From an optimization exercise on the open Yosys and OpenROAD flow, aimed at small area; shortcuts taken in it are not production practice.
Only simulation tests tie the RTL to the original design; equivalence was not proved.
Not every run is shown, and edits may drop behaviour that the tests do not exercise.
Power and IR drop assume default switching activity.

## design/flow/flow/run.sh

```bash
#!/bin/bash
# Own layout flow: the standard layout, with two changes.
#  1. Synthesis is the standard script (synth_recipe.tcl) with the combinational
#     mapping step changed: no half/full-adder extraction and an area-only ABC
#     mapping (flow/area.abc). Registers are made by the same passes as in the
#     standard synthesis, so they keep their names and cell types.
#  2. Ports are buffered with sky130_fd_sc_hd__buf_1 instead of the default.
# Each tool's output goes to a log file of its own in the work folder.
set -euo pipefail
WORK="$(cd "$(dirname "$0")/.." && pwd)"
cd "$WORK"

# synthesis script: the standard one with our mapping step
sed -e "s#@AREA_ABC@#$WORK/flow/area.abc#" flow/synth_pre.tcl > "$WORK/own_synth.tcl"
tail -n +2 synth_recipe.tcl >> "$WORK/own_synth.tcl"

# the standard make line, with our synthesis script
sed -e "s#SYNTH_SCRIPT=[^ ]*#SYNTH_SCRIPT=$WORK/own_synth.tcl#" standard.sh > own_standard.sh

bash own_standard.sh synth > "$WORK/log_synth.txt" 2>&1
BUFFER_PORTS_ARGS="-buffer_cell sky130_fd_sc_hd__buf_1" bash own_standard.sh > "$WORK/log_layout.txt" 2>&1
test -s out/final.def
```

## design/flow/flow/area.abc

```
strash
&get -n
&dch -f
&nf -R 1000
&put
topo
```

## design/flow/flow/synth_pre.tcl

```tcl
proc synth {args} { yosys synth -nofsm -noshare {*}$args }
# no half/full-adder extraction
proc extract_fa {args} { puts "extract_fa skipped" }
# area-only mapping script in place of the standard one
proc abc {args} {
  set out {}
  set skip 0
  foreach a $args {
    if { $skip } { set skip 0; continue }
    if { $a eq "-script" } { lappend out -script @AREA_ABC@; set skip 1; continue }
    if { $a eq "-D" } { set skip 1; continue }
    lappend out $a
  }
  yosys abc {*}$out
}
```

## design/flow/standard.sh

```bash
#!/bin/bash
# synth_recipe.tcl (not shown) runs the flow's synth.tcl, then flattens the netlist and writes it again
# the make line also repeats each setting of config.mk as NAME=value (left out here)
make -C /OpenROAD-flow-scripts/flow DESIGN_CONFIG=/design/flow/config.mk WORK_HOME=/design/flow/orfs CLKGATE_MAP_FILE= SYNTH_SCRIPT=/design/flow/synth_recipe.tcl "${@:-finish}"
```

## design/flow/config.mk

```make
export PLATFORM = sky130hd
export DESIGN_NAME = pcs_8b_10b
export DESIGN_NICKNAME = pcs_8b_10b
export VERILOG_FILES = /design/flow/design.v
export SDC_FILE = /design/flow/constraint.sdc
export NUM_CORES = 4
export LEC_CHECK = 0
export CAP_MARGIN = 20
export CORE_MARGIN = 2
export CORE_UTILIZATION = 40
export SLEW_MARGIN = 20
```

## design/flow/constraint.sdc

```tcl
create_clock -name core_clock -period 4.0 [get_ports {clk}]
set_input_delay 0.8000 -clock core_clock [delete_from_list [all_inputs] [get_ports {clk}]]
set_output_delay 0.8000 -clock core_clock [all_outputs]
set_load 0.01 [all_outputs]
```

## design/flow/design.v

```verilog
module pcs_8b_10b(clk, reset, tx_rd_in, tx_char_val, tx_data_in, tx_data_out, rx_rd_in, rx_char_val, rx_data_in, rx_data_out);
  input clk;
  wire clk;
  input reset;
  wire reset;
  input tx_rd_in;
  wire tx_rd_in;
  input tx_char_val;
  wire tx_char_val;
  input [7:0] tx_data_in;
  wire [7:0] tx_data_in;
  output [9:0] tx_data_out;
  reg [9:0] tx_data_out;
  input rx_rd_in;
  wire rx_rd_in;
  output rx_char_val;
  reg rx_char_val;
  input [9:0] rx_data_in;
  wire [9:0] rx_data_in;
  output [7:0] rx_data_out;
  reg [7:0] rx_data_out;
  wire [7:0] n000;
  wire [1:0] n001;
  wire [9:0] n002;
  wire [8:0] n003;
  wire n004;
  wire n005;
  wire n006;
  wire n007;
  wire n008;
  wire n009;
  wire n010;
  wire n011;
  wire n012;
  wire n013;
  wire n014;
  wire n015;
  wire n016;
  wire n017;
  wire n018;
  wire n019;
  wire n020;
  wire n021;
  wire n022;
  wire n023;
  wire n024;
  wire n025;
  wire n026;
  wire n027;
  wire n028;
  wire n029;
  wire n030;
  wire n031;
  wire n032;
  wire n033;
  wire n034;
  wire n035;
  wire n036;
  wire n037;
  wire n038;
  wire n039;
  wire n040;
  wire n041;
  wire n042;
  wire n043;
  wire n044;
  wire n045;
  wire n046;
  wire n047;
  wire n048;
  wire n049;
  wire n050;
  wire n051;
  wire n052;
  wire n053;
  wire n054;
  wire n055;
  wire n056;
  wire n057;
  wire n058;
  wire n059;
  wire n060;
  wire n061;
  wire n062;
  wire n063;
  wire n064;
  wire n065;
  wire n066;
  wire n067;
  wire n068;
  wire n069;
  wire n070;
  wire n071;
  wire n072;
  wire n073;
  wire n074;
  wire n075;
  wire n076;
  wire n077;
  wire n078;
  wire n079;
  wire n080;
  wire n081;
  wire n082;
  wire n083;
  wire n084;
  wire n085;
  wire n086;
  wire n087;
  wire n088;
  wire n089;
  wire n090;
  wire n091;
  wire n092;
  wire n093;
  wire n094;
  wire n095;
  wire n096;
  wire n097;
  wire n098;
  wire n099;
  wire n100;
  wire n101;
  wire n102;
  wire n103;
  wire n104;
  wire n105;
  wire n106;
  wire n107;
  wire n108;
  wire n109;
  wire n110;
  wire n111;
  wire n112;
  wire n113;
  wire n114;
  wire n115;
  wire n116;
  wire n117;
  wire n118;
  wire n119;
  wire n120;
  wire n121;
  wire n122;
  wire n123;
  wire n124;
  wire n125;
  wire n126;
  wire n127;
  wire n128;
  wire n129;
  wire n130;
  wire n131;
  wire n132;
  wire n133;
  wire n134;
  wire n135;
  wire n136;
  wire n137;
  wire n138;
  wire n139;
  wire n140;
  wire n141;
  wire n142;
  wire n143;
  wire n144;
  wire n145;
  wire n146;
  wire n147;
  wire n148;
  wire n149;
  wire n150;
  wire n151;
  wire n152;
  wire n153;
  wire n154;
  wire n155;
  wire n156;
  wire n157;
  wire n158;
  wire n159;
  wire n160;
  wire n161;
  wire n162;
  wire n163;
  wire n164;
  wire n165;
  wire n166;
  wire n167;
  wire n168;
  wire n169;
  wire n170;
  wire n171;
  wire n172;
  wire n173;
  wire n174;
  wire n175;
  wire n176;
  wire n177;
  wire n178;
  wire n179;
  wire n180;
  wire n181;
  wire n182;
  wire n183;
  wire n184;
  wire n185;
  wire n186;
  wire n187;
  wire n188;
  wire n189;
  wire n190;
  wire n191;
  wire n192;
  wire n193;
  wire n194;
  wire n195;
  wire n196;
  wire n197;
  wire n198;
  wire n199;
  wire n200;
  wire n201;
  wire n202;
  wire n203;
  wire n204;
  wire n205;
  wire n206;
  wire n207;
  wire n208;
  wire n209;
  wire n210;
  wire n211;
  wire n212;
  wire n213;
  wire n214;
  wire n215;
  wire n216;
  wire n217;
  wire n218;
  wire n219;
  wire n220;
  wire n221;
  wire n222;
  wire n223;
  wire n224;
  wire n225;
  wire n226;
  wire n227;
  wire n228;
  wire n229;
  wire n230;
  wire n231;
  wire n232;
  wire n233;
  wire n234;
  wire n235;
  wire n236;
  wire n237;
  wire n238;
  wire n239;
  wire n240;
  wire [4:0] d5;
  reg [7:0] dec_r;
  reg [1:0] e_hi_r;
  wire [1:0] e_kk_r;
  reg [3:0] e_lo_r;
  reg e_rd_r;
  wire in_k28;
  reg k28;
  wire kc;
  reg [8:0] sel_r;
  assign n208 = rx_data_in[7] & ~(rx_data_in[5]);
  assign n209 = ~(rx_data_in[7] & rx_data_in[4]);
  assign n210 = rx_data_in[5] | rx_data_in[4];
  assign n211 = ~(n210 & n209);
  assign n212 = n211 & ~(n208);
  assign n213 = rx_data_in[6] & rx_data_in[7];
  assign n214 = ~(rx_data_in[6] | rx_data_in[7]);
  assign n215 = ~(n214 | n213);
  assign n216 = n215 & ~(n212);
  assign n217 = ~(rx_data_in[9] ^ rx_data_in[4]);
  assign n218 = n216 & ~(n217);
  assign n219 = rx_data_in[9] & ~(rx_rd_in);
  assign n220 = rx_rd_in & ~(rx_data_in[9]);
  assign n221 = n220 | n219;
  assign n222 = n221 & n217;
  assign n223 = n222 & ~(n216);
  assign n224 = ~(rx_data_in[6] | rx_data_in[5]);
  assign n225 = rx_data_in[8] & ~(n224);
  assign n226 = n225 & n209;
  assign n227 = ~rx_data_in[8];
  assign n228 = rx_data_in[6] & rx_data_in[5];
  assign n229 = n227 & ~(n228);
  assign n230 = ~(rx_data_in[7] | rx_data_in[4]);
  assign n231 = n229 & ~(n230);
  assign n232 = rx_rd_in ? n231 : n226;
  assign n233 = n232 | n223;
  assign n234 = n233 | n218;
  assign n235 = n220 & ~(n228);
  assign n236 = n219 & ~(n224);
  assign n237 = ~(n236 | n235);
  assign n238 = n213 | rx_data_in[4];
  assign n239 = n225 & ~(n238);
  assign n240 = ~rx_data_in[4];
  assign n004 = n214 | n240;
  assign n005 = n229 & ~(n004);
  assign n006 = ~(n005 | n239);
  assign n007 = n006 & ~(n237);
  assign d5[1] = n234 & ~(n007);
  assign n008 = ~(rx_data_in[6] ^ rx_data_in[8]);
  assign n009 = ~(n224 | n228);
  assign n010 = ~(rx_data_in[6] | rx_data_in[4]);
  assign n011 = rx_data_in[6] & rx_data_in[4];
  assign n012 = ~(n011 | n010);
  assign n013 = ~(n012 | n009);
  assign n014 = ~(n008 | n212);
  assign n015 = n014 & ~(n013);
  assign d5[3] = d5[1] ? n008 : n015;
  assign n016 = d5[3] & ~(n013);
  assign n017 = ~(rx_data_in[6] ^ rx_data_in[9]);
  assign n018 = ~(n017 | n212);
  assign d5[0] = n018 ^ n016;
  assign n019 = ~(rx_data_in[5] & rx_data_in[4]);
  assign n020 = n227 ? n210 : n019;
  assign n021 = n020 | d5[0];
  assign n022 = n019 & n210;
  assign n023 = n022 | ~(n217);
  assign n024 = ~(n023 & n215);
  assign n025 = n024 ^ n016;
  assign d5[2] = n021 & ~(n025);
  assign n026 = rx_data_in[2] & ~(rx_data_in[3]);
  assign n027 = rx_data_in[3] & ~(rx_data_in[2]);
  assign n028 = ~(n027 | n026);
  assign n029 = ~(rx_data_in[1] | rx_data_in[0]);
  assign n030 = n029 | n028;
  assign n031 = rx_data_in[1] | ~(rx_data_in[2]);
  assign n032 = rx_data_in[3] & ~(n031);
  assign n033 = n032 | rx_data_in[4];
  assign n034 = n030 & ~(n033);
  assign n035 = rx_data_in[1] & rx_data_in[0];
  assign n036 = n035 | n028;
  assign n037 = rx_data_in[1] & ~(rx_data_in[2]);
  assign n038 = n037 & ~(rx_data_in[3]);
  assign n039 = n038 | n240;
  assign n040 = n036 & ~(n039);
  assign n041 = n040 | n034;
  assign n042 = ~rx_data_in[9];
  assign n043 = ~(n011 | n208);
  assign n044 = ~(n043 & n227);
  assign n045 = rx_data_in[5] & ~(rx_data_in[7]);
  assign n046 = ~(n045 | n010);
  assign n047 = rx_data_in[8] & ~(n043);
  assign n048 = ~(n047 | n046);
  assign n049 = n044 & ~(n048);
  assign n050 = n042 & ~(n049);
  assign n051 = n049 & ~(n042);
  assign n052 = n012 | n215;
  assign n053 = rx_data_in[8] ? n043 : n046;
  assign n054 = ~(n053 & n052);
  assign n055 = rx_data_in[5] & ~(rx_rd_in);
  assign n056 = n027 & ~(rx_data_in[1]);
  assign n057 = ~(n056 & n055);
  assign n058 = rx_rd_in & ~(rx_data_in[5]);
  assign n059 = ~(n026 & rx_data_in[1]);
  assign n060 = n058 & ~(n059);
  assign n061 = n057 & ~(n060);
  assign n062 = n061 | n054;
  assign n063 = ~(n062 | n051);
  assign n064 = n063 & ~(n050);
  assign n065 = n041 & ~(n064);
  assign n066 = rx_data_in[8] | rx_rd_in;
  assign n067 = n066 | n019;
  assign n068 = n067 | n017;
  assign n069 = n068 | d5[0];
  assign n070 = n234 & ~(n237);
  assign n071 = n054 & ~(n070);
  assign n072 = n230 & ~(n227);
  assign n073 = ~(n072 & n058);
  assign n074 = n071 & ~(n073);
  assign n075 = n074 | n041;
  assign n076 = n069 & ~(n075);
  assign kc = ~(n076 | n065);
  assign n077 = rx_data_in[0] & ~(rx_data_in[1]);
  assign n078 = rx_data_in[0] & ~(rx_data_in[3]);
  assign n079 = n078 | n077;
  assign n080 = rx_data_in[3] & ~(rx_data_in[0]);
  assign n081 = rx_data_in[1] & ~(rx_data_in[0]);
  assign n082 = n081 | n080;
  assign n083 = rx_rd_in ? n079 : n082;
  assign n003[7] = kc ? n083 : dec_r[7];
  assign n084 = ~(n081 | n077);
  assign n085 = rx_data_in[2] ^ rx_rd_in;
  assign n086 = n085 ^ n084;
  assign n003[6] = kc ? n086 : dec_r[6];
  assign n087 = ~(n080 | n078);
  assign n088 = n028 & ~(n087);
  assign n089 = rx_data_in[3] ^ rx_rd_in;
  assign n090 = n089 | n088;
  assign n003[5] = kc ? n090 : dec_r[5];
  assign n091 = n051 & ~(n058);
  assign n092 = n050 & ~(n055);
  assign n093 = ~(n092 | n091);
  assign d5[4] = n093 & ~(n071);
  assign n003[4] = kc | dec_r[4];
  assign n094 = ~n009;
  assign n003[3] = kc ? n094 : dec_r[3];
  assign n095 = ~(n012 & n215);
  assign n003[2] = kc ? n095 : dec_r[2];
  assign n003[1] = kc ? n232 : dec_r[1];
  assign n003[0] = kc ? d5[0] : dec_r[0];
  assign n096 = rx_rd_in & ~(n074);
  assign n097 = n069 & ~(n096);
  assign n098 = n026 & ~(n084);
  assign n099 = n098 | n088;
  assign n100 = n027 & ~(n084);
  assign n101 = n100 | n088;
  assign n000[6] = n097 ? n099 : n101;
  assign n000[5] = n097 ? n101 : n099;
  assign n102 = ~(k28 & tx_char_val);
  assign n103 = tx_char_val & ~(e_kk_r[0]);
  assign n104 = n102 & ~(n103);
  assign n105 = e_lo_r[2] | e_lo_r[0];
  assign n106 = e_lo_r[1] & e_lo_r[0];
  assign n107 = ~(e_lo_r[1] | e_lo_r[0]);
  assign n108 = e_lo_r[2] ? n106 : n107;
  assign n109 = ~e_lo_r[3];
  assign n110 = n106 ^ n109;
  assign n111 = n110 & n108;
  assign n112 = e_lo_r[1] & ~(n111);
  assign n113 = n105 & ~(n112);
  assign n114 = n104 & ~(n113);
  assign n115 = n108 | tx_char_val;
  assign n116 = e_lo_r[3] & ~(e_lo_r[2]);
  assign n117 = ~e_lo_r[2];
  assign n118 = n106 ? e_lo_r[3] : n117;
  assign n119 = n118 & ~(n116);
  assign n120 = e_lo_r[2] & e_lo_r[3];
  assign n121 = n107 & ~(n120);
  assign n122 = ~(n121 | n119);
  assign n123 = e_lo_r[3] & ~(n107);
  assign n124 = n117 & ~(n106);
  assign n125 = n124 | ~(n123);
  assign n126 = tx_data_in[4] ? n125 : n122;
  assign n127 = n126 & ~(n115);
  assign n128 = ~e_rd_r;
  assign n129 = tx_data_in[4] | tx_char_val;
  assign n130 = n110 & ~(n129);
  assign n131 = n130 ^ n128;
  assign n132 = ~(n131 | n127);
  assign n002[8] = n132 ^ n114;
  assign n133 = e_rd_r & ~(n127);
  assign n134 = ~(n107 & n109);
  assign n135 = n129 | n106;
  assign n136 = n135 | n123;
  assign n137 = n134 & ~(n136);
  assign n138 = n102 & ~(n137);
  assign n139 = ~n103;
  assign n140 = n134 & ~(e_lo_r[2]);
  assign n141 = n139 & ~(n140);
  assign n142 = n141 & ~(n130);
  assign n143 = n142 | ~(n138);
  assign n002[7] = n143 ^ n133;
  assign n144 = e_lo_r[3] & ~(n103);
  assign n145 = n144 & ~(n108);
  assign n146 = n145 | ~(n102);
  assign n002[6] = n146 ^ n132;
  assign n147 = n129 | n111;
  assign n148 = n103 & ~(k28);
  assign n149 = n147 & ~(n148);
  assign n002[5] = n149 ^ n133;
  assign n150 = n139 & ~(n122);
  assign n151 = n138 & ~(n150);
  assign n152 = n129 | e_lo_r[2];
  assign n153 = n152 | n110;
  assign n154 = ~(n153 & n151);
  assign n002[4] = n133 ? n151 : n154;
  assign n155 = tx_data_in[7] & ~(tx_char_val);
  assign n156 = ~(e_hi_r[1] | tx_char_val);
  assign n157 = e_hi_r[0] ? e_hi_r[1] : n156;
  assign n158 = n157 & ~(n155);
  assign n159 = tx_char_val & ~(k28);
  assign n160 = e_hi_r[0] | e_hi_r[1];
  assign n161 = n103 & ~(n160);
  assign n162 = n161 | n159;
  assign n163 = ~(n162 | n158);
  assign n164 = ~(n160 | tx_char_val);
  assign n165 = n103 & ~(n162);
  assign n166 = n165 | n164;
  assign n167 = ~tx_data_in[7];
  assign n168 = e_hi_r[0] & e_hi_r[1];
  assign n169 = n168 | tx_char_val;
  assign n170 = n169 ? e_rd_r : n167;
  assign n002[0] = n166 ? n128 : n170;
  assign n171 = ~(n002[0] ^ n163);
  assign n172 = n171 | e_hi_r[1];
  assign n173 = ~(n159 | e_hi_r[0]);
  assign n174 = e_rd_r & tx_char_val;
  assign n175 = ~(n174 & e_hi_r[1]);
  assign n176 = ~(n175 & n173);
  assign n177 = n172 & ~(n176);
  assign n178 = n174 & ~(n173);
  assign n179 = e_rd_r | tx_char_val;
  assign n180 = e_hi_r[1] & ~(n179);
  assign n181 = n180 | n178;
  assign n002[2] = n181 | n177;
  assign n002[1] = ~n171;
  assign n182 = n097 & ~(n028);
  assign n183 = n077 & ~(n182);
  assign n184 = ~(n097 | n028);
  assign n185 = n081 & ~(n184);
  assign n000[7] = n185 | n183;
  assign n186 = n116 & ~(e_lo_r[1]);
  assign n187 = ~(n186 | e_lo_r[0]);
  assign n188 = n104 & ~(n187);
  assign n002[9] = n188 ^ n132;
  assign n189 = n156 & e_hi_r[0];
  assign n190 = e_kk_r[0] & ~(n173);
  assign n191 = n156 | e_hi_r[0];
  assign n192 = k28 & ~(e_hi_r[1]);
  assign n193 = tx_char_val & ~(n192);
  assign n194 = n191 & ~(n193);
  assign n195 = n194 | n190;
  assign n196 = n195 ? n128 : n174;
  assign n002[3] = n196 | n189;
  assign n197 = ~(tx_data_in[0] | tx_data_in[1]);
  assign n198 = tx_data_in[2] & tx_data_in[3];
  assign n199 = ~(n198 & tx_data_in[4]);
  assign in_k28 = n197 & ~(n199);
  assign n200 = tx_data_in[0] & tx_data_in[1];
  assign n201 = n200 ^ n198;
  assign n202 = ~(tx_data_in[6] & tx_data_in[5]);
  assign n203 = n202 & ~(n197);
  assign n204 = ~(tx_data_in[2] | tx_data_in[3]);
  assign n205 = ~(tx_data_in[7] & tx_data_in[4]);
  assign n206 = n205 | n204;
  assign n207 = n206 | n203;
  assign n001[0] = n201 & ~(n207);
  always @(posedge clk)
    dec_r[0] <= d5[0];
  always @(posedge clk)
    dec_r[1] <= d5[1];
  always @(posedge clk)
    dec_r[2] <= d5[2];
  always @(posedge clk)
    dec_r[3] <= d5[3];
  always @(posedge clk)
    dec_r[4] <= d5[4];
  always @(posedge clk)
    dec_r[5] <= n000[5];
  always @(posedge clk)
    dec_r[6] <= n000[6];
  always @(posedge clk)
    dec_r[7] <= n000[7];
  always @(posedge clk)
    sel_r[0] <= n003[0];
  always @(posedge clk)
    sel_r[1] <= n003[1];
  always @(posedge clk)
    sel_r[2] <= n003[2];
  always @(posedge clk)
    sel_r[3] <= n003[3];
  always @(posedge clk)
    sel_r[4] <= n003[4];
  always @(posedge clk)
    sel_r[5] <= n003[5];
  always @(posedge clk)
    sel_r[6] <= n003[6];
  always @(posedge clk)
    sel_r[7] <= n003[7];
  always @(posedge clk)
    sel_r[8] <= kc;
  always @(posedge clk)
    rx_data_out[0] <= sel_r[0];
  always @(posedge clk)
    rx_data_out[1] <= sel_r[1];
  always @(posedge clk)
    rx_data_out[2] <= sel_r[2];
  always @(posedge clk)
    rx_data_out[3] <= sel_r[3];
  always @(posedge clk)
    rx_data_out[4] <= sel_r[4];
  always @(posedge clk)
    rx_data_out[5] <= sel_r[5];
  always @(posedge clk)
    rx_data_out[6] <= sel_r[6];
  always @(posedge clk)
    rx_data_out[7] <= sel_r[7];
  always @(posedge clk)
    rx_char_val <= sel_r[8];
  always @(posedge clk)
    e_lo_r[0] <= tx_data_in[0];
  always @(posedge clk)
    e_lo_r[1] <= tx_data_in[1];
  always @(posedge clk)
    e_lo_r[2] <= tx_data_in[2];
  always @(posedge clk)
    e_lo_r[3] <= tx_data_in[3];
  always @(posedge clk)
    e_hi_r[0] <= tx_data_in[5];
  always @(posedge clk)
    e_hi_r[1] <= tx_data_in[6];
  always @(posedge clk)
    e_rd_r <= tx_rd_in;
  reg \e_kk_r_reg[0] ;
  always @(posedge clk)
    \e_kk_r_reg[0]  <= n001[0];
  assign e_kk_r[0] = \e_kk_r_reg[0] ;
  always @(posedge clk)
    k28 <= in_k28;
  always @(posedge clk)
    tx_data_out[0] <= n002[0];
  always @(posedge clk)
    tx_data_out[1] <= n002[1];
  always @(posedge clk)
    tx_data_out[2] <= n002[2];
  always @(posedge clk)
    tx_data_out[3] <= n002[3];
  always @(posedge clk)
    tx_data_out[4] <= n002[4];
  always @(posedge clk)
    tx_data_out[5] <= n002[5];
  always @(posedge clk)
    tx_data_out[6] <= n002[6];
  always @(posedge clk)
    tx_data_out[7] <= n002[7];
  always @(posedge clk)
    tx_data_out[8] <= n002[8];
  always @(posedge clk)
    tx_data_out[9] <= n002[9];
  assign n000[4:0] = d5;
  assign n001[1] = in_k28;
  assign n003[8] = kc;
  assign e_kk_r[1] = k28;
endmodule
```

Run 1, power grid:
Bar = 20 µm. Pins as bars on the die edge.
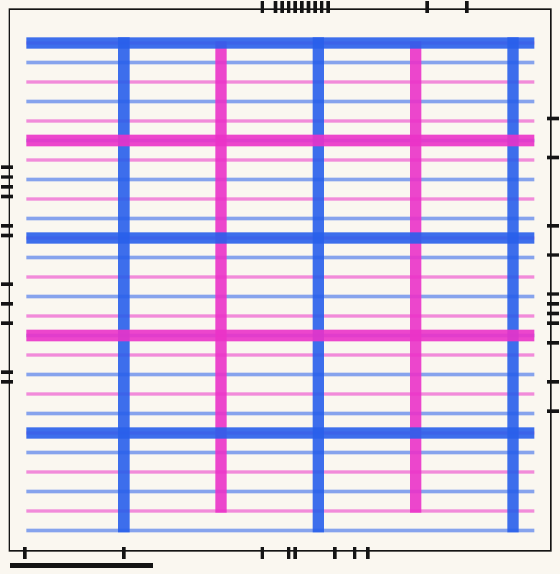
legend:
  VSS:
    color: blue
  VDD:
    color: magenta
signal pins: 42
met4 straps: 5
met5 straps: 5

Run 1, placement by cell class:
Fill, decap, tap and diode cells in gray.
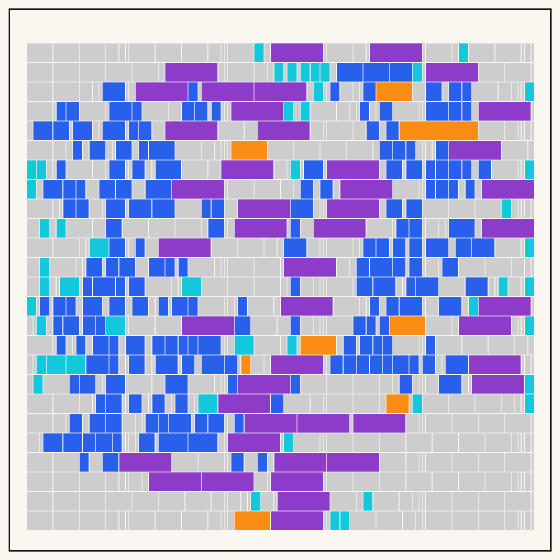
legend:
  combinational and other logic:
    color: blue
    cells: 199
    share_of_their_area: 48%
  other buffers and delay cells:
    color: cyan
    cells: 48
    share_of_their_area: 8.9%
  flops:
    color: purple
    cells: 45
    share_of_their_area: 38%
  clock drivers and dummy loads:
    color: orange
    cells: 8
    share_of_their_area: 4.7%

Run 1, clock distribution:
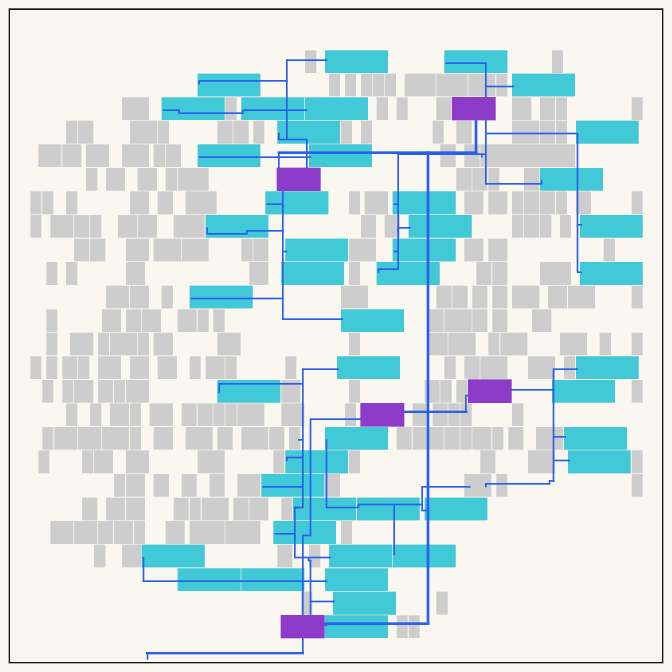
legend:
  clock wires:
    color: blue
    length: 521 µm
  clock drivers:
    color: purple
    count: 5
  flip-flops:
    color: cyan
    count: 45
routed clock nets: 6

Run 1, signal wires by layer:
Bar = 20 µm. Two of the layers only.
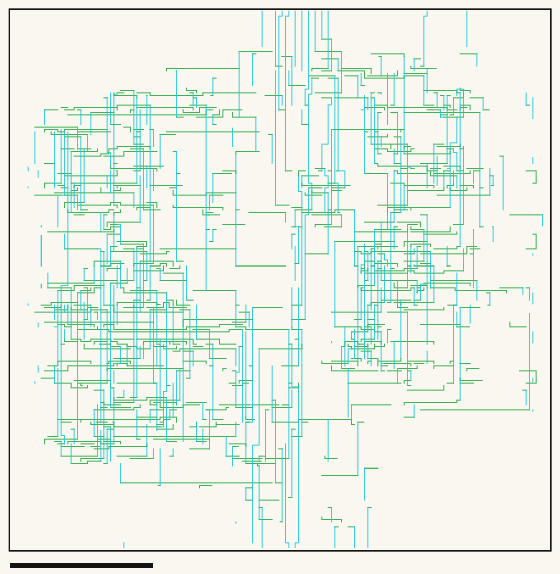
legend:
  metal 1:
    color: green
    wire_length: 1,830 µm
  metal 2:
    color: cyan
    wire_length: 2,040 µm

==> implementation parameters, run 1 <==
Parameter                              Value

Status
  Outcome ... complete, no violations

Finish
  Area added between synthesis and finish ... 19.9%
  Largest register FFs ... 10
  Post-layout nets ... 322
  Filler instances ... 483
  Diodes inserted ... 0
  Post-route insts no fill ... 367
  Most common cell after layout, fill and taps aside ... sky130_fd_sc_hd__dfxtp_1

Clock tree
  Num CTS Buffers ... 5
  Clock tree from TritonCTS ... done
  Buffers from clock root to sink, at most ... 2
  CTS-repair resized insts ... 0
  Post-cts hold buffer count ... 0
  Clock network latency to the later pin of the worst-skew pair ... 0.30 ns

Run
  Max-capacitance violation count ... 0

Critical path
  Category of the most critical setup path ... primary input to flop
  Required @ worst endpoint ... 4.23 ns
  Biggest fanout along the worst timing path ... 14
  Crit-path slowest cell ... sky130_fd_sc_hd__a21boi_0

Synth
  Part of the Yosys area used for sequential elements ... 44.3%
  Yosys top cell area share ... 44.3%
  Synth unique cells ... 33
  Prevailing post-synth register cell ... sky130_fd_sc_hd__dfxtp_1
  EDFF count, synth ... 0
  Syn nets ... 267
  Most instantiated library cell after synthesis ... sky130_fd_sc_hd__dfxtp_1
  Most numerous cell types in the synthesized netlist ... sky130_fd_sc_hd__dfxtp_1, sky130_fd_sc_hd__nor2_1, sky130_fd_sc_hd__a21oi_1, sky130_fd_sc_hd__nand2_1

Routing
  Overall via count from detail_route ... 1,779
  Routed vias/inst ... 4.85
  Detailed Routing Iterations Pass 1 ... 4
  Remaining design rule violation count ... 0
  Detailed router's first-iteration violation count ... 85

Placed design
  Port bufs ... 40

Die
  Top-Level Pins ... 42
  Effective utilization at floorplan ... 42.2%
  Rows ... 25
  Chip width ... 75.3 µm
  Area inside the core boundary ... 0.00482 mm²

Timing
  Ratio of final minimum period to clock period ... 86.4%
  Post-route worst setup slack ... 0.544 ns
  Least-Margin Pin Slew ... 0.727 ns
  Setup repair after global routing missed its margin ... no
  Hold Vio Cnt, Final ... 0
  Max-slew violations ... 0
  Worst clock skew on the final layout ... 0.00790 ns
  Count of final setup violators ... 0
  Fmax ... 289 MHz

Power and ir drop
  Total power density per cell area ... 457 mW/mm²
  Maximum vdd drop ... 162 µV
  Total leakage power ... 0.920 nW

Global route
  Global-route wire length before repair ... 6990 µm
  GRT overflow ... 0

Min path
  Path category of the worst min-delay check ... flop to flop
## run 1: worst register-to-register path: cells and delay by family (launching register included)
| family | cells | cell delay (ns) |
|---|---|---|
| AND/OR/NAND/NOR | 4 | 0.69 |
| AO/OA/AOI/OAI | 3 | 0.32 |
| buffers and inverters | 1 | 0.09 |
| flip-flops | 1 | 0.41 |
| XOR/XNOR | 1 | 0.18 |
## run 1: path summary, 6_finish.rpt
| path | from | to | slack, ns | cells past startpoint |
|---|---|---|---|---|
| worst min register to register | sel_r[1] | rx_data_out[1] | 0.33 | 0 |
| worst max register to register | e_lo_r[0] | tx_data_out[7] | 2.19 | 9 |
| worst max-delay path | rx_data_in[4] | sel_r[2] | 0.54 | 16 |
| worst min-delay path | sel_r[1] | rx_data_out[1] | 0.33 | 0 |
## run 1: report_power, final
group          internal [mW]  switching [mW]
logic                 0.0958           0.133
clock network          0.187           0.148
registers              0.527          0.0229
## run 1: through the flow
step | power [mW] | hold WS, ns
after floorplan | 0.704 | 0.310
after global placement | 0.788 | 0.310
after detailed placement | 0.793 | 0.312
after CTS | 1.13 | 0.332
after global routing | 1.18 | 0.343
final | 1.11 | 0.332
## run 1: cell type report
class / count / area, µm² / share of cell area [%]
clock inverter: 2 / 38.8 / 1.59
sequential: 45 / 901 / 36.9
tap: 67 / 83.8 / 3.44
multi-input combinational: 190 / 1100 / 45.1
clock buffer: 6 / 72.6 / 2.97
inverter: 9 / 33.8 / 1.38
timing repair buffer: 48 / 210 / 8.62
## run 1: layer usage
| layer | wire, µm | GRT usage [%] |
|---|---|---|
| met5 | 0 | 0 |
| met4 | 59 | 8.58 |
| met3 | 151 | 4.10 |
| met2 | 2040 | 27.9 |
| met1 | 1830 | 18.6 |
## run 1: logic make-up (layout without fill, tap and decap cells)
family	Yosys count	count (layout)	synth area share, %
flip-flops	45	45	44.3
buffers and inverters	9	65	1.66
AO/OA/AOI/OAI	66	66	18.5
AND/OR/NAND/NOR	96	96	22.9
XOR/XNOR	20	20	8.61
multiplexers	8	8	4.06
Run 1, the routed nets:
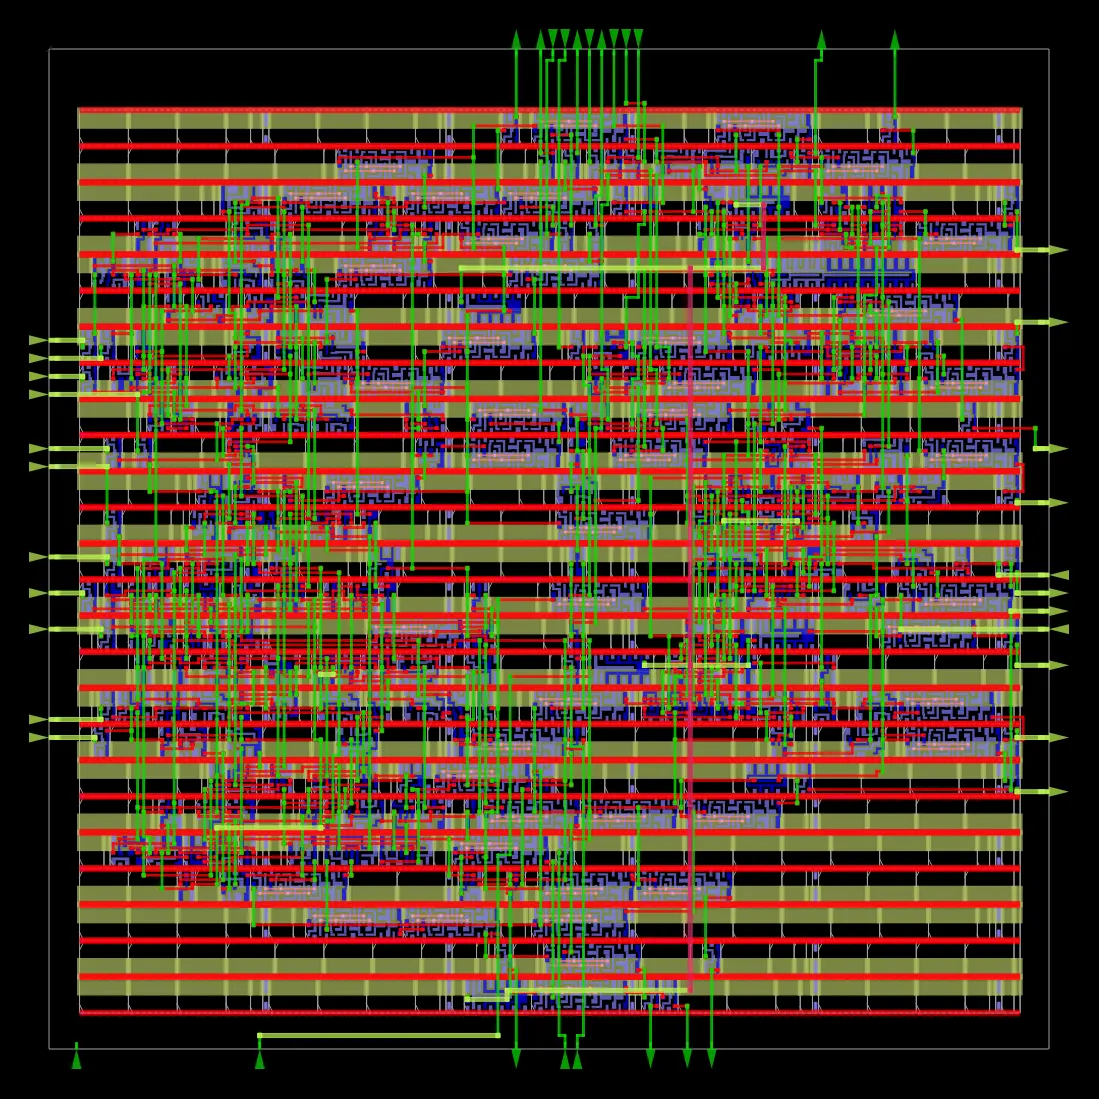

## Run 2: what changed since run 1
--- a/design/flow/config.mk
+++ b/design/flow/config.mk
@@ -8,4 +8,5 @@
 export CAP_MARGIN = 20
 export CORE_MARGIN = 2
 export CORE_UTILIZATION = 40
+export GPL_TIMING_DRIVEN = 0
 export SLEW_MARGIN = 20
Run 2, the routed nets:
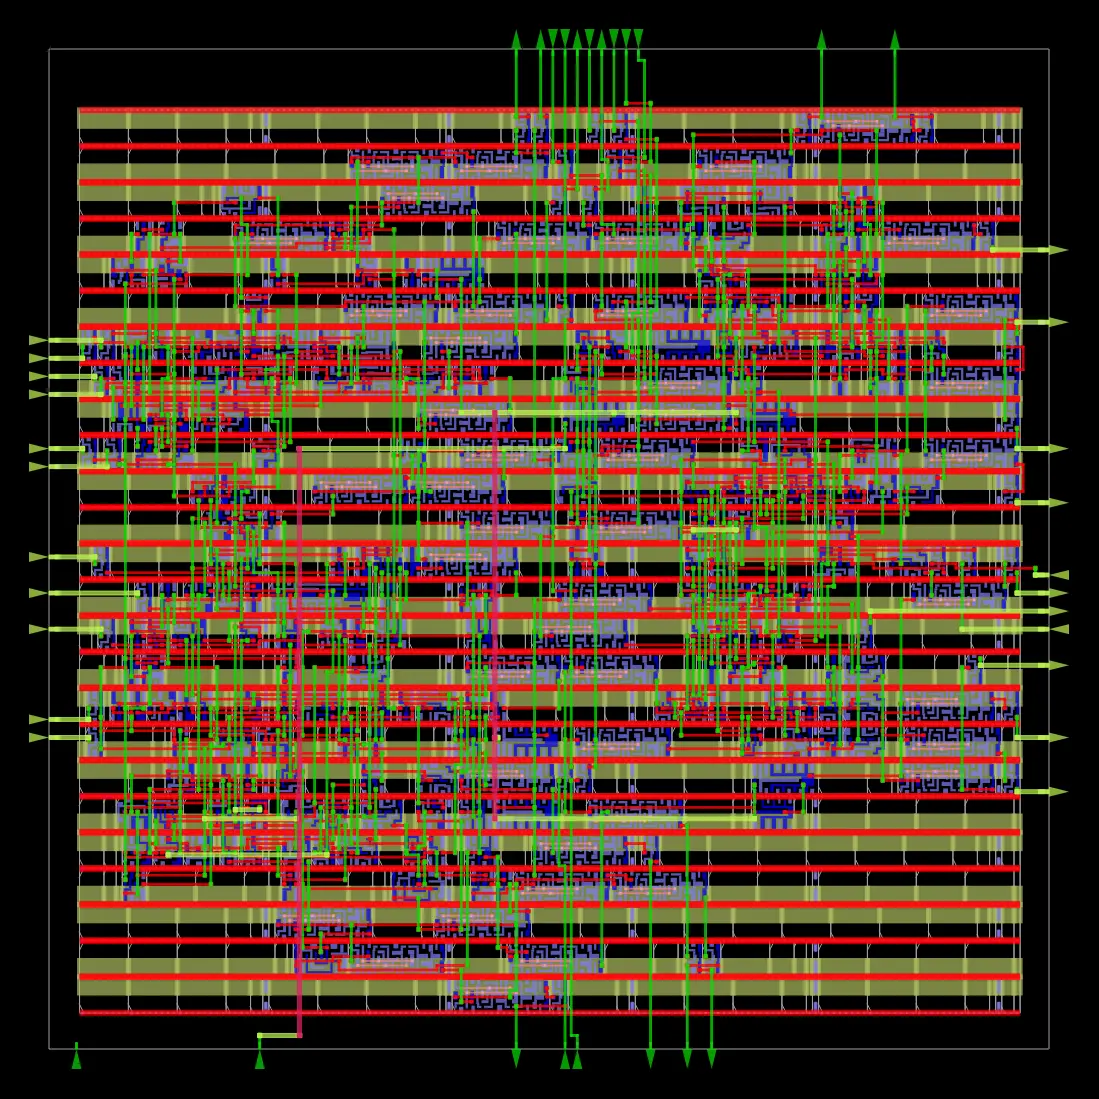
overall via count from detail_route: 1,783
final wirelength: 3990 µm
met1 wire length: 1800 µm
metal2 WL: 1950 µm
routed length per placed instance: 11.0 µm

Run 2, congestion heat map:
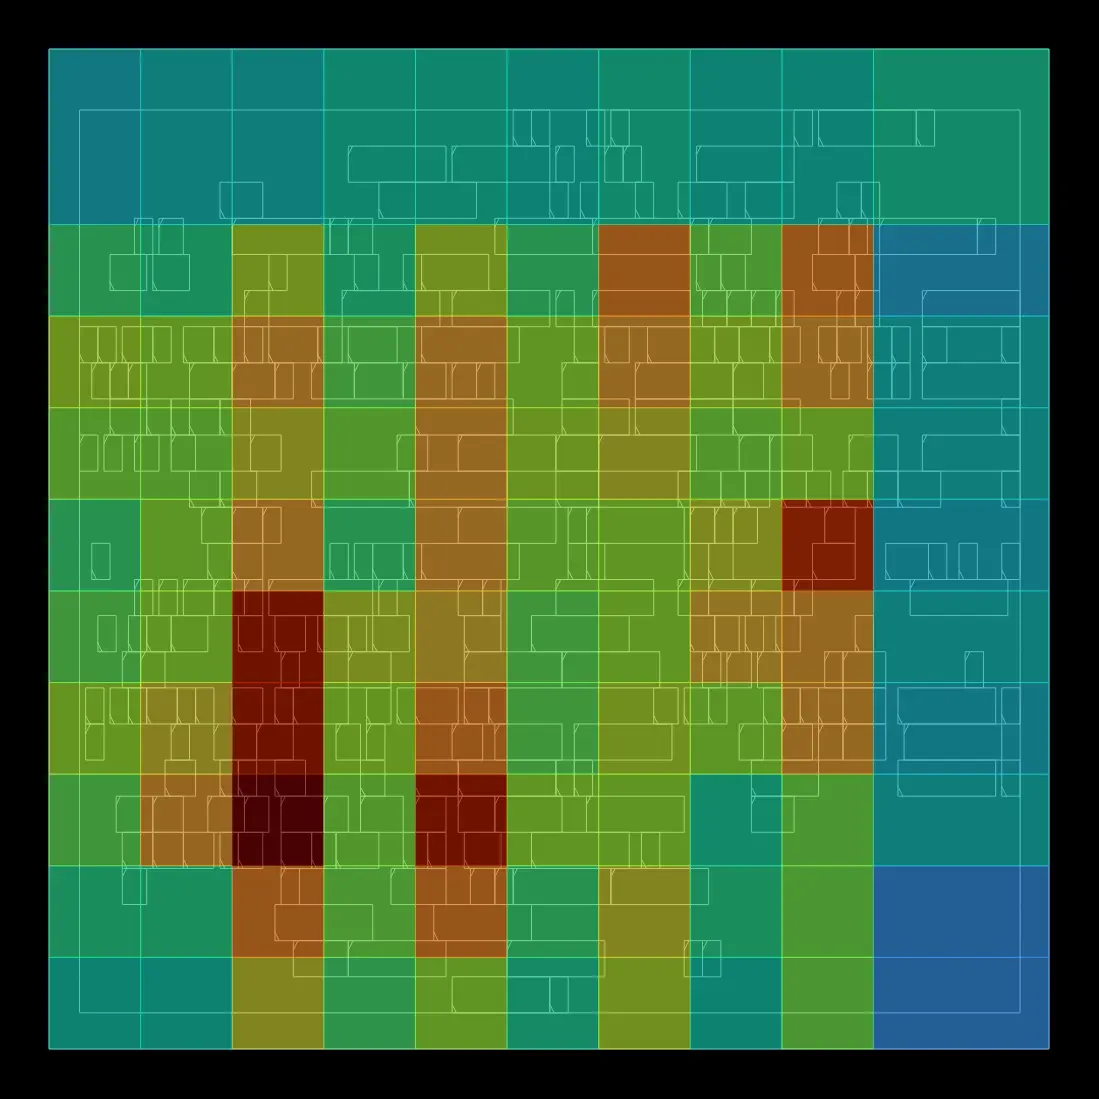
routing layer with the top usage in global route: met2
met3 track utilization from global routing: 3.84%
met1 usage: 19.2%
M2 GR Usage: 26.7%
gr usage total: 15.9%

Run 2, clock distribution:
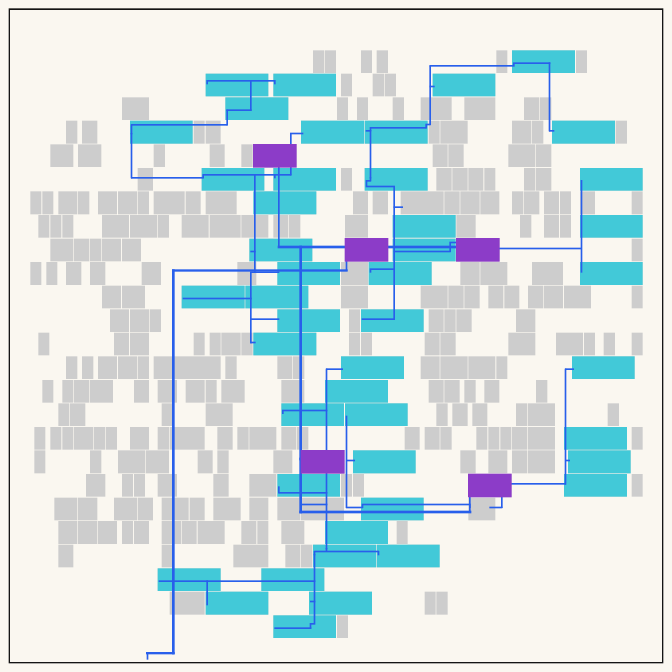
legend:
  flip-flops:
    color: cyan
    count: 45
  clock drivers:
    color: purple
    count: 5
  clock wires:
    color: blue
    length: 487 µm
routed clock nets: 6

==> run 2 against run 1 <==
Compared with the run above:
- synthesized cell count is the same
- worst setup slack lost 0.19 ns
- largest cell class unchanged
- critical path depth shrank 4
- still clean
- global-route usage shrank 0.35 points
- via count grew 0.22%
- highest routed layer unchanged
- register-to-register slack lost 0.05 ns
- area after synthesis is the same
- largest power group unchanged
- first-iteration DRC count shrank 24%
==> implementation parameters, run 2 <==
Parameter                              Value

Die
  Effective utilization at floorplan ... 42.2% (unchanged)
  Rows ... 25 (unchanged)
  Chip width ... 75.3 µm (unchanged)
  Top-Level Pins ... 42 (unchanged)
  Area inside the core boundary ... 0.00482 mm² (unchanged)

Routing
  Detailed Routing Iterations Pass 1 ... 4 (unchanged)
  Routed vias/inst ... 4.91 (+1.3%)
  Detailed router's first-iteration violation count ... 65 (-24%)
  Remaining design rule violation count ... 0 (unchanged)

Clock tree
  Num CTS Buffers ... 5 (unchanged)
  Post-cts hold buffer count ... 0 (unchanged)
  Buffers from clock root to sink, at most ... 2 (unchanged)
  Clock tree from TritonCTS ... done
  Clock network latency to the later pin of the worst-skew pair ... 0.29 ns (about the same)

Critical path
  Crit-path slowest cell ... sky130_fd_sc_hd__mux2_1
  Category of the most critical setup path ... primary input to flop
  Biggest fanout along the worst timing path ... 12 (-2)
  Slack of the worst reg-to-reg path ... 2.14 ns (-0.05 ns)

Status
  Outcome ... complete, no violations

Timing
  Hold Vio Cnt, Final ... 0 (unchanged)
  Ratio of final minimum period to clock period ... 91.1% (+4.7 points)
  Count of final setup violators ... 0 (unchanged)
  Max-slew violations ... 0 (unchanged)
  Fmax ... 274 MHz (-5.2%)
  Setup repair after global routing missed its margin ... no
  Least-Margin Pin Slew ... 0.738 ns (+0.0108 ns)

Finish
  Sequential cell area ... 901 µm² (unchanged)
  Post-route insts no fill ... 363 (-1.1%)
  Filler instances ... 482 (-0.21%)
  Area of the multi-input gates ... 0.00112 mm² (+1.7%)
  Area added between synthesis and finish ... 19.1%
  Diodes inserted ... 0 (unchanged)
  Largest register FFs ... 10 (unchanged)

Global route
  Global-route wire length before repair ... 6930 µm (-0.79%)
  GRT overflow ... 0 (unchanged)
  Pin count of the biggest net entering global routing ... 21

Run
  Max-capacitance violation count ... 0 (unchanged)

Synth
  Synth unique cells ... 33 (unchanged)
  Most numerous cell types in the synthesized netlist ... sky130_fd_sc_hd__dfxtp_1, sky130_fd_sc_hd__nor2_1, sky130_fd_sc_hd__a21oi_1, sky130_fd_sc_hd__nand2_1
  Part of the Yosys area used for sequential elements ... 44.3% (unchanged)
  Prevailing post-synth register cell ... sky130_fd_sc_hd__dfxtp_1
  Syn nets ... 267 (unchanged)
  Yosys top cell area share ... 44.3% (unchanged)

Placed design
  Port bufs ... 40 (unchanged)
  DP HPWL ... 3010 µm

Power and ir drop
  Total power density per cell area ... 446 mW/mm² (-2.4%)
  Maximum vdd drop ... 164 µV (+0.88%)
  Final total power ... 1.08 mW (-3.1%)

Min path
  Path category of the worst min-delay check ... flop to flop
==> run 2: cell count changes in the layout (fill, tap and decap cells not counted), sizes merged <==
cell,before,now
buf,48,44
bufinv,1,0
clkbuf,6,7
clkinv,10,9
inv,0,1
==> run 2: per-layer routing <==
layer | global-route usage (%) | share of wire [%] | routed length [µm] | up-vias
met5 | 0 | 0 | 0 | -
met4 | 7.60 | 1.9 | 74 | 0
met3 | 3.84 | 4.1 | 164 | 5
met2 | 26.7 | 49 | 1950 | 37
met1 | 19.2 | 45 | 1800 | 781
li1 | - | - | - | 960
==> run 2: metrics by stage <==
stage                     setup TNS, ns  worst slack [ns]  hold WS [ns]
after floorplan                       0             0.225         0.310
after global placement            -4.91            -0.729         0.310
after detailed placement          -2.15            -0.435         0.312
after CTS                             0            0.0284         0.332
after global routing                  0            0.0673         0.337
final                                 0             0.355         0.331
==> run 2: cell families (layout without fill, tap and decap cells) <==
family                 count (synthesis)  count (layout)  synth area share (%)
AO/OA/AOI/OAI                         66              66                  18.5
multiplexers                           8               8                  4.06
buffers and inverters                  9              61                  1.66
XOR/XNOR                              20              20                  8.61
flip-flops                            45              45                  44.3
AND/OR/NAND/NOR                       96              96                  22.9
==> run 2: path summary, 6_finish.rpt <==
path            startpoint             end  depth (start not counted)
max reg2reg  e_kk_r_reg[0]  tx_data_out[2]                          9
min reg2reg       sel_r[3]  rx_data_out[3]                          0
min               sel_r[3]  rx_data_out[3]                          0
max          rx_data_in[4]        sel_r[1]                         12
==> run 2: layout make-up <==
class	instances	area share (%)
inverter	9	1.39
sequential	45	37.2
clock buffer	7	3.98
multi-input combinational	190	46.2
clock inverter	1	0.362
timing repair buffer	44	7.44
tap	67	3.46
==> run 2: timing repair <==
action / in CTS / in global routing
buffers inserted: 0 / 4
hold endpoints to repair: 0 / 0
endpoints found under the setup margin: 1 / 9
gates resized for setup: 1 / 2
gates cloned: 0 / 0
pin swaps: 0 / 1
==> run 2: critical path, delay by kind of cell <==
kind	cells	cell delay [ns]
buffers and inverters	1	0.24
AND/OR/NAND/NOR	4	0.89
XOR/XNOR	1	0.31
AO/OA/AOI/OAI	4	0.89
multiplexers	2	0.69
==> run 2: power by group <==
part	total, mW	internal, mW	switching, mW
logic	0.227	0.0940	0.133
registers	0.550	0.527	0.0233
clock network	0.303	0.159	0.144
Run 2, placement by cell class:
Fill, decap, tap and diode cells in gray.
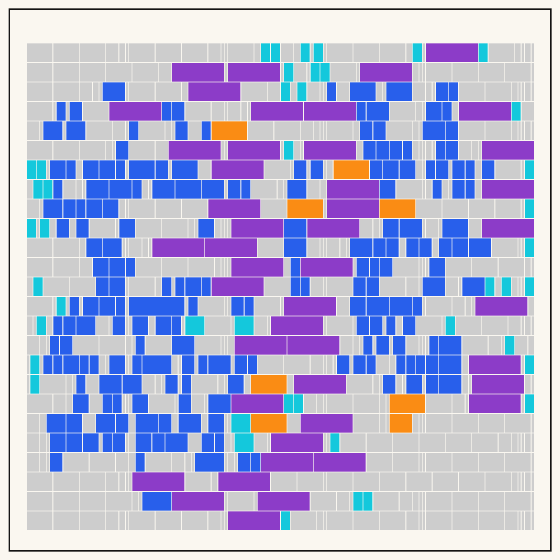

## Run 3: what changed since run 2
--- a/design/flow/flow/run.sh
+++ b/design/flow/flow/run.sh
@@ -5,6 +5,7 @@
 #     mapping (flow/area.abc). Registers are made by the same passes as in the
 #     standard synthesis, so they keep their names and cell types.
 #  2. Ports are buffered with sky130_fd_sc_hd__buf_1 instead of the default.
+#  3. Clock tree synthesis arguments from flow/cts_args.txt when it exists.
 # Each tool's output goes to a log file of its own in the work folder.
 set -euo pipefail
 WORK="$(cd "$(dirname "$0")/.." && pwd)"
@@ -18,5 +19,8 @@
 sed -e "s#SYNTH_SCRIPT=[^ ]*#SYNTH_SCRIPT=$WORK/own_synth.tcl#" standard.sh > own_standard.sh
 
 bash own_standard.sh synth > "$WORK/log_synth.txt" 2>&1
+if [[ -f flow/cts_args.txt ]]; then
+  export CTS_ARGS="$(tr '\n' ' ' < flow/cts_args.txt)"
+fi
 BUFFER_PORTS_ARGS="-buffer_cell sky130_fd_sc_hd__buf_1" bash own_standard.sh > "$WORK/log_layout.txt" 2>&1
 test -s out/final.def
==> design/flow/flow/cts_args.txt (new file) <==
-sink_clustering_enable -repair_clock_nets -dont_use_dummy_load
--- a/design/flow/config.mk
+++ b/design/flow/config.mk
@@ -8,5 +8,4 @@
 export CAP_MARGIN = 20
 export CORE_MARGIN = 2
 export CORE_UTILIZATION = 40
-export GPL_TIMING_DRIVEN = 0
 export SLEW_MARGIN = 20
Run 3, placement by cell class:
Fill, decap, tap and diode cells in gray.
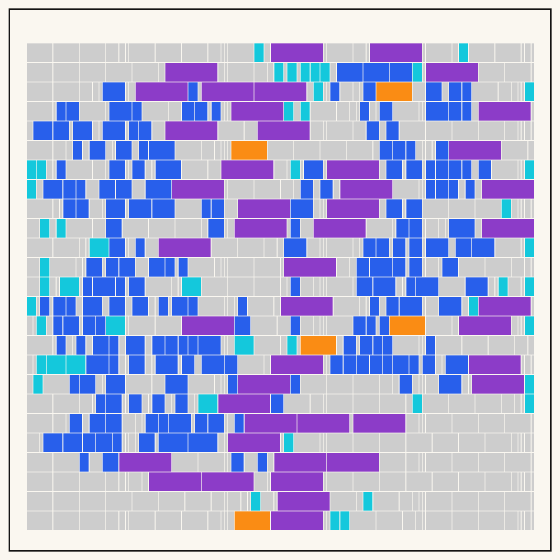
utilization after layout: 49.8%
final non-filler cell area: 0.00240 mm²

Run 3, clock distribution:
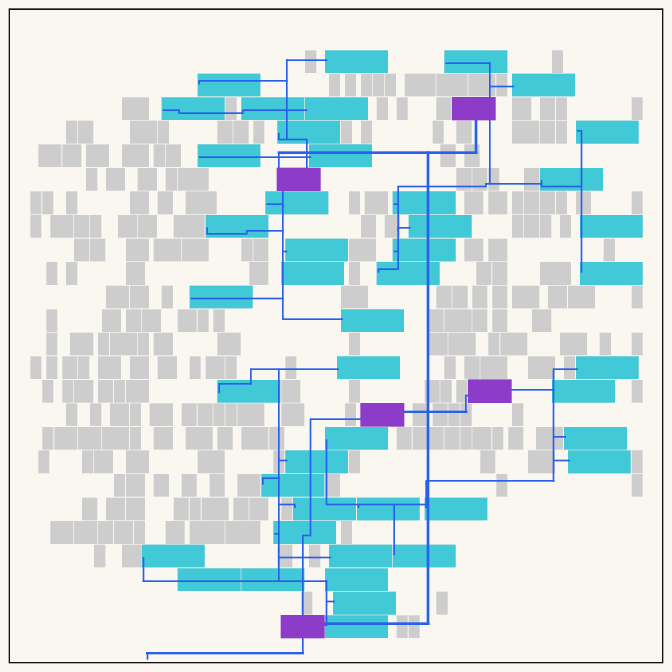
legend:
  flip-flops:
    color: cyan
    count: 45
  clock drivers:
    color: purple
    count: 5
  clock wires:
    color: blue
    length: 508 µm
routed clock nets: 6

Run 3, the routed nets:
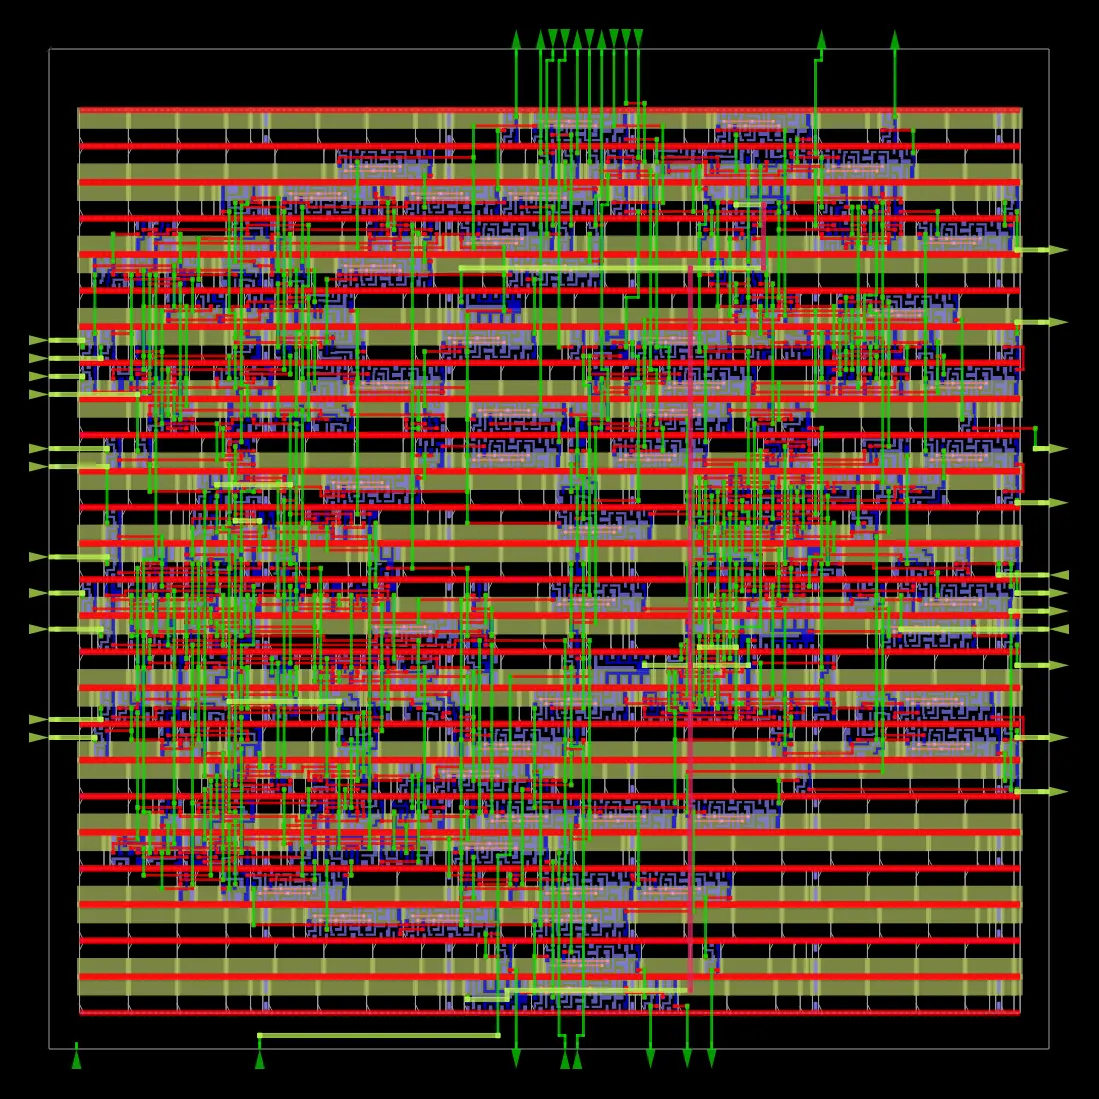
met1 wire length: 1820 µm
highest routed metal layer: met4
gr usage total: 16.3%
metal2 WL: 2040 µm

==> run 3 against run 2 <==
Compared with the run above:
- register-to-register slack improved by 0.05 ns
- worst setup slack improved by 0.20 ns
- die area did not move
- count of clock-buffer cells in the layout fell by 2
- fmax rose by 5.8%
- area after synthesis did not move
- sequential cell count did not move
- sequential share of layout area rose by 0.39 points
- global-route usage rose by 0.38 points
- critical endpoint is now sel_r[2]
==> implementation parameters, run 3 <==
Parameter                              Value

Synth
  Part of the Yosys area used for sequential elements ... 44.3% (unchanged)
  Syn nets ... 267 (unchanged)
  Synth unique cells ... 33 (unchanged)
  Prevailing post-synth register cell ... sky130_fd_sc_hd__dfxtp_1
  Yosys warns ... 1
  Most numerous cell types in the synthesized netlist ... sky130_fd_sc_hd__dfxtp_1, sky130_fd_sc_hd__nor2_1, sky130_fd_sc_hd__a21oi_1, sky130_fd_sc_hd__nand2_1

Timing
  Count of final setup violators ... 0 (unchanged)
  Setup total negative slack ... 0 ns (unchanged)
  Hold Vio Cnt, Final ... 0 (unchanged)
  Post-route worst hold slack ... 0.330 ns (-0.000793 ns)
  Max-slew violations ... 0 (unchanged)
  Setup repair after global routing missed its margin ... no
  Least-Margin Pin Slew ... 0.735 ns (-0.00259 ns)
  Fmax ... 290 MHz (+5.8%)
  Ratio of final minimum period to clock period ... 86.1% (-5.0 points)

Critical path
  Cell type group with the largest total delay on the critical path ... simple AND/OR/NAND/NOR gates
  Category of the most critical setup path ... primary input to flop
  Crit-path slowest cell ... sky130_fd_sc_hd__a21boi_0
  Biggest fanout along the worst timing path ... 14 (+2)

Power and ir drop
  Total power density per cell area ... 427 mW/mm² (-4.3%)
  Net switching power figure ... 287 µW (-4.3%)
  Maximum vdd drop ... 132 µV (-20%)
  Final total power ... 1.02 mW (-5.3%)
  Share of total power in the clock network ... 23.8% (-4.3 points)
  Seq pwr share ... 53.8% (+2.9 points)
  Pint ... 735 µW (-5.7%)

Routing
  Remaining design rule violation count ... 0 (unchanged)
  Detailed router's first-iteration violation count ... 93 (+43%)
  Final wirelength ... 4070 µm (+2.1%)
  Routed length per placed instance ... 11.2 µm (+1.8%)
  Detailed Routing Iterations Pass 1 ... 4 (unchanged)
  Overall via count from detail_route ... 1,780 (-0.17%)

Finish
  Registers with the most flip-flops ... tx_data_out: 10 flops, sel_r: 9 flops
  Filler instances ... 485 (+0.62%)
  Largest register FFs ... 10 (unchanged)
  Sequential cell area ... 901 µm² (unchanged)
  Area added between synthesis and finish ... 17.8%
  Area of the multi-input gates ... 0.00110 mm² (-1.7%)

Global route
  Global-route wire length before repair ... 6980 µm (+0.69%)
  Pin count of the biggest net entering global routing ... 21 (unchanged)
  GRT overflow ... 0 (unchanged)

Status
  Outcome ... complete, no violations

Placed design
  DP HPWL ... 3190 µm (+6.0%)
  Port bufs ... 40 (unchanged)

Die
  Chip width ... 75.3 µm (unchanged)
  Effective utilization at floorplan ... 42.2% (unchanged)
  Rows ... 25 (unchanged)

Clock tree
  Count of buffers added by post-CTS timing repair for setup ... 0 (unchanged)
  Clock network latency to the later pin of the worst-skew pair ... 0.30 ns (about the same)
  Post-cts hold buffer count ... 0 (unchanged)
  Num CTS Buffers ... 5 (unchanged)
  Clock tree from TritonCTS ... done
  Buffers from clock root to sink, at most ... 2 (unchanged)

Run
  Max-capacitance violation count ... 0 (unchanged)
==> run 3: cell type report <==
type / instances / share of cell area, %
multi-input cells: 190 / 45.9
flip-flops and latches: 45 / 37.6
repair buffers: 48 / 8.77
well taps: 67 / 3.50
clock buffers: 5 / 2.87
inverters: 9 / 1.41
==> run 3: final timing paths <==
kind | start | end | slack (ns) | cells after the start
worst max-delay path | rx_data_in[4] | sel_r[2] | 0.56 | 16
worst min-delay path | sel_r[1] | rx_data_out[1] | 0.33 | 0
worst min register to register | sel_r[1] | rx_data_out[1] | 0.33 | 0
worst max register to register | e_lo_r[0] | tx_data_out[7] | 2.19 | 9
==> run 3: stage by stage <==
step	utilization, %	setup WS, ns	std cells
global route	49.8	0.220	364
global placement	48.3	0.219	359
CTS	49.8	0.546	364
finish	49.8	0.555	364
detailed placement	48.3	0.227	359
floorplan	-	0.225	244
==> run 3: logic make-up after synthesis <==
family                    count (synthesis)  synth area share (%)
muxes                                     8                  4.06
DFF                                      45                  44.3
AOI/OAI and AO/OA                        66                  18.5
buffers and inverters                     9                  1.66
and+or+nand+nor                          96                  22.9
xor gates and xnor gates                 20                  8.61
==> run 3: per-layer routing <==
metal  up-vias  share of wire [%]  global-route usage, %
met2        37                 50                   27.7
met5         -                  0                      0
met3         5                3.8                   4.10
met1       777                 45                   18.8
li1        961                  -                      -
met4         0                1.4                   8.58
==> run 3: power groups by stage <==
| stage | sequential [mW] | clock, mW | combinational, mW |
|---|---|---|---|
| after floorplan | 0.578 | 0 | 0.126 |
| after global routing | 0.560 | 0.268 | 0.262 |
| after global placement | 0.560 | 0 | 0.228 |
| final | 0.550 | 0.244 | 0.229 |
| after detailed placement | 0.562 | 0 | 0.231 |
| after CTS | 0.551 | 0.260 | 0.231 |
Run 3, signal wires by layer:
Bar = 20 µm. Two of the layers only.
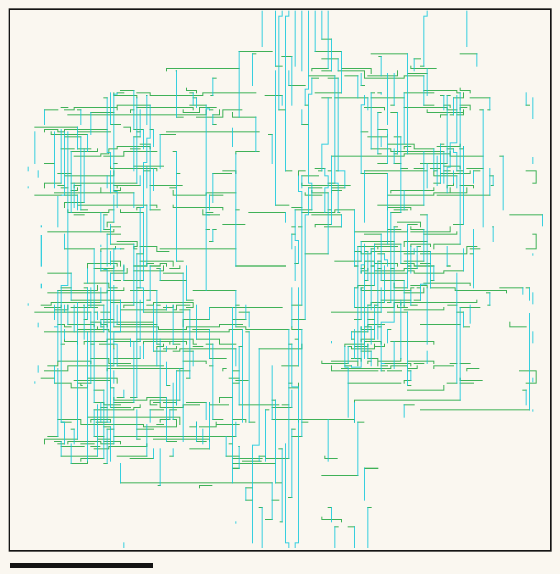

## Run 4: what changed since run 3
--- a/design/flow/config.mk
+++ b/design/flow/config.mk
@@ -8,4 +8,5 @@
 export CAP_MARGIN = 20
 export CORE_MARGIN = 2
 export CORE_UTILIZATION = 40
+export GPL_TIMING_DRIVEN = 0
 export SLEW_MARGIN = 20
Run 4, signal wires by layer:
Bar = 20 µm. Two of the layers only.
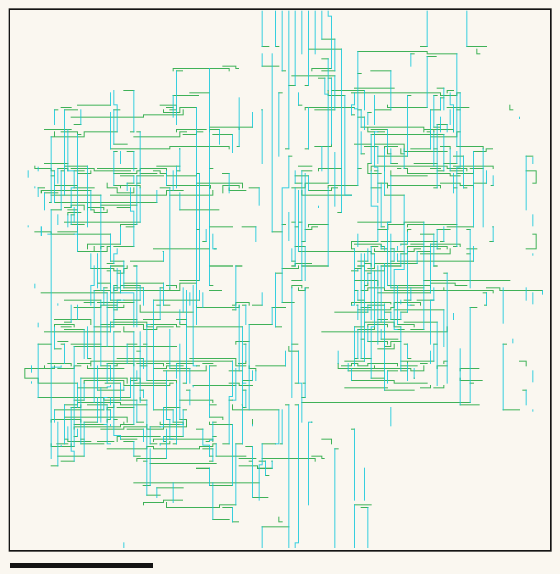
routed length per placed instance: 11.1 µm
gr usage total: 15.8%
final wirelength: 4000 µm

Run 4, the routed nets:
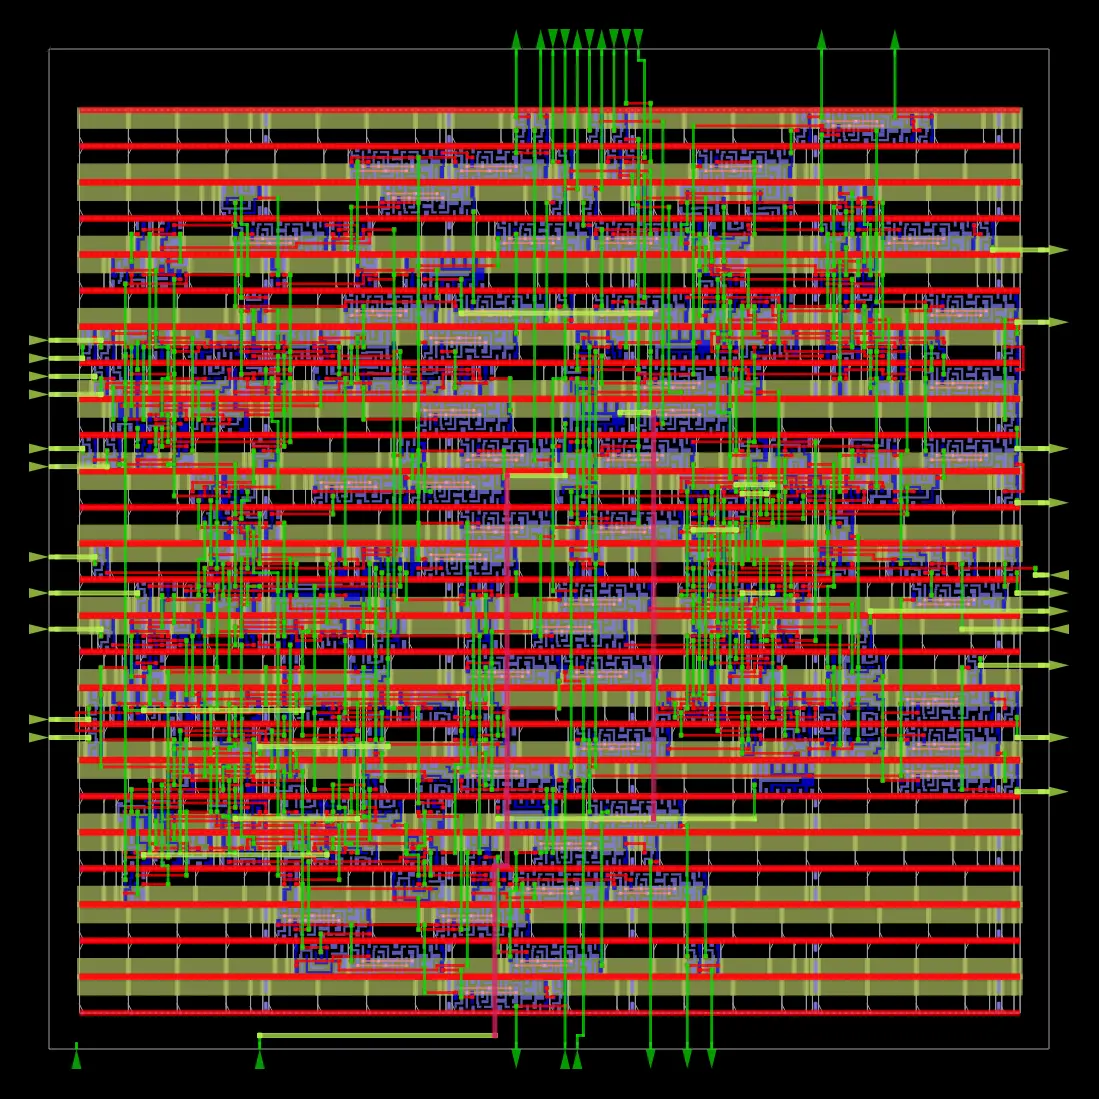
metal2 WL: 1950 µm
met3 wire len: 189 µm

Run 4, clock distribution:
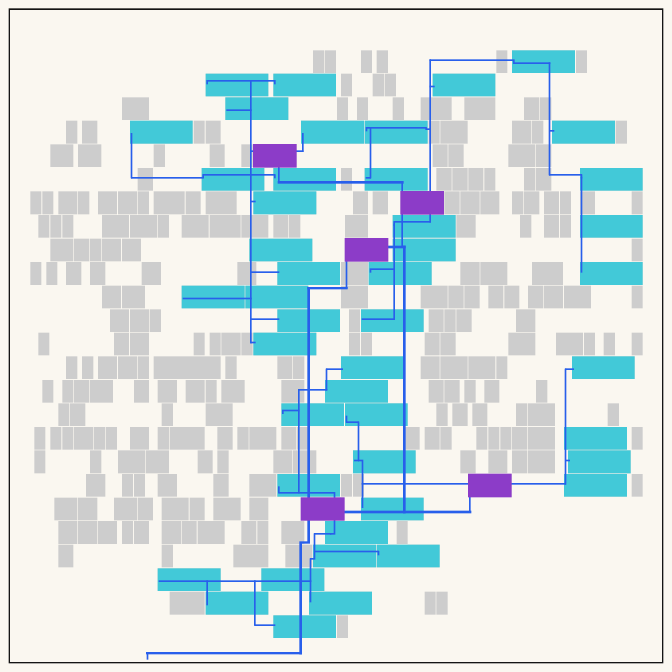
clock group power: 236 µW
worst clock skew on the final layout: 0.0209 ns
clock network latency to the later pin of the worst-skew pair: 0.29 ns
share of total power in the clock network: 23.3%

==> run 4 against run 3 <==
Compared with the run above:
- total power is 0.91% lower
- clock power down 3%
- final area shrank 0.47%
- synthesized cell count stayed put
- utilization shrank 0.23 points
- critical path depth is 4 lower
- worst hold slack got worse by 0.00069 ns
- wire length is 1.7% lower
- largest power group unchanged
- highest routed layer unchanged
- area after synthesis stayed put
==> implementation parameters, run 4 <==
Parameter                              Value

Timing
  Max-slew violations ... 0 (unchanged)
  Post-route worst hold slack ... 0.330 ns (-0.000688 ns)
  Setup repair after global routing missed its margin ... no
  Count of final setup violators ... 0 (unchanged)
  Least-Margin Pin Slew ... 0.747 ns (+0.0114 ns)
  Hold Vio Cnt, Final ... 0 (unchanged)
  Headroom to the max-slew limit ... 50.2%
  Fmax ... 275 MHz (-5.1%)
  Ratio of final minimum period to clock period ... 90.8% (+4.6 points)

Routing
  Detailed router's first-iteration violation count ... 84 (-9.7%)
  Overall via count from detail_route ... 1,801 (+1.2%)
  Remaining design rule violation count ... 0 (unchanged)
  Detailed Routing Iterations Pass 1 ... 4 (unchanged)

Synth
  Leading post-synthesis cells by cell area ... sky130_fd_sc_hd__dfxtp_1, sky130_fd_sc_hd__a21oi_1, sky130_fd_sc_hd__xnor2_1, sky130_fd_sc_hd__nor2_1, sky130_fd_sc_hd__o21ai_0
  Yosys warns ... 1 (unchanged)
  Synth unique cells ... 33 (unchanged)
  Part of the Yosys area used for sequential elements ... 44.3% (unchanged)
  Prevailing post-synth register cell ... sky130_fd_sc_hd__dfxtp_1
  Syn nets ... 267 (unchanged)
  Most numerous cell types in the synthesized netlist ... sky130_fd_sc_hd__dfxtp_1, sky130_fd_sc_hd__nor2_1, sky130_fd_sc_hd__a21oi_1, sky130_fd_sc_hd__nand2_1

Die
  Die ar. ... 0.00567 mm²
  Chip width ... 75.3 µm (unchanged)
  Effective utilization at floorplan ... 42.2% (unchanged)
  Rows ... 25 (unchanged)
  Area inside the core boundary ... 0.00482 mm²

Run
  Max-capacitance violation count ... 0 (unchanged)

Critical path
  Cell type group with the largest total delay on the critical path ... simple AND/OR/NAND/NOR gates
  Crit-path slowest cell ... sky130_fd_sc_hd__mux2_1
  Largest stage delay on the critical path ... 0.35 ns
  Category of the most critical setup path ... primary input to flop
  Data arrival time of the critical path ... 3.81 ns
  Number of buffers and inverters on the critical path ... 1
  Type of origin of the critical path ... primary input
  Biggest fanout along the worst timing path ... 12 (-2)

Power and ir drop
  Maximum vdd drop ... 135 µV (+2.9%)
  Final total power ... 1.01 mW (-0.91%)
  Total power density per cell area ... 425 mW/mm² (-0.44%)

Global route
  GRT overflow ... 0 (unchanged)
  Via count of the first global-routing pass ... 1,625
  Pin count of the biggest net entering global routing ... 21 (unchanged)
  Global-route wire length before repair ... 6910 µm (-1.1%)

Finish
  Largest register FFs ... 10 (unchanged)
  Registers with the most flip-flops ... tx_data_out: 10 flops, sel_r: 9 flops
  Area added between synthesis and finish ... 17.3%
  Filler instances ... 486 (+0.21%)
  Share of final-layout standard cells stronger than drive strength 1 ... 3.75%

Placed design
  Port bufs ... 40 (unchanged)
  DP HPWL ... 3010 µm (-5.6%)

Status
  Outcome ... complete, no violations

Clock tree
  Clock tree from TritonCTS ... done
  Num CTS Buffers ... 5 (unchanged)
  Buffers from clock root to sink, at most ... 2 (unchanged)
==> run 4: path summary, 6_finish.rpt <==
path                 start        endpoint  slack (ns)  depth (start not counted)
min               sel_r[3]  rx_data_out[3]        0.33                          0
max reg2reg  e_kk_r_reg[0]  tx_data_out[2]        2.14                          9
min reg2reg       sel_r[3]  rx_data_out[3]        0.33                          0
max          rx_data_in[4]        sel_r[1]        0.37                         12
==> run 4: kinds of logic (layout without fill, tap and decap cells) <==
logic type	Yosys count	count (layout)	share of synthesized area (%)
multiplexers	8	8	4.06
AO/OA/AOI/OAI	66	66	18.5
AND/OR/NAND/NOR	96	96	22.9
buffers and inverters	9	58	1.66
XOR/XNOR	20	20	8.61
flip-flops	45	45	44.3
==> run 4: layout make-up <==
| type | count | area [µm²] | share of cell area [%] |
|---|---|---|---|
| clock buffers | 5 | 68.8 | 2.88 |
| inverters | 9 | 33.8 | 1.42 |
| multi-input cells | 190 | 1120 | 46.9 |
| flip-flops and latches | 45 | 901 | 37.8 |
| well taps | 67 | 83.8 | 3.51 |
| repair buffers | 44 | 180 | 7.55 |
==> run 4: stage by stage <==
| step | setup TNS, ns | setup WS [ns] | instance area (µm²) | util [%] | std cells |
|---|---|---|---|---|---|
| 3_3_place_gp | -4.91 | -0.729 | 2270 | 47.1 | 351 |
| 3_5_place_dp | -2.15 | -0.435 | 2270 | 47.2 | 351 |
| 2_1_floorplan | 0 | 0.225 | 2030 | - | 244 |
| 5_1_grt | 0 | 0.0533 | 2390 | 49.5 | 360 |
| 6_report | 0 | 0.370 | 2390 | 49.5 | 360 |
| 4_1_cts | 0 | 0.0169 | 2350 | 48.8 | 356 |
==> run 4: repair_timing <==
item,4_1_cts,5_1_grt
pin swaps,0,1
endpoints found under the setup margin,1,10
setup buffers,0,4
resized for setup,1,2
hold buffers,0,0
==> run 4: layer usage <==
metal	global-route usage (%)	share of wire [%]	vias to the layer above
met5	0	0	-
met4	7.60	1.8	0
met3	3.44	4.7	4
met2	27.0	49	46
met1	18.9	45	796
li1	-	-	955
==> run 4: where the power goes <==
group / switching, mW / internal (mW) / leakage [nW]
sequential: 0.0233 / 0.527 / 0.378
clock: 0.124 / 0.112 / 0.0359
combinational: 0.133 / 0.0940 / 0.470
Run 4, congestion heat map:
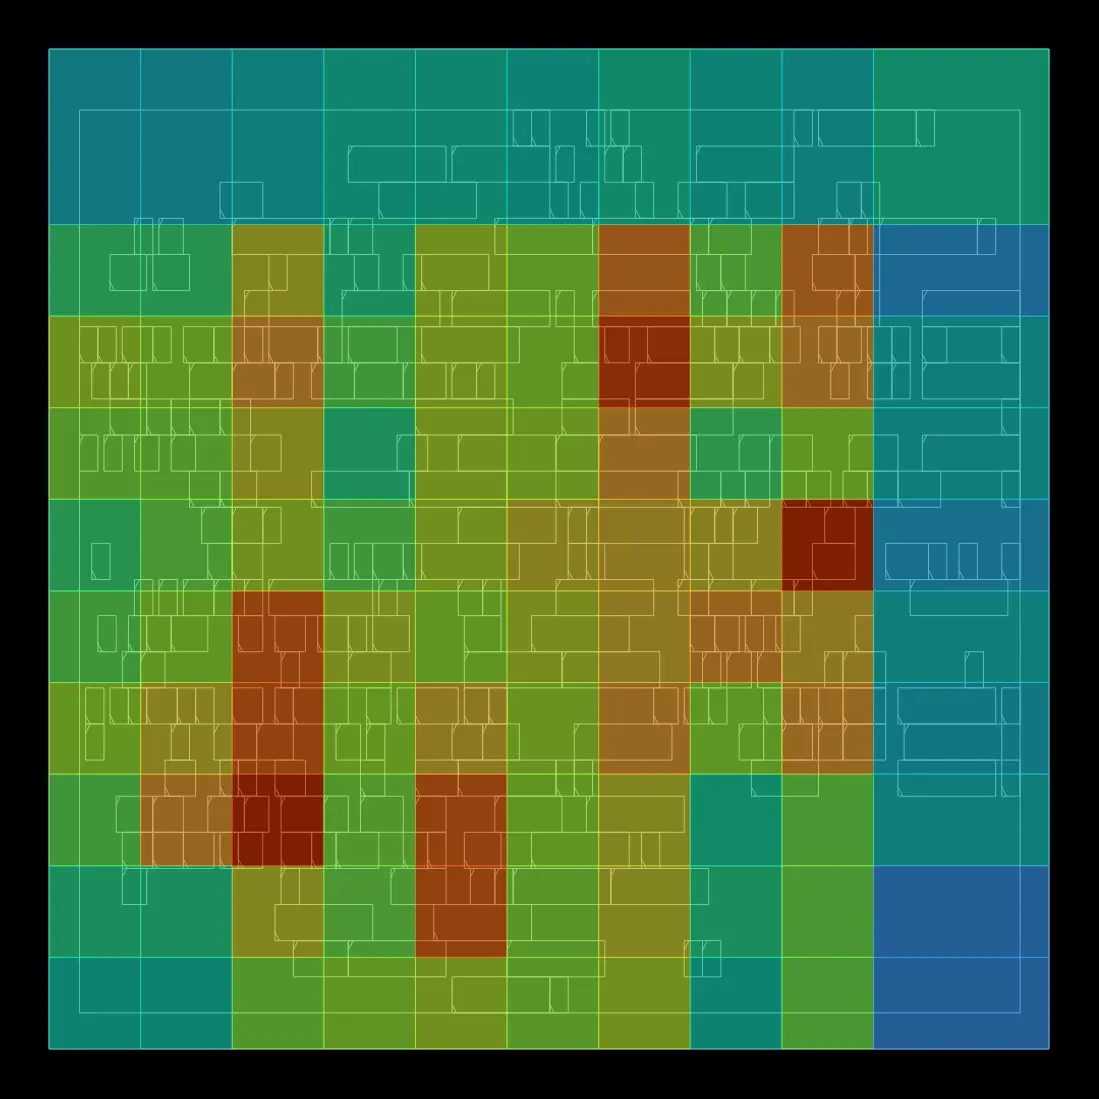

## Run 5: what changed since run 4
--- a/design/flow/config.mk
+++ b/design/flow/config.mk
@@ -7,6 +7,7 @@
 export LEC_CHECK = 0
 export CAP_MARGIN = 20
 export CORE_MARGIN = 2
-export CORE_UTILIZATION = 40
+export CORE_UTILIZATION = 60
 export GPL_TIMING_DRIVEN = 0
+export PLACE_DENSITY = 0.7
 export SLEW_MARGIN = 20
Run 5, congestion heat map:
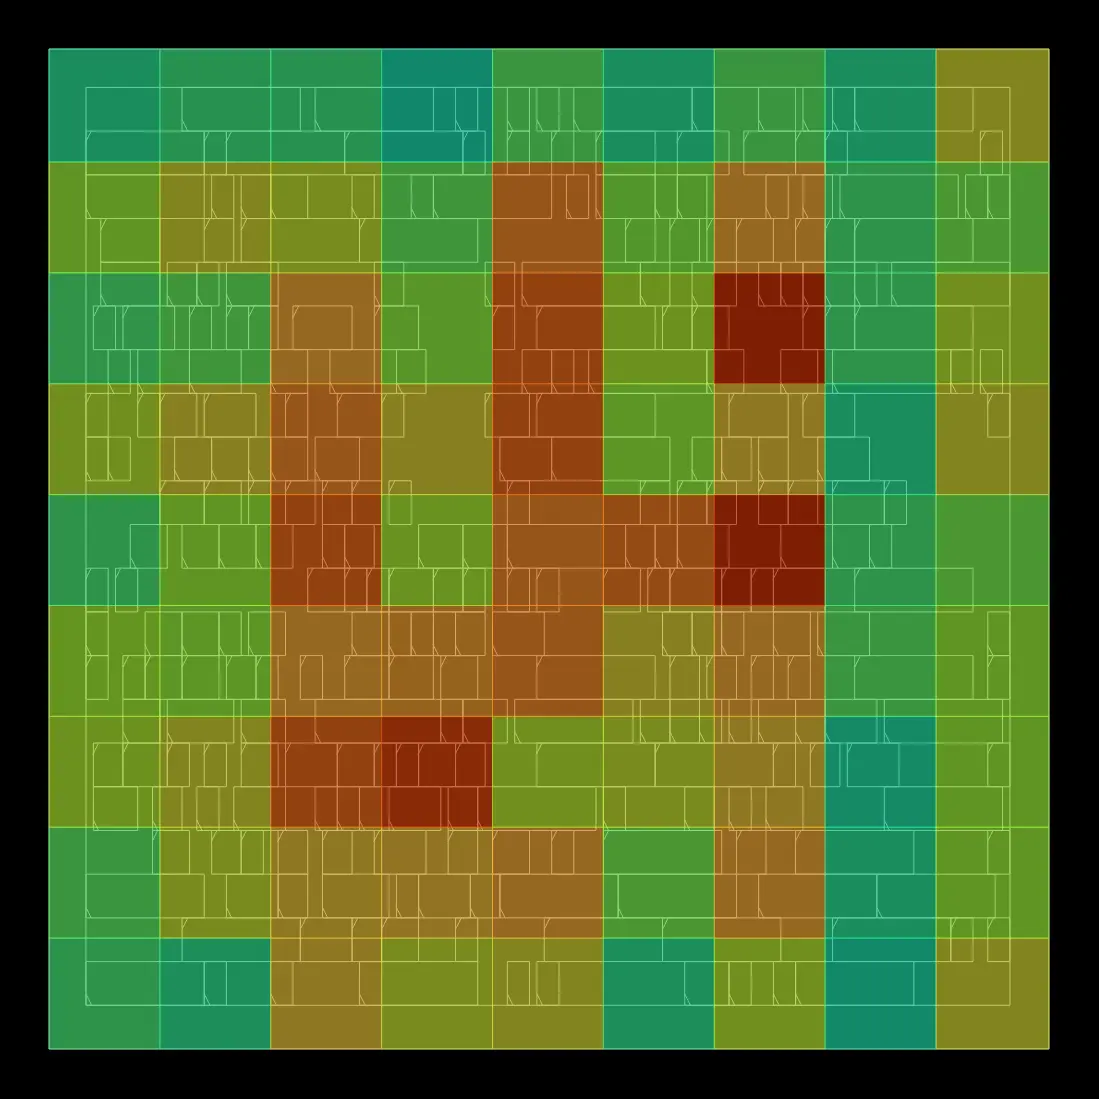
met3 track utilization from global routing: 4.53%
routed length per placed instance: 11.2 µm
M2 GR Usage: 38.2%
gr usage total: 20.4%
utilization after layout: 70.3%

Run 5, signal wires by layer:
Bar = 20 µm. Two of the layers only.
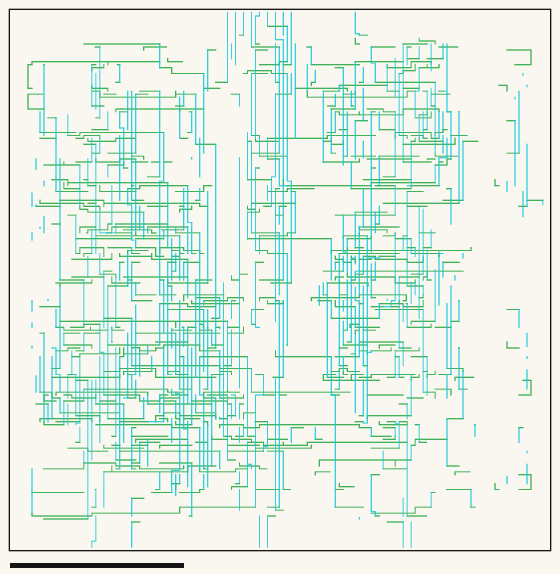
legend:
  metal 2:
    color: cyan
    wire_length: 1,850 µm
  metal 1:
    color: green
    wire_length: 1,640 µm

==> run 5 against run 4 <==
Compared with the run above:
- sequential cell count did not move
- non-clock buffer count down 2
- utilization grew 21 points
- first-iteration DRC count is 15% lower
- critical endpoint unchanged
- worst hold slack got worse by 0.014 ns
- clock power shrank 25%
- fmax is 1.7% lower
- final area decreased by 3.2%
- sequential share of layout area grew 1.2 points
- register-to-register slack barely moved
- synthesized cell count unchanged
- die area fell by 32%
==> implementation parameters, run 5 <==
Parameter                              Value

Status
  Outcome ... complete, no violations

Critical path
  Category of the most critical setup path ... primary input to flop
  Type of origin of the critical path ... primary input

Global route
  Global-route wire length before repair ... 6400 µm (-7.4%)
  Via count of the first global-routing pass ... 1,614 (-0.68%)
  Met1 usage ... 22.2% (+3.3 points)

Synth
  Most numerous cell types in the synthesized netlist ... sky130_fd_sc_hd__dfxtp_1, sky130_fd_sc_hd__nor2_1, sky130_fd_sc_hd__a21oi_1, sky130_fd_sc_hd__nand2_1
  Leading post-synthesis cells by cell area ... sky130_fd_sc_hd__dfxtp_1, sky130_fd_sc_hd__a21oi_1, sky130_fd_sc_hd__xnor2_1, sky130_fd_sc_hd__nor2_1, sky130_fd_sc_hd__o21ai_0
  Syn nets ... 267 (unchanged)
  Post-synthesis compound-gate area fraction ... 18.5% (unchanged)
  Prevailing post-synth register cell ... sky130_fd_sc_hd__dfxtp_1
  Yosys warns ... 1 (unchanged)

Die
  Effective utilization at floorplan ... 61.9% (+20 points)
  Area inside the core boundary ... 0.00328 mm² (-32%)

Placed design
  Port bufs ... 40 (unchanged)

Power and ir drop
  Switching Fraction ... 28.7% (+1.0 points)
  Share of total power in the clock network ... 18.6% (-4.7 points)
  Combinational group share of total power ... 23.6% (+1.2 points)
  Maximum vdd drop ... 255 µV (+88%)

Timing
  Ratio of final minimum period to clock period ... 92.3% (+1.6 points)
  Headroom to the max-slew limit ... 52.2% (+2.0 points)
  Fmax ... 271 MHz (-1.7%)
  Post-route worst hold slack ... 0.316 ns (-0.0140 ns)

Routing
  Final wirelength ... 3780 µm (-5.5%)
  Remaining design rule violation count ... 0 (unchanged)

Run
  Max-capacitance violation count ... 0 (unchanged)

Clock tree
  Clock tree from TritonCTS ... done

Finish
  Filler instances ... 285 (-41%)
Run 5, clock distribution:
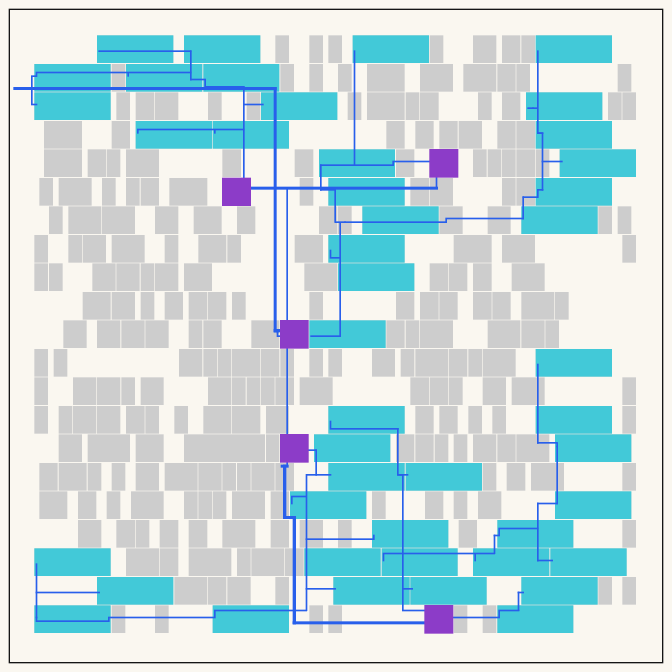
legend:
  clock drivers:
    color: purple
    count: 5
  flip-flops:
    color: cyan
    count: 45
  clock wires:
    color: blue
    length: 422 µm
flops lie: widely spread

## run 5: cell counts after synthesis
No cell type changed its count.
## run 5: worst paths after layout
kind | start | to | slack (ns) | depth (start not counted)
worst min register to register | sel_r[3] | rx_data_out[3] | 0.32 | 0
worst min-delay path | sel_r[3] | rx_data_out[3] | 0.32 | 0
worst max register to register | e_kk_r_reg[0] | tx_data_out[2] | 2.13 | 9
worst max-delay path | rx_data_in[4] | sel_r[1] | 0.31 | 12
## run 5: layout make-up
cell class,instances,share of cell area [%]
inverter,9,1.46
sequential,45,39.0
multi-input combinational,190,48.3
clock buffer,5,1.63
timing repair buffer,42,7.15
tap,46,2.49
## run 5: critical path, cell delays in order
cell,delay (ns)
sky130_fd_sc_hd__buf_1,0.24
sky130_fd_sc_hd__or2_0,0.34
sky130_fd_sc_hd__a21boi_1,0.31
sky130_fd_sc_hd__o21ai_0,0.14
sky130_fd_sc_hd__o21ai_0,0.23
sky130_fd_sc_hd__and2_0,0.21
sky130_fd_sc_hd__mux2_1,0.34
sky130_fd_sc_hd__nor2b_1,0.16
sky130_fd_sc_hd__xnor2_1,0.34
sky130_fd_sc_hd__nand2_1,0.18
sky130_fd_sc_hd__a31oi_4,0.25
sky130_fd_sc_hd__mux2_1,0.36
## run 5: timing repair
item                                    in CTS  in global routing
gates resized for setup                      1                  1
endpoints found under the setup margin       1                  9
buffers inserted                             2                  0
pin swaps                                    1                  0
## run 5: kinds of logic (layout without fill, tap and decap cells)
kind of cell              count (synthesis)  count (layout)
muxes                                     8               8
and+or+nand+nor                          96              96
xor gates and xnor gates                 20              20
AOI/OAI and AO/OA                        66              66
DFF                                      45              45
buffers and inverters                     9              56
## run 5: layer usage
layer / share of wire (%) / up-vias
met5: 0 / -
met4: 1.4 / 0
met3: 6.1 / 6
met2: 49 / 60
met1: 43 / 804
li1: - / 946
## run 5: power by group through the flow
stage	registers (mW)	logic [mW]	clock network, mW
after CTS	0.549	0.225	0.186
after global routing	0.556	0.251	0.201
final	0.548	0.224	0.176
after detailed placement	0.560	0.219	0
after global placement	0.558	0.214	0
after floorplan	0.578	0.126	0
## run 5: through the flow
step	setup WS, ns	instances
6_report	0.307	337
5_1_grt	0.0261	337
4_1_cts	0.196	337
3_5_place_dp	-0.496	330
3_3_place_gp	-0.813	330
2_1_floorplan	0.225	244
Run 5, the routed nets:
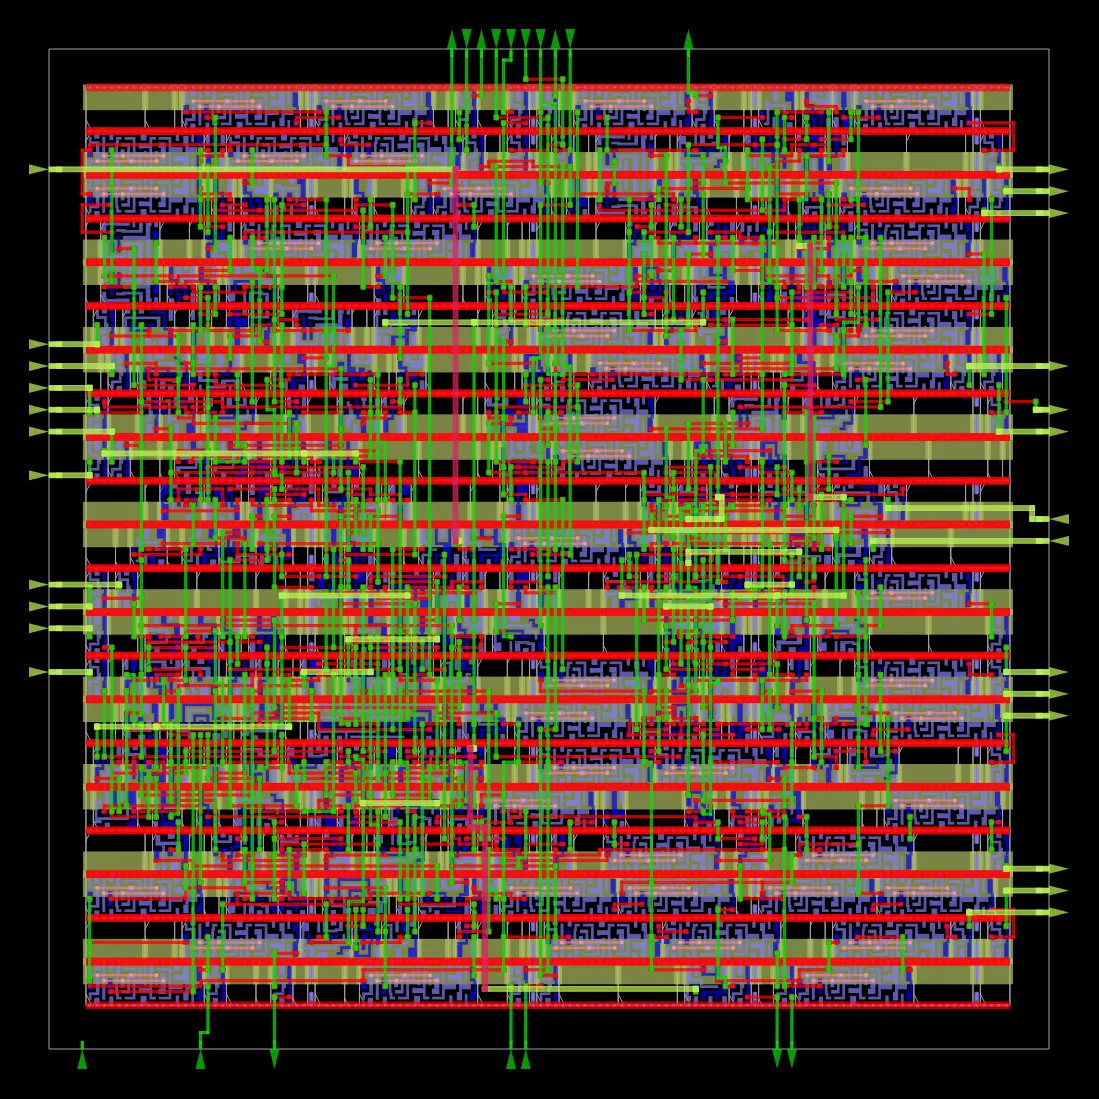

## Run 6: what changed since run 5
==> design/flow/flow/cts_args.txt (replaced) <==
-sink_clustering_enable -repair_clock_nets -dont_use_dummy_load -buf_list sky130_fd_sc_hd__clkbuf_4 -root_buf sky130_fd_sc_hd__clkbuf_4
--- a/design/flow/config.mk
+++ b/design/flow/config.mk
@@ -7,7 +7,5 @@
 export LEC_CHECK = 0
 export CAP_MARGIN = 20
 export CORE_MARGIN = 2
-export CORE_UTILIZATION = 60
-export GPL_TIMING_DRIVEN = 0
-export PLACE_DENSITY = 0.7
+export CORE_UTILIZATION = 40
 export SLEW_MARGIN = 20
Run 6, the routed nets:
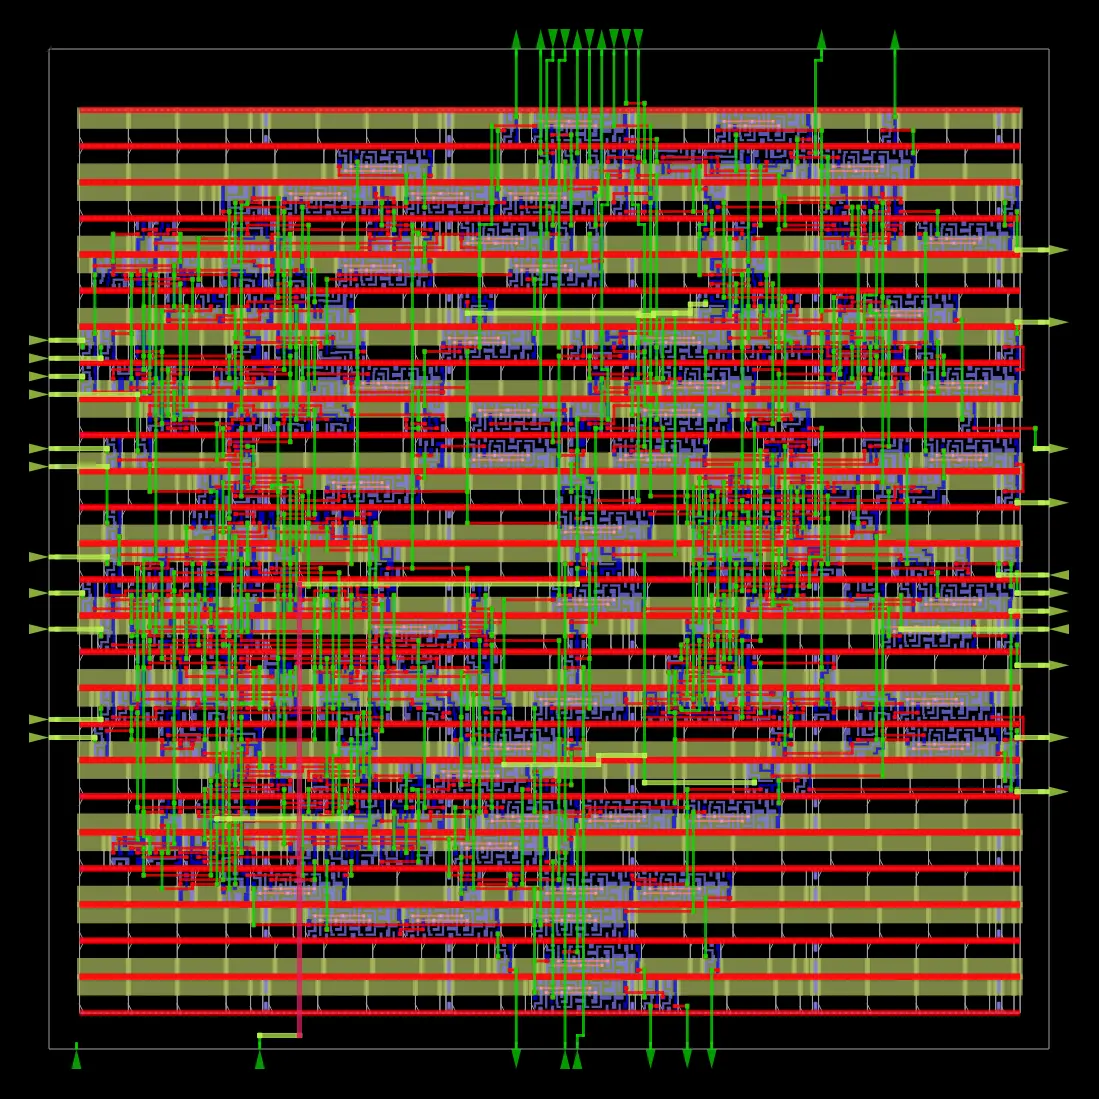
gr usage total: 16.0%
met1 wire length: 1810 µm
overall via count from detail_route: 1,771
routed length per placed instance: 11.1 µm

Run 6, congestion heat map:
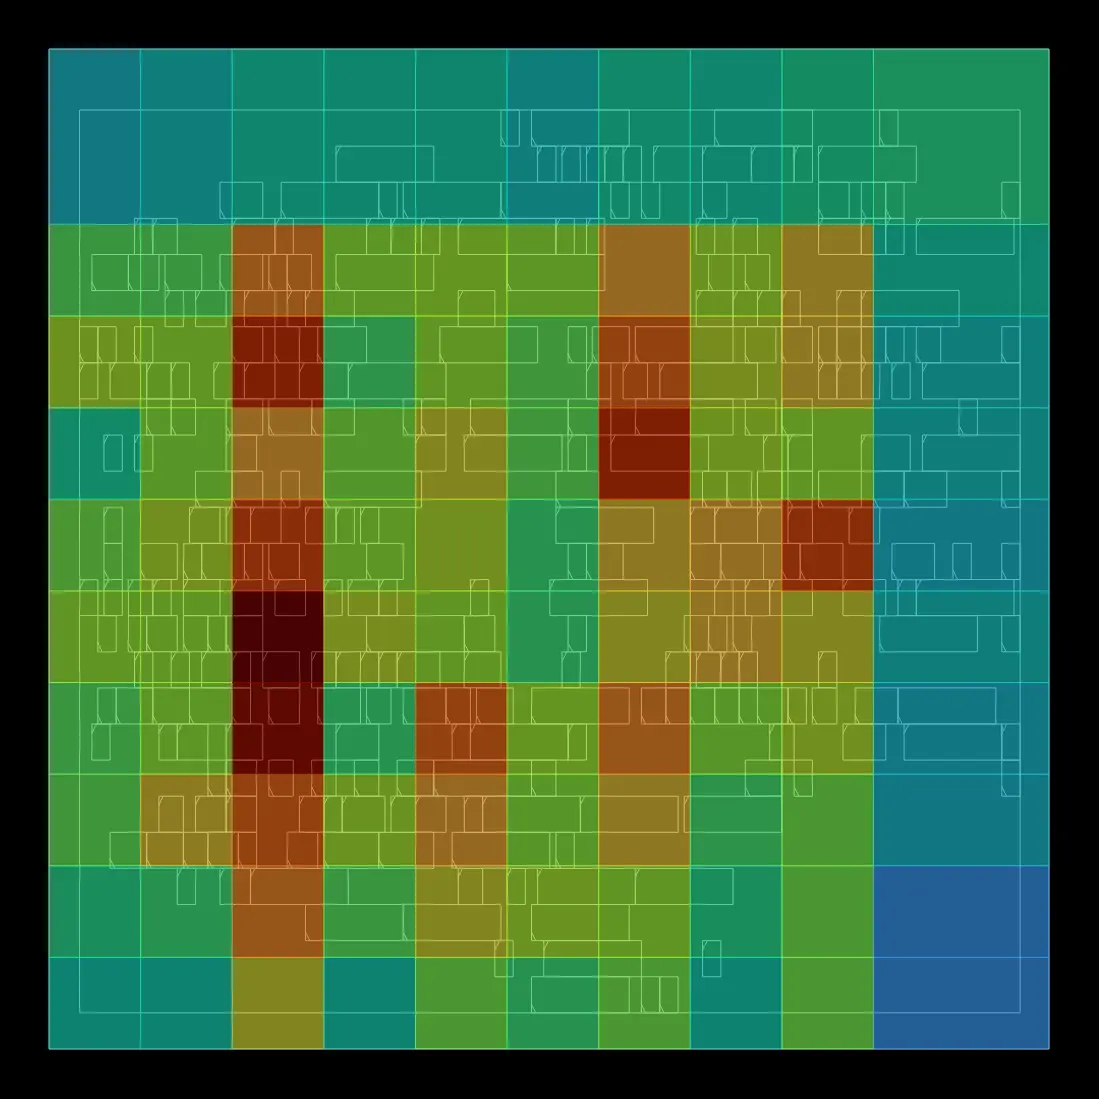
met1 usage: 18.7%
M2 GR Usage: 27.9%
met3 track utilization from global routing: 3.70%
utilization after layout: 49.1%

==> run 6 against run 5 <==
Compared with the run above:
- total power is 0.99% higher
- clock power barely moved
- die area is 46% higher
- area after synthesis stayed put
- non-clock buffer count is 6 higher
- worst hold slack gained 0.025 ns
- sequential cell count is the same
==> implementation parameters, run 6 <==
Parameter                              Value

Status
  Outcome ... complete, no violations

Synth
  Prevailing post-synth register cell ... sky130_fd_sc_hd__dfxtp_1
  Number of storage elements in the synthesis netlist ... 45
  Most numerous cell types in the synthesized netlist ... sky130_fd_sc_hd__dfxtp_1, sky130_fd_sc_hd__nor2_1, sky130_fd_sc_hd__a21oi_1, sky130_fd_sc_hd__nand2_1
  Yosys warns ... 1 (unchanged)
  Leading post-synthesis cells by cell area ... sky130_fd_sc_hd__dfxtp_1, sky130_fd_sc_hd__a21oi_1, sky130_fd_sc_hd__xnor2_1, sky130_fd_sc_hd__nor2_1, sky130_fd_sc_hd__o21ai_0
  Synth unique cells ... 33
  Syn nets ... 267 (unchanged)

Critical path
  Largest stage delay on the critical path ... 0.36 ns (about the same)
  Category of the most critical setup path ... primary input to flop
  Crit-path slowest cell ... sky130_fd_sc_hd__a21boi_0
  Cell type group with the largest total delay on the critical path ... simple AND/OR/NAND/NOR gates
  Cells traversed along the worst timing path ... buf_1, or2_0, a21boi_0, buf_4, nor3_1, nor2_1, o21ai_0, and2_0, mux2_1, nor2b_1, xnor2_1, nand2_1, a31oi_1, buf_4, nor2_1, a31oi_1
  Type of origin of the critical path ... primary input
  Capturing element type of the critical path ... flop
  Number of buffers and inverters on the critical path ... 3 (+2)

Power and ir drop
  Maximum vdd drop ... 111 µV (-56%)
  Total power density per cell area ... 405 mW/mm²

Timing
  Least-Margin Pin Slew ... 0.733 ns
  Fmax ... 295 MHz (+8.8%)
  Headroom to the max-slew limit ... 51.1% (-1.1 points)
  Ratio of final minimum period to clock period ... 84.9% (-7.5 points)

Die
  Effective utilization at floorplan ... 42.2% (-20 points)
  Area inside the core boundary ... 0.00482 mm² (+47%)

Clock tree
  Register clock-pin slew on the reported worst setup and hold paths ... 0.12 ns
  CTS-repair resized insts ... 0 (-1)
  Buffers from clock root to sink, at most ... 2
  Count of buffers added by post-CTS timing repair for setup ... 0 (-2)
  Clock tree from TritonCTS ... done

Routing
  Final wirelength ... 4040 µm (+6.9%)
  Remaining design rule violation count ... 0 (unchanged)
  Met3 wire len ... 142 µm (-39%)
  Highest routed metal layer ... met4
  Metal2 WL ... 2050 µm (+11%)

Finish
  Diodes inserted ... 0
  Largest register FFs ... 10

Global route
  Global-route wire length before repair ... 6980 µm (+9.1%)
  Antenna violations before repair ... 0
  Via count of the first global-routing pass ... 1,633 (+1.2%)

Run
  Max-capacitance violation count ... 0 (unchanged)

Placed design
  Port bufs ... 40 (unchanged)
Run 6, clock distribution:
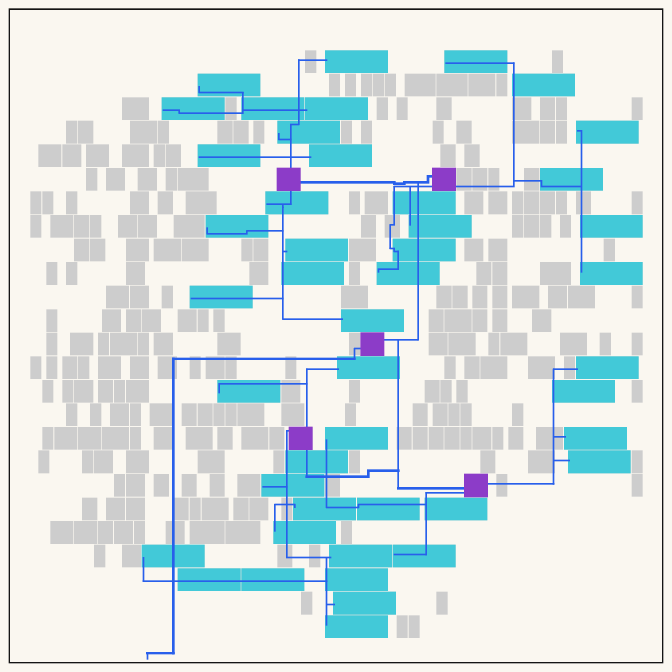
worst clock skew on the final layout: 0.0319 ns
share of total power in the clock network: 18.7%
clock group power: 179 µW

==> run 6: path summary, 6_finish.rpt <==
kind	startpoint	to	slack, ns	depth (start not counted)
min	sel_r[1]	rx_data_out[1]	0.34	0
max reg2reg	e_kk_r_reg[0]	tx_data_out[2]	2.19	9
max	rx_data_in[4]	sel_r[2]	0.61	16
min reg2reg	sel_r[1]	rx_data_out[1]	0.34	0
==> run 6: routing by layer <==
| layer | vias to the layer above | global-route usage [%] |
|---|---|---|
| met5 | - | 0 |
| met1 | 773 | 18.7 |
| met3 | 2 | 3.70 |
| met2 | 34 | 27.9 |
| met4 | 0 | 7.41 |
| li1 | 962 | - |
==> run 6: worst reg2reg max path, delay by kind of cell, from the launching register on <==
family	cells	cell delay (ns)
DFF	1	0.33
xor gates and xnor gates	1	0.15
AOI/OAI and AO/OA	4	0.51
and+or+nand+nor	3	0.45
muxes	1	0.27
==> run 6: stage by stage <==
stage / worst slack (ns) / std cells / power, mW / hold WS [ns] / area, µm²
2_1_floorplan: 0.225 / 244 / 0.704 / 0.310 / 2030
3_3_place_gp: 0.219 / 359 / 0.788 / 0.310 / 2330
3_5_place_dp: 0.227 / 359 / 0.793 / 0.312 / 2330
4_1_cts: 0.598 / 364 / 0.973 / 0.342 / 2370
5_1_grt: 0.288 / 364 / 1.03 / 0.353 / 2370
6_report: 0.605 / 364 / 0.958 / 0.341 / 2370
==> run 6: cell families (layout without fill, tap and decap cells) <==
group | count (synthesis) | after routing | share of synthesized area (%)
AO/OA/AOI/OAI | 66 | 66 | 18.5
XOR/XNOR | 20 | 20 | 8.61
buffers and inverters | 9 | 62 | 1.66
flip-flops | 45 | 45 | 44.3
multiplexers | 8 | 8 | 4.06
AND/OR/NAND/NOR | 96 | 96 | 22.9
==> run 6: where the power goes <==
part / switching, mW / internal [mW] / leakage, nW
sequential: 0.0231 / 0.527 / 0.378
combinational: 0.133 / 0.0958 / 0.486
clock: 0.120 / 0.0590 / 0.0230
total: 0.276 / 0.681 / 0.888
==> run 6: final cells by class <==
class                           count  area [µm²]
Inverter                            9        33.8
Fill cell                         492        2450
Timing Repair Buffer               48         210
Multi-Input combinational cell    190        1100
Tap cell                           67        83.8
Sequential cell                    45         901
Clock buffer                        5        37.5
## Run 7: what changed since run 6
==> design/flow/flow/cts_args.txt (replaced) <==
-sink_clustering_enable -repair_clock_nets -dont_use_dummy_load -buf_list sky130_fd_sc_hd__clkbuf_8 -root_buf sky130_fd_sc_hd__clkbuf_8 -sink_clustering_size 25 -sink_clustering_max_diameter 100
Run 7, congestion heat map:
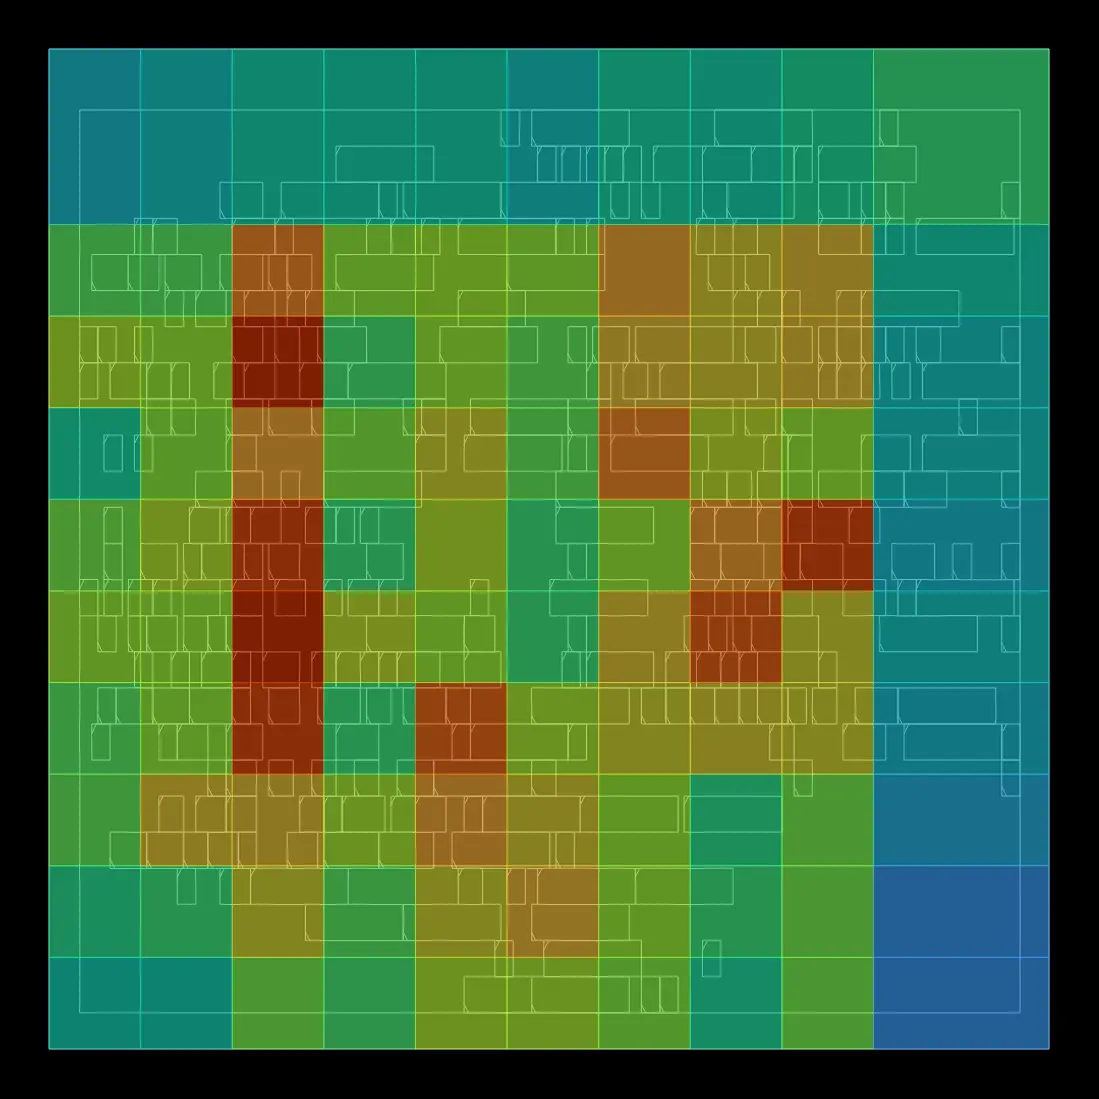
utilization after layout: 49.8%
routed length per placed instance: 11.2 µm
gr usage total: 16.3%

==> run 7 against run 6 <==
Compared with the run above:
- utilization is 0.65 points higher
- worst hold slack worse by 0.011 ns
- critical path depth stayed put
- final cell count unchanged
- first-iteration DRC count up 13%
- highest routed layer unchanged
- die area is the same
- non-clock buffer count unchanged
- via count rose by 0.51%
- sequential share of layout area shrank 0.50 points
- wire length up 0.77%
==> implementation parameters, run 7 <==
Parameter                              Value

Clock tree
  Clk sink count ... 45
  Clock tree from TritonCTS ... done
  Register clock-pin slew on the reported worst setup and hold paths ... 0.07 ns (-0.05 ns)
  Count of buffers added by post-CTS timing repair for setup ... 0 (unchanged)
  Buffers from clock root to sink, at most ... 2 (unchanged)
  CTS-repair resized insts ... 0 (unchanged)

Finish
  Share of final-layout standard cells stronger than drive strength 1 ... 4.38%
  Largest register FFs ... 10 (unchanged)
  Sequential cell area ... 901 µm² (unchanged)
  Filler instances ... 485 (-1.4%)
  Diodes inserted ... 0 (unchanged)
  Area of the multi-input gates ... 0.00110 mm² (unchanged)

Synth
  Number of storage elements in the synthesis netlist ... 45 (unchanged)
  Leading post-synthesis cells by cell area ... sky130_fd_sc_hd__dfxtp_1, sky130_fd_sc_hd__a21oi_1, sky130_fd_sc_hd__xnor2_1, sky130_fd_sc_hd__nor2_1, sky130_fd_sc_hd__o21ai_0
  Prevailing post-synth register cell ... sky130_fd_sc_hd__dfxtp_1
  Synth unique cells ... 33 (unchanged)
  Syn nets ... 267 (unchanged)
  Most numerous cell types in the synthesized netlist ... sky130_fd_sc_hd__dfxtp_1, sky130_fd_sc_hd__nor2_1, sky130_fd_sc_hd__a21oi_1, sky130_fd_sc_hd__nand2_1
  Yosys warns ... 1 (unchanged)

Timing
  Worst clock skew on the final layout ... 0.0204 ns (-0.0115 ns)
  Post-route worst hold slack ... 0.330 ns (-0.0105 ns)
  Least-Margin Pin Slew ... 0.735 ns (+0.00220 ns)
  Ratio of final minimum period to clock period ... 86.1% (+1.3 points)
  Fmax ... 290 MHz (-1.5%)
  Headroom to the max-slew limit ... 51.0% (-0.15 points)

Critical path
  Type of origin of the critical path ... primary input
  Biggest fanout along the worst timing path ... 14
  Category of the most critical setup path ... primary input to flop
  Capturing element type of the critical path ... flop

Global route
  Routing layer with the top usage in global route ... met2
  Met3 track utilization from global routing ... 4.10% (+0.40 points)
  M2 GR Usage ... 27.7% (-0.19 points)
  Antenna violations before repair ... 0 (unchanged)
  Via count of the first global-routing pass ... 1,631 (-0.12%)
  Global-route wire length before repair ... 6980 µm (+0.10%)

Power and ir drop
  Share of total power in the clock network ... 23.8% (+5.1 points)
  Pint ... 735 µW (+7.9%)
  Maximum vdd drop ... 132 µV (+18%)
  Clock group power ... 244 µW (+36%)
  Switching Fraction ... 28.1% (-0.76 points)
  Combinational Power ... 229 µW (about the same)
  Seq pwr share ... 53.8% (-3.6 points)
  Total power density per cell area ... 427 mW/mm² (+5.4%)
  Largest power group ... sequential cells
  P_seq ... 550 µW (about the same)
  Combinational group share of total power ... 22.4% (-1.5 points)

Routing
  Remaining design rule violation count ... 0 (unchanged)
  Final wirelength ... 4070 µm (+0.77%)
  Overall via count from detail_route ... 1,780 (+0.51%)

Die
  Area inside the core boundary ... 0.00482 mm² (unchanged)
  Effective utilization at floorplan ... 42.2% (unchanged)

Placed design
  Port bufs ... 40 (unchanged)

Run
  Max-capacitance violation count ... 0 (unchanged)

Status
  Outcome ... complete, no violations
run 7: kinds of logic after synthesis:
family	after synthesis	share of synthesized area (%)
AND/OR/NAND/NOR	96	22.9
AO/OA/AOI/OAI	66	18.5
flip-flops	45	44.3
XOR/XNOR	20	8.61
buffers and inverters	9	1.66
multiplexers	8	4.06
run 7: cell type report:
cell class	instances	share of cell area, %
flip-flops and latches	45	37.6
inverters	9	1.41
well taps	67	3.50
multi-input cells	190	45.9
repair buffers	48	8.77
clock buffers	5	2.87
run 7: through the flow:
step | instances | cell area [µm²] | total power [mW] | setup slack, ns
global route | 364 | 2400 | 1.09 | 0.220
global placement | 359 | 2330 | 0.788 | 0.219
detailed placement | 359 | 2330 | 0.793 | 0.227
floorplan | 244 | 2030 | 0.704 | 0.225
finish | 364 | 2400 | 1.02 | 0.555
CTS | 364 | 2400 | 1.04 | 0.546
run 7: final timing paths:
| path | startpoint | endpoint | slack, ns | cells past startpoint |
|---|---|---|---|---|
| hold reg to reg | sel_r[1] | rx_data_out[1] | 0.33 | 0 |
| setup reg to reg | e_lo_r[0] | tx_data_out[7] | 2.19 | 9 |
| hold / removal | sel_r[1] | rx_data_out[1] | 0.33 | 0 |
| setup / recovery | rx_data_in[4] | sel_r[2] | 0.56 | 16 |
run 7: worst max-delay path, stage by stage:
cell and delay, ns:
sky130_fd_sc_hd__buf_1 0.16, sky130_fd_sc_hd__or2_0 0.29, sky130_fd_sc_hd__a21boi_0 0.36, sky130_fd_sc_hd__buf_4 0.18, sky130_fd_sc_hd__nor3_1 0.04, sky130_fd_sc_hd__nor2_1 0.08
sky130_fd_sc_hd__o21ai_0 0.10, sky130_fd_sc_hd__and2_0 0.18, sky130_fd_sc_hd__mux2_1 0.33, sky130_fd_sc_hd__nor2b_1 0.17, sky130_fd_sc_hd__xnor2_1 0.21, sky130_fd_sc_hd__nand2_1 0.10
sky130_fd_sc_hd__a31oi_1 0.24, sky130_fd_sc_hd__buf_4 0.24, sky130_fd_sc_hd__nor2_1 0.05, sky130_fd_sc_hd__a31oi_1 0.14
run 7: routing by layer:
metal / routed length [µm] / vias to the layer above
met1: 1820 / 777
met3: 155 / 5
met5: 0 / -
met4: 59 / 0
li1: - / 961
met2: 2040 / 37
## Run 8: what changed since run 7
==> design/flow/flow/cts_args.txt (replaced) <==
-sink_clustering_enable -repair_clock_nets -dont_use_dummy_load -buf_list sky130_fd_sc_hd__clkbuf_4 -root_buf sky130_fd_sc_hd__clkbuf_8 -sink_clustering_size 12 -sink_clustering_max_diameter 60
==> run 8 against run 7 <==
Compared with the run above:
- fmax unchanged
- final area stayed put
- non-clock buffer count stayed put
==> implementation parameters, run 8 <==
Parameter                              Value

Critical path
  Length in cells of the worst reg-to-reg path ... 9 (unchanged)
  Type of origin of the critical path ... primary input
  Endpoint of the worst setup timing path ... sel_r[2]
  Largest stage delay on the critical path ... 0.36 ns (about the same)
  Biggest fanout along the worst timing path ... 14 (unchanged)
  Slack of the worst reg-to-reg path ... 2.19 ns (about the same)
  Worst reg2reg startpoint ... e_lo_r[0]
  Capturing element type of the critical path ... flop
  Cells traversed along the worst timing path ... buf_1, or2_0, a21boi_0, buf_4, nor3_1, nor2_1, o21ai_0, and2_0, mux2_1, nor2b_1, xnor2_1, nand2_1, a31oi_1, buf_4, nor2_1, a31oi_1
  Crit Reg-Reg Endpoint ... tx_data_out[7]
  Category of the most critical setup path ... primary input to flop
  Critical path launch point ... rx_data_in[4]

Finish
  Largest register FFs ... 10 (unchanged)
  Filler instances ... 485 (unchanged)
  Post-route insts no fill ... 364 (unchanged)
  Area of the multi-input gates ... 0.00110 mm² (unchanged)
  Sequential cell area ... 901 µm² (unchanged)
  Diodes inserted ... 0 (unchanged)

Routing
  Remaining design rule violation count ... 0 (unchanged)
  Final wirelength ... 4070 µm (unchanged)

Synth
  Leading post-synthesis cells by cell area ... sky130_fd_sc_hd__dfxtp_1, sky130_fd_sc_hd__a21oi_1, sky130_fd_sc_hd__xnor2_1, sky130_fd_sc_hd__nor2_1, sky130_fd_sc_hd__o21ai_0
  Synth unique cells ... 33 (unchanged)
  Prevailing post-synth register cell ... sky130_fd_sc_hd__dfxtp_1
  Most numerous cell types in the synthesized netlist ... sky130_fd_sc_hd__dfxtp_1, sky130_fd_sc_hd__nor2_1, sky130_fd_sc_hd__a21oi_1, sky130_fd_sc_hd__nand2_1

Min path
  Hold Crit Depth ... 0 (unchanged)

Clock tree
  Buffers from clock root to sink, at most ... 2 (unchanged)
  Register clock-pin slew on the reported worst setup and hold paths ... 0.07 ns (about the same)
  Clock tree from TritonCTS ... done

Timing
  Fmax ... 290 MHz (unchanged)
  Post-route worst setup slack ... 0.555 ns (unchanged)
  Post-route worst hold slack ... 0.330 ns (unchanged)
  Ratio of final minimum period to clock period ... 86.1% (unchanged)

Power and ir drop
  Final total power ... 1.02 mW (unchanged)
  Maximum vdd drop ... 132 µV (unchanged)

Placed design
  Placed cell count ... 359 (unchanged)
  Worst setup slack before clock tree synthesis ... 0.227 ns (unchanged)
  Placed inst area ... 0.00233 mm² (unchanged)

Status
  Outcome ... complete, no violations
-- run 8: cell counts after synthesis --
Identical to the previous run, type by type.
-- run 8: worst min-delay path by stage --
| stage | from | end | slack [ns] |
|---|---|---|---|
| floorplan | sel_r[8] | rx_char_val | 0.31 |
| global placement | sel_r[5] | rx_data_out[5] | 0.31 |
| detailed placement | sel_r[8] | rx_char_val | 0.31 |
| CTS | sel_r[1] | rx_data_out[1] | 0.33 |
| global route | sel_r[5] | rx_data_out[5] | 0.35 |
| finish | sel_r[1] | rx_data_out[1] | 0.33 |
-- run 8: worst max-delay path, delay by kind of cell --
kind / cells / cell delay [ns]
AND/OR/NAND/NOR: 7 / 0.91
AO/OA/AOI/OAI: 4 / 0.84
buffers and inverters: 3 / 0.58
multiplexers: 1 / 0.33
XOR/XNOR: 1 / 0.21
-- run 8: logic make-up (layout without fill, tap and decap cells) --
group | Yosys count | count (layout) | share of synthesized area, %
and+or+nand+nor | 96 | 96 | 22.9
xor gates and xnor gates | 20 | 20 | 8.61
AOI/OAI and AO/OA | 66 | 66 | 18.5
muxes | 8 | 8 | 4.06
DFF | 45 | 45 | 44.3
buffers and inverters | 9 | 62 | 1.66
-- run 8: metal layers --
layer	wire length, µm	part of all wire [%]	GRT usage (%)
met1	1820	45	18.8
met2	2040	50	27.7
met3	155	3.8	4.10
met4	59	1.4	8.58
met5	0	0	0
-- run 8: final cells by class --
class / instances / area share (%)
inverters: 9 / 1.41
repair buffers: 48 / 8.77
multi-input cells: 190 / 45.9
clock buffers: 5 / 2.87
flip-flops and latches: 45 / 37.6
well taps: 67 / 3.50
-- run 8: power breakdown --
group	switching [mW]	internal [mW]
registers	0.0230	0.527
logic	0.133	0.0958
clock network	0.131	0.112
total	0.287	0.735

==> screenshots <==
Placement by cell class.
Fill, decap, tap and diode cells in gray.
image #1
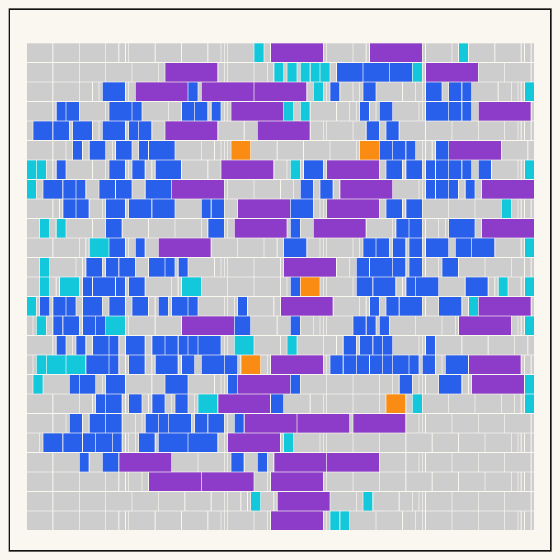
image #2
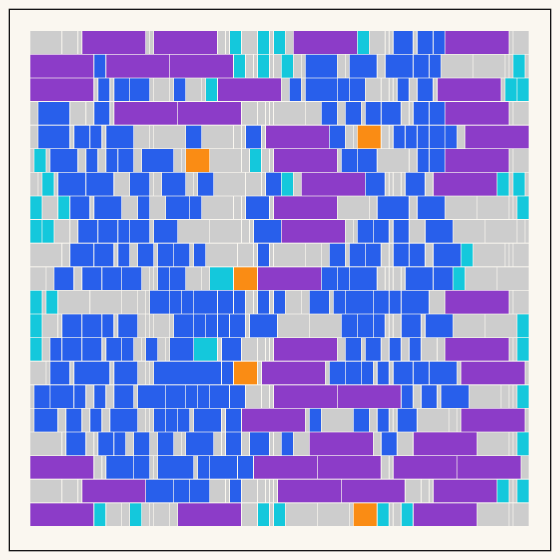
- highest utilization: image #2
Run 6 is image #1.
Run 5 is image #2.

Key to image #1:
legend:
  combinational and other logic:
    color: blue
    cells: 199
    share_of_their_area: 50%
  clock drivers:
    color: orange
    cells: 5
    share_of_their_area: 1.6%
  flops:
    color: purple
    cells: 45
    share_of_their_area: 39%
  other buffers and delay cells:
    color: cyan
    cells: 48
    share_of_their_area: 9.2%

## re-timing with driven ports
No port has a modelled driver above. Below, the same layouts with a new extraction and two added sets of constraints.
Step 1: set_driving_cell puts a clkbuf_16 on clk and a buf_2 on each other input, an assumption about the parent block.
Step 2 also shifts input and output timing later by t, the mid clock arrival at the registers, as if the neighbouring blocks saw the same clock.
Slacks: ideal / step 1 / step 2; pairs: ideal / step 1.
run | t (ns) | setup slack, ns | worst register clock-pin slew, ns | worst slew at a driven data input, ns | cell pins on the clock port's net
run 1 | 0.320 | 0.544 / 0.546 / 0.226 | 0.08 / 0.08 | 0.04 | 1
run 2 | 0.318 | 0.355 / 0.363 / 0.045 | 0.08 / 0.08 | 0.04 | 1
run 3 | 0.314 | 0.555 / 0.556 / 0.242 | 0.08 / 0.08 | 0.04 | 1
run 4 | 0.303 | 0.370 / 0.376 / 0.073 | 0.08 / 0.08 | 0.03 | 1
run 5 | 0.348 | 0.307 / 0.310 / -0.038 | 0.12 / 0.12 | 0.04 | 1
run 6 | 0.352 | 0.605 / 0.609 / 0.257 | 0.13 / 0.13 | 0.04 | 1
run 7 | 0.314 | 0.555 / 0.556 / 0.242 | 0.08 / 0.08 | 0.04 | 1
run 8 | 0.314 | 0.555 / 0.556 / 0.242 | 0.08 / 0.08 | 0.04 | 1
Met with ideal ports but missed after step 2: setup timing in run 5. For run 6, which loses most, drivers alone change the setup slack by +0.004 ns; drivers and shift together by -0.348 ns.
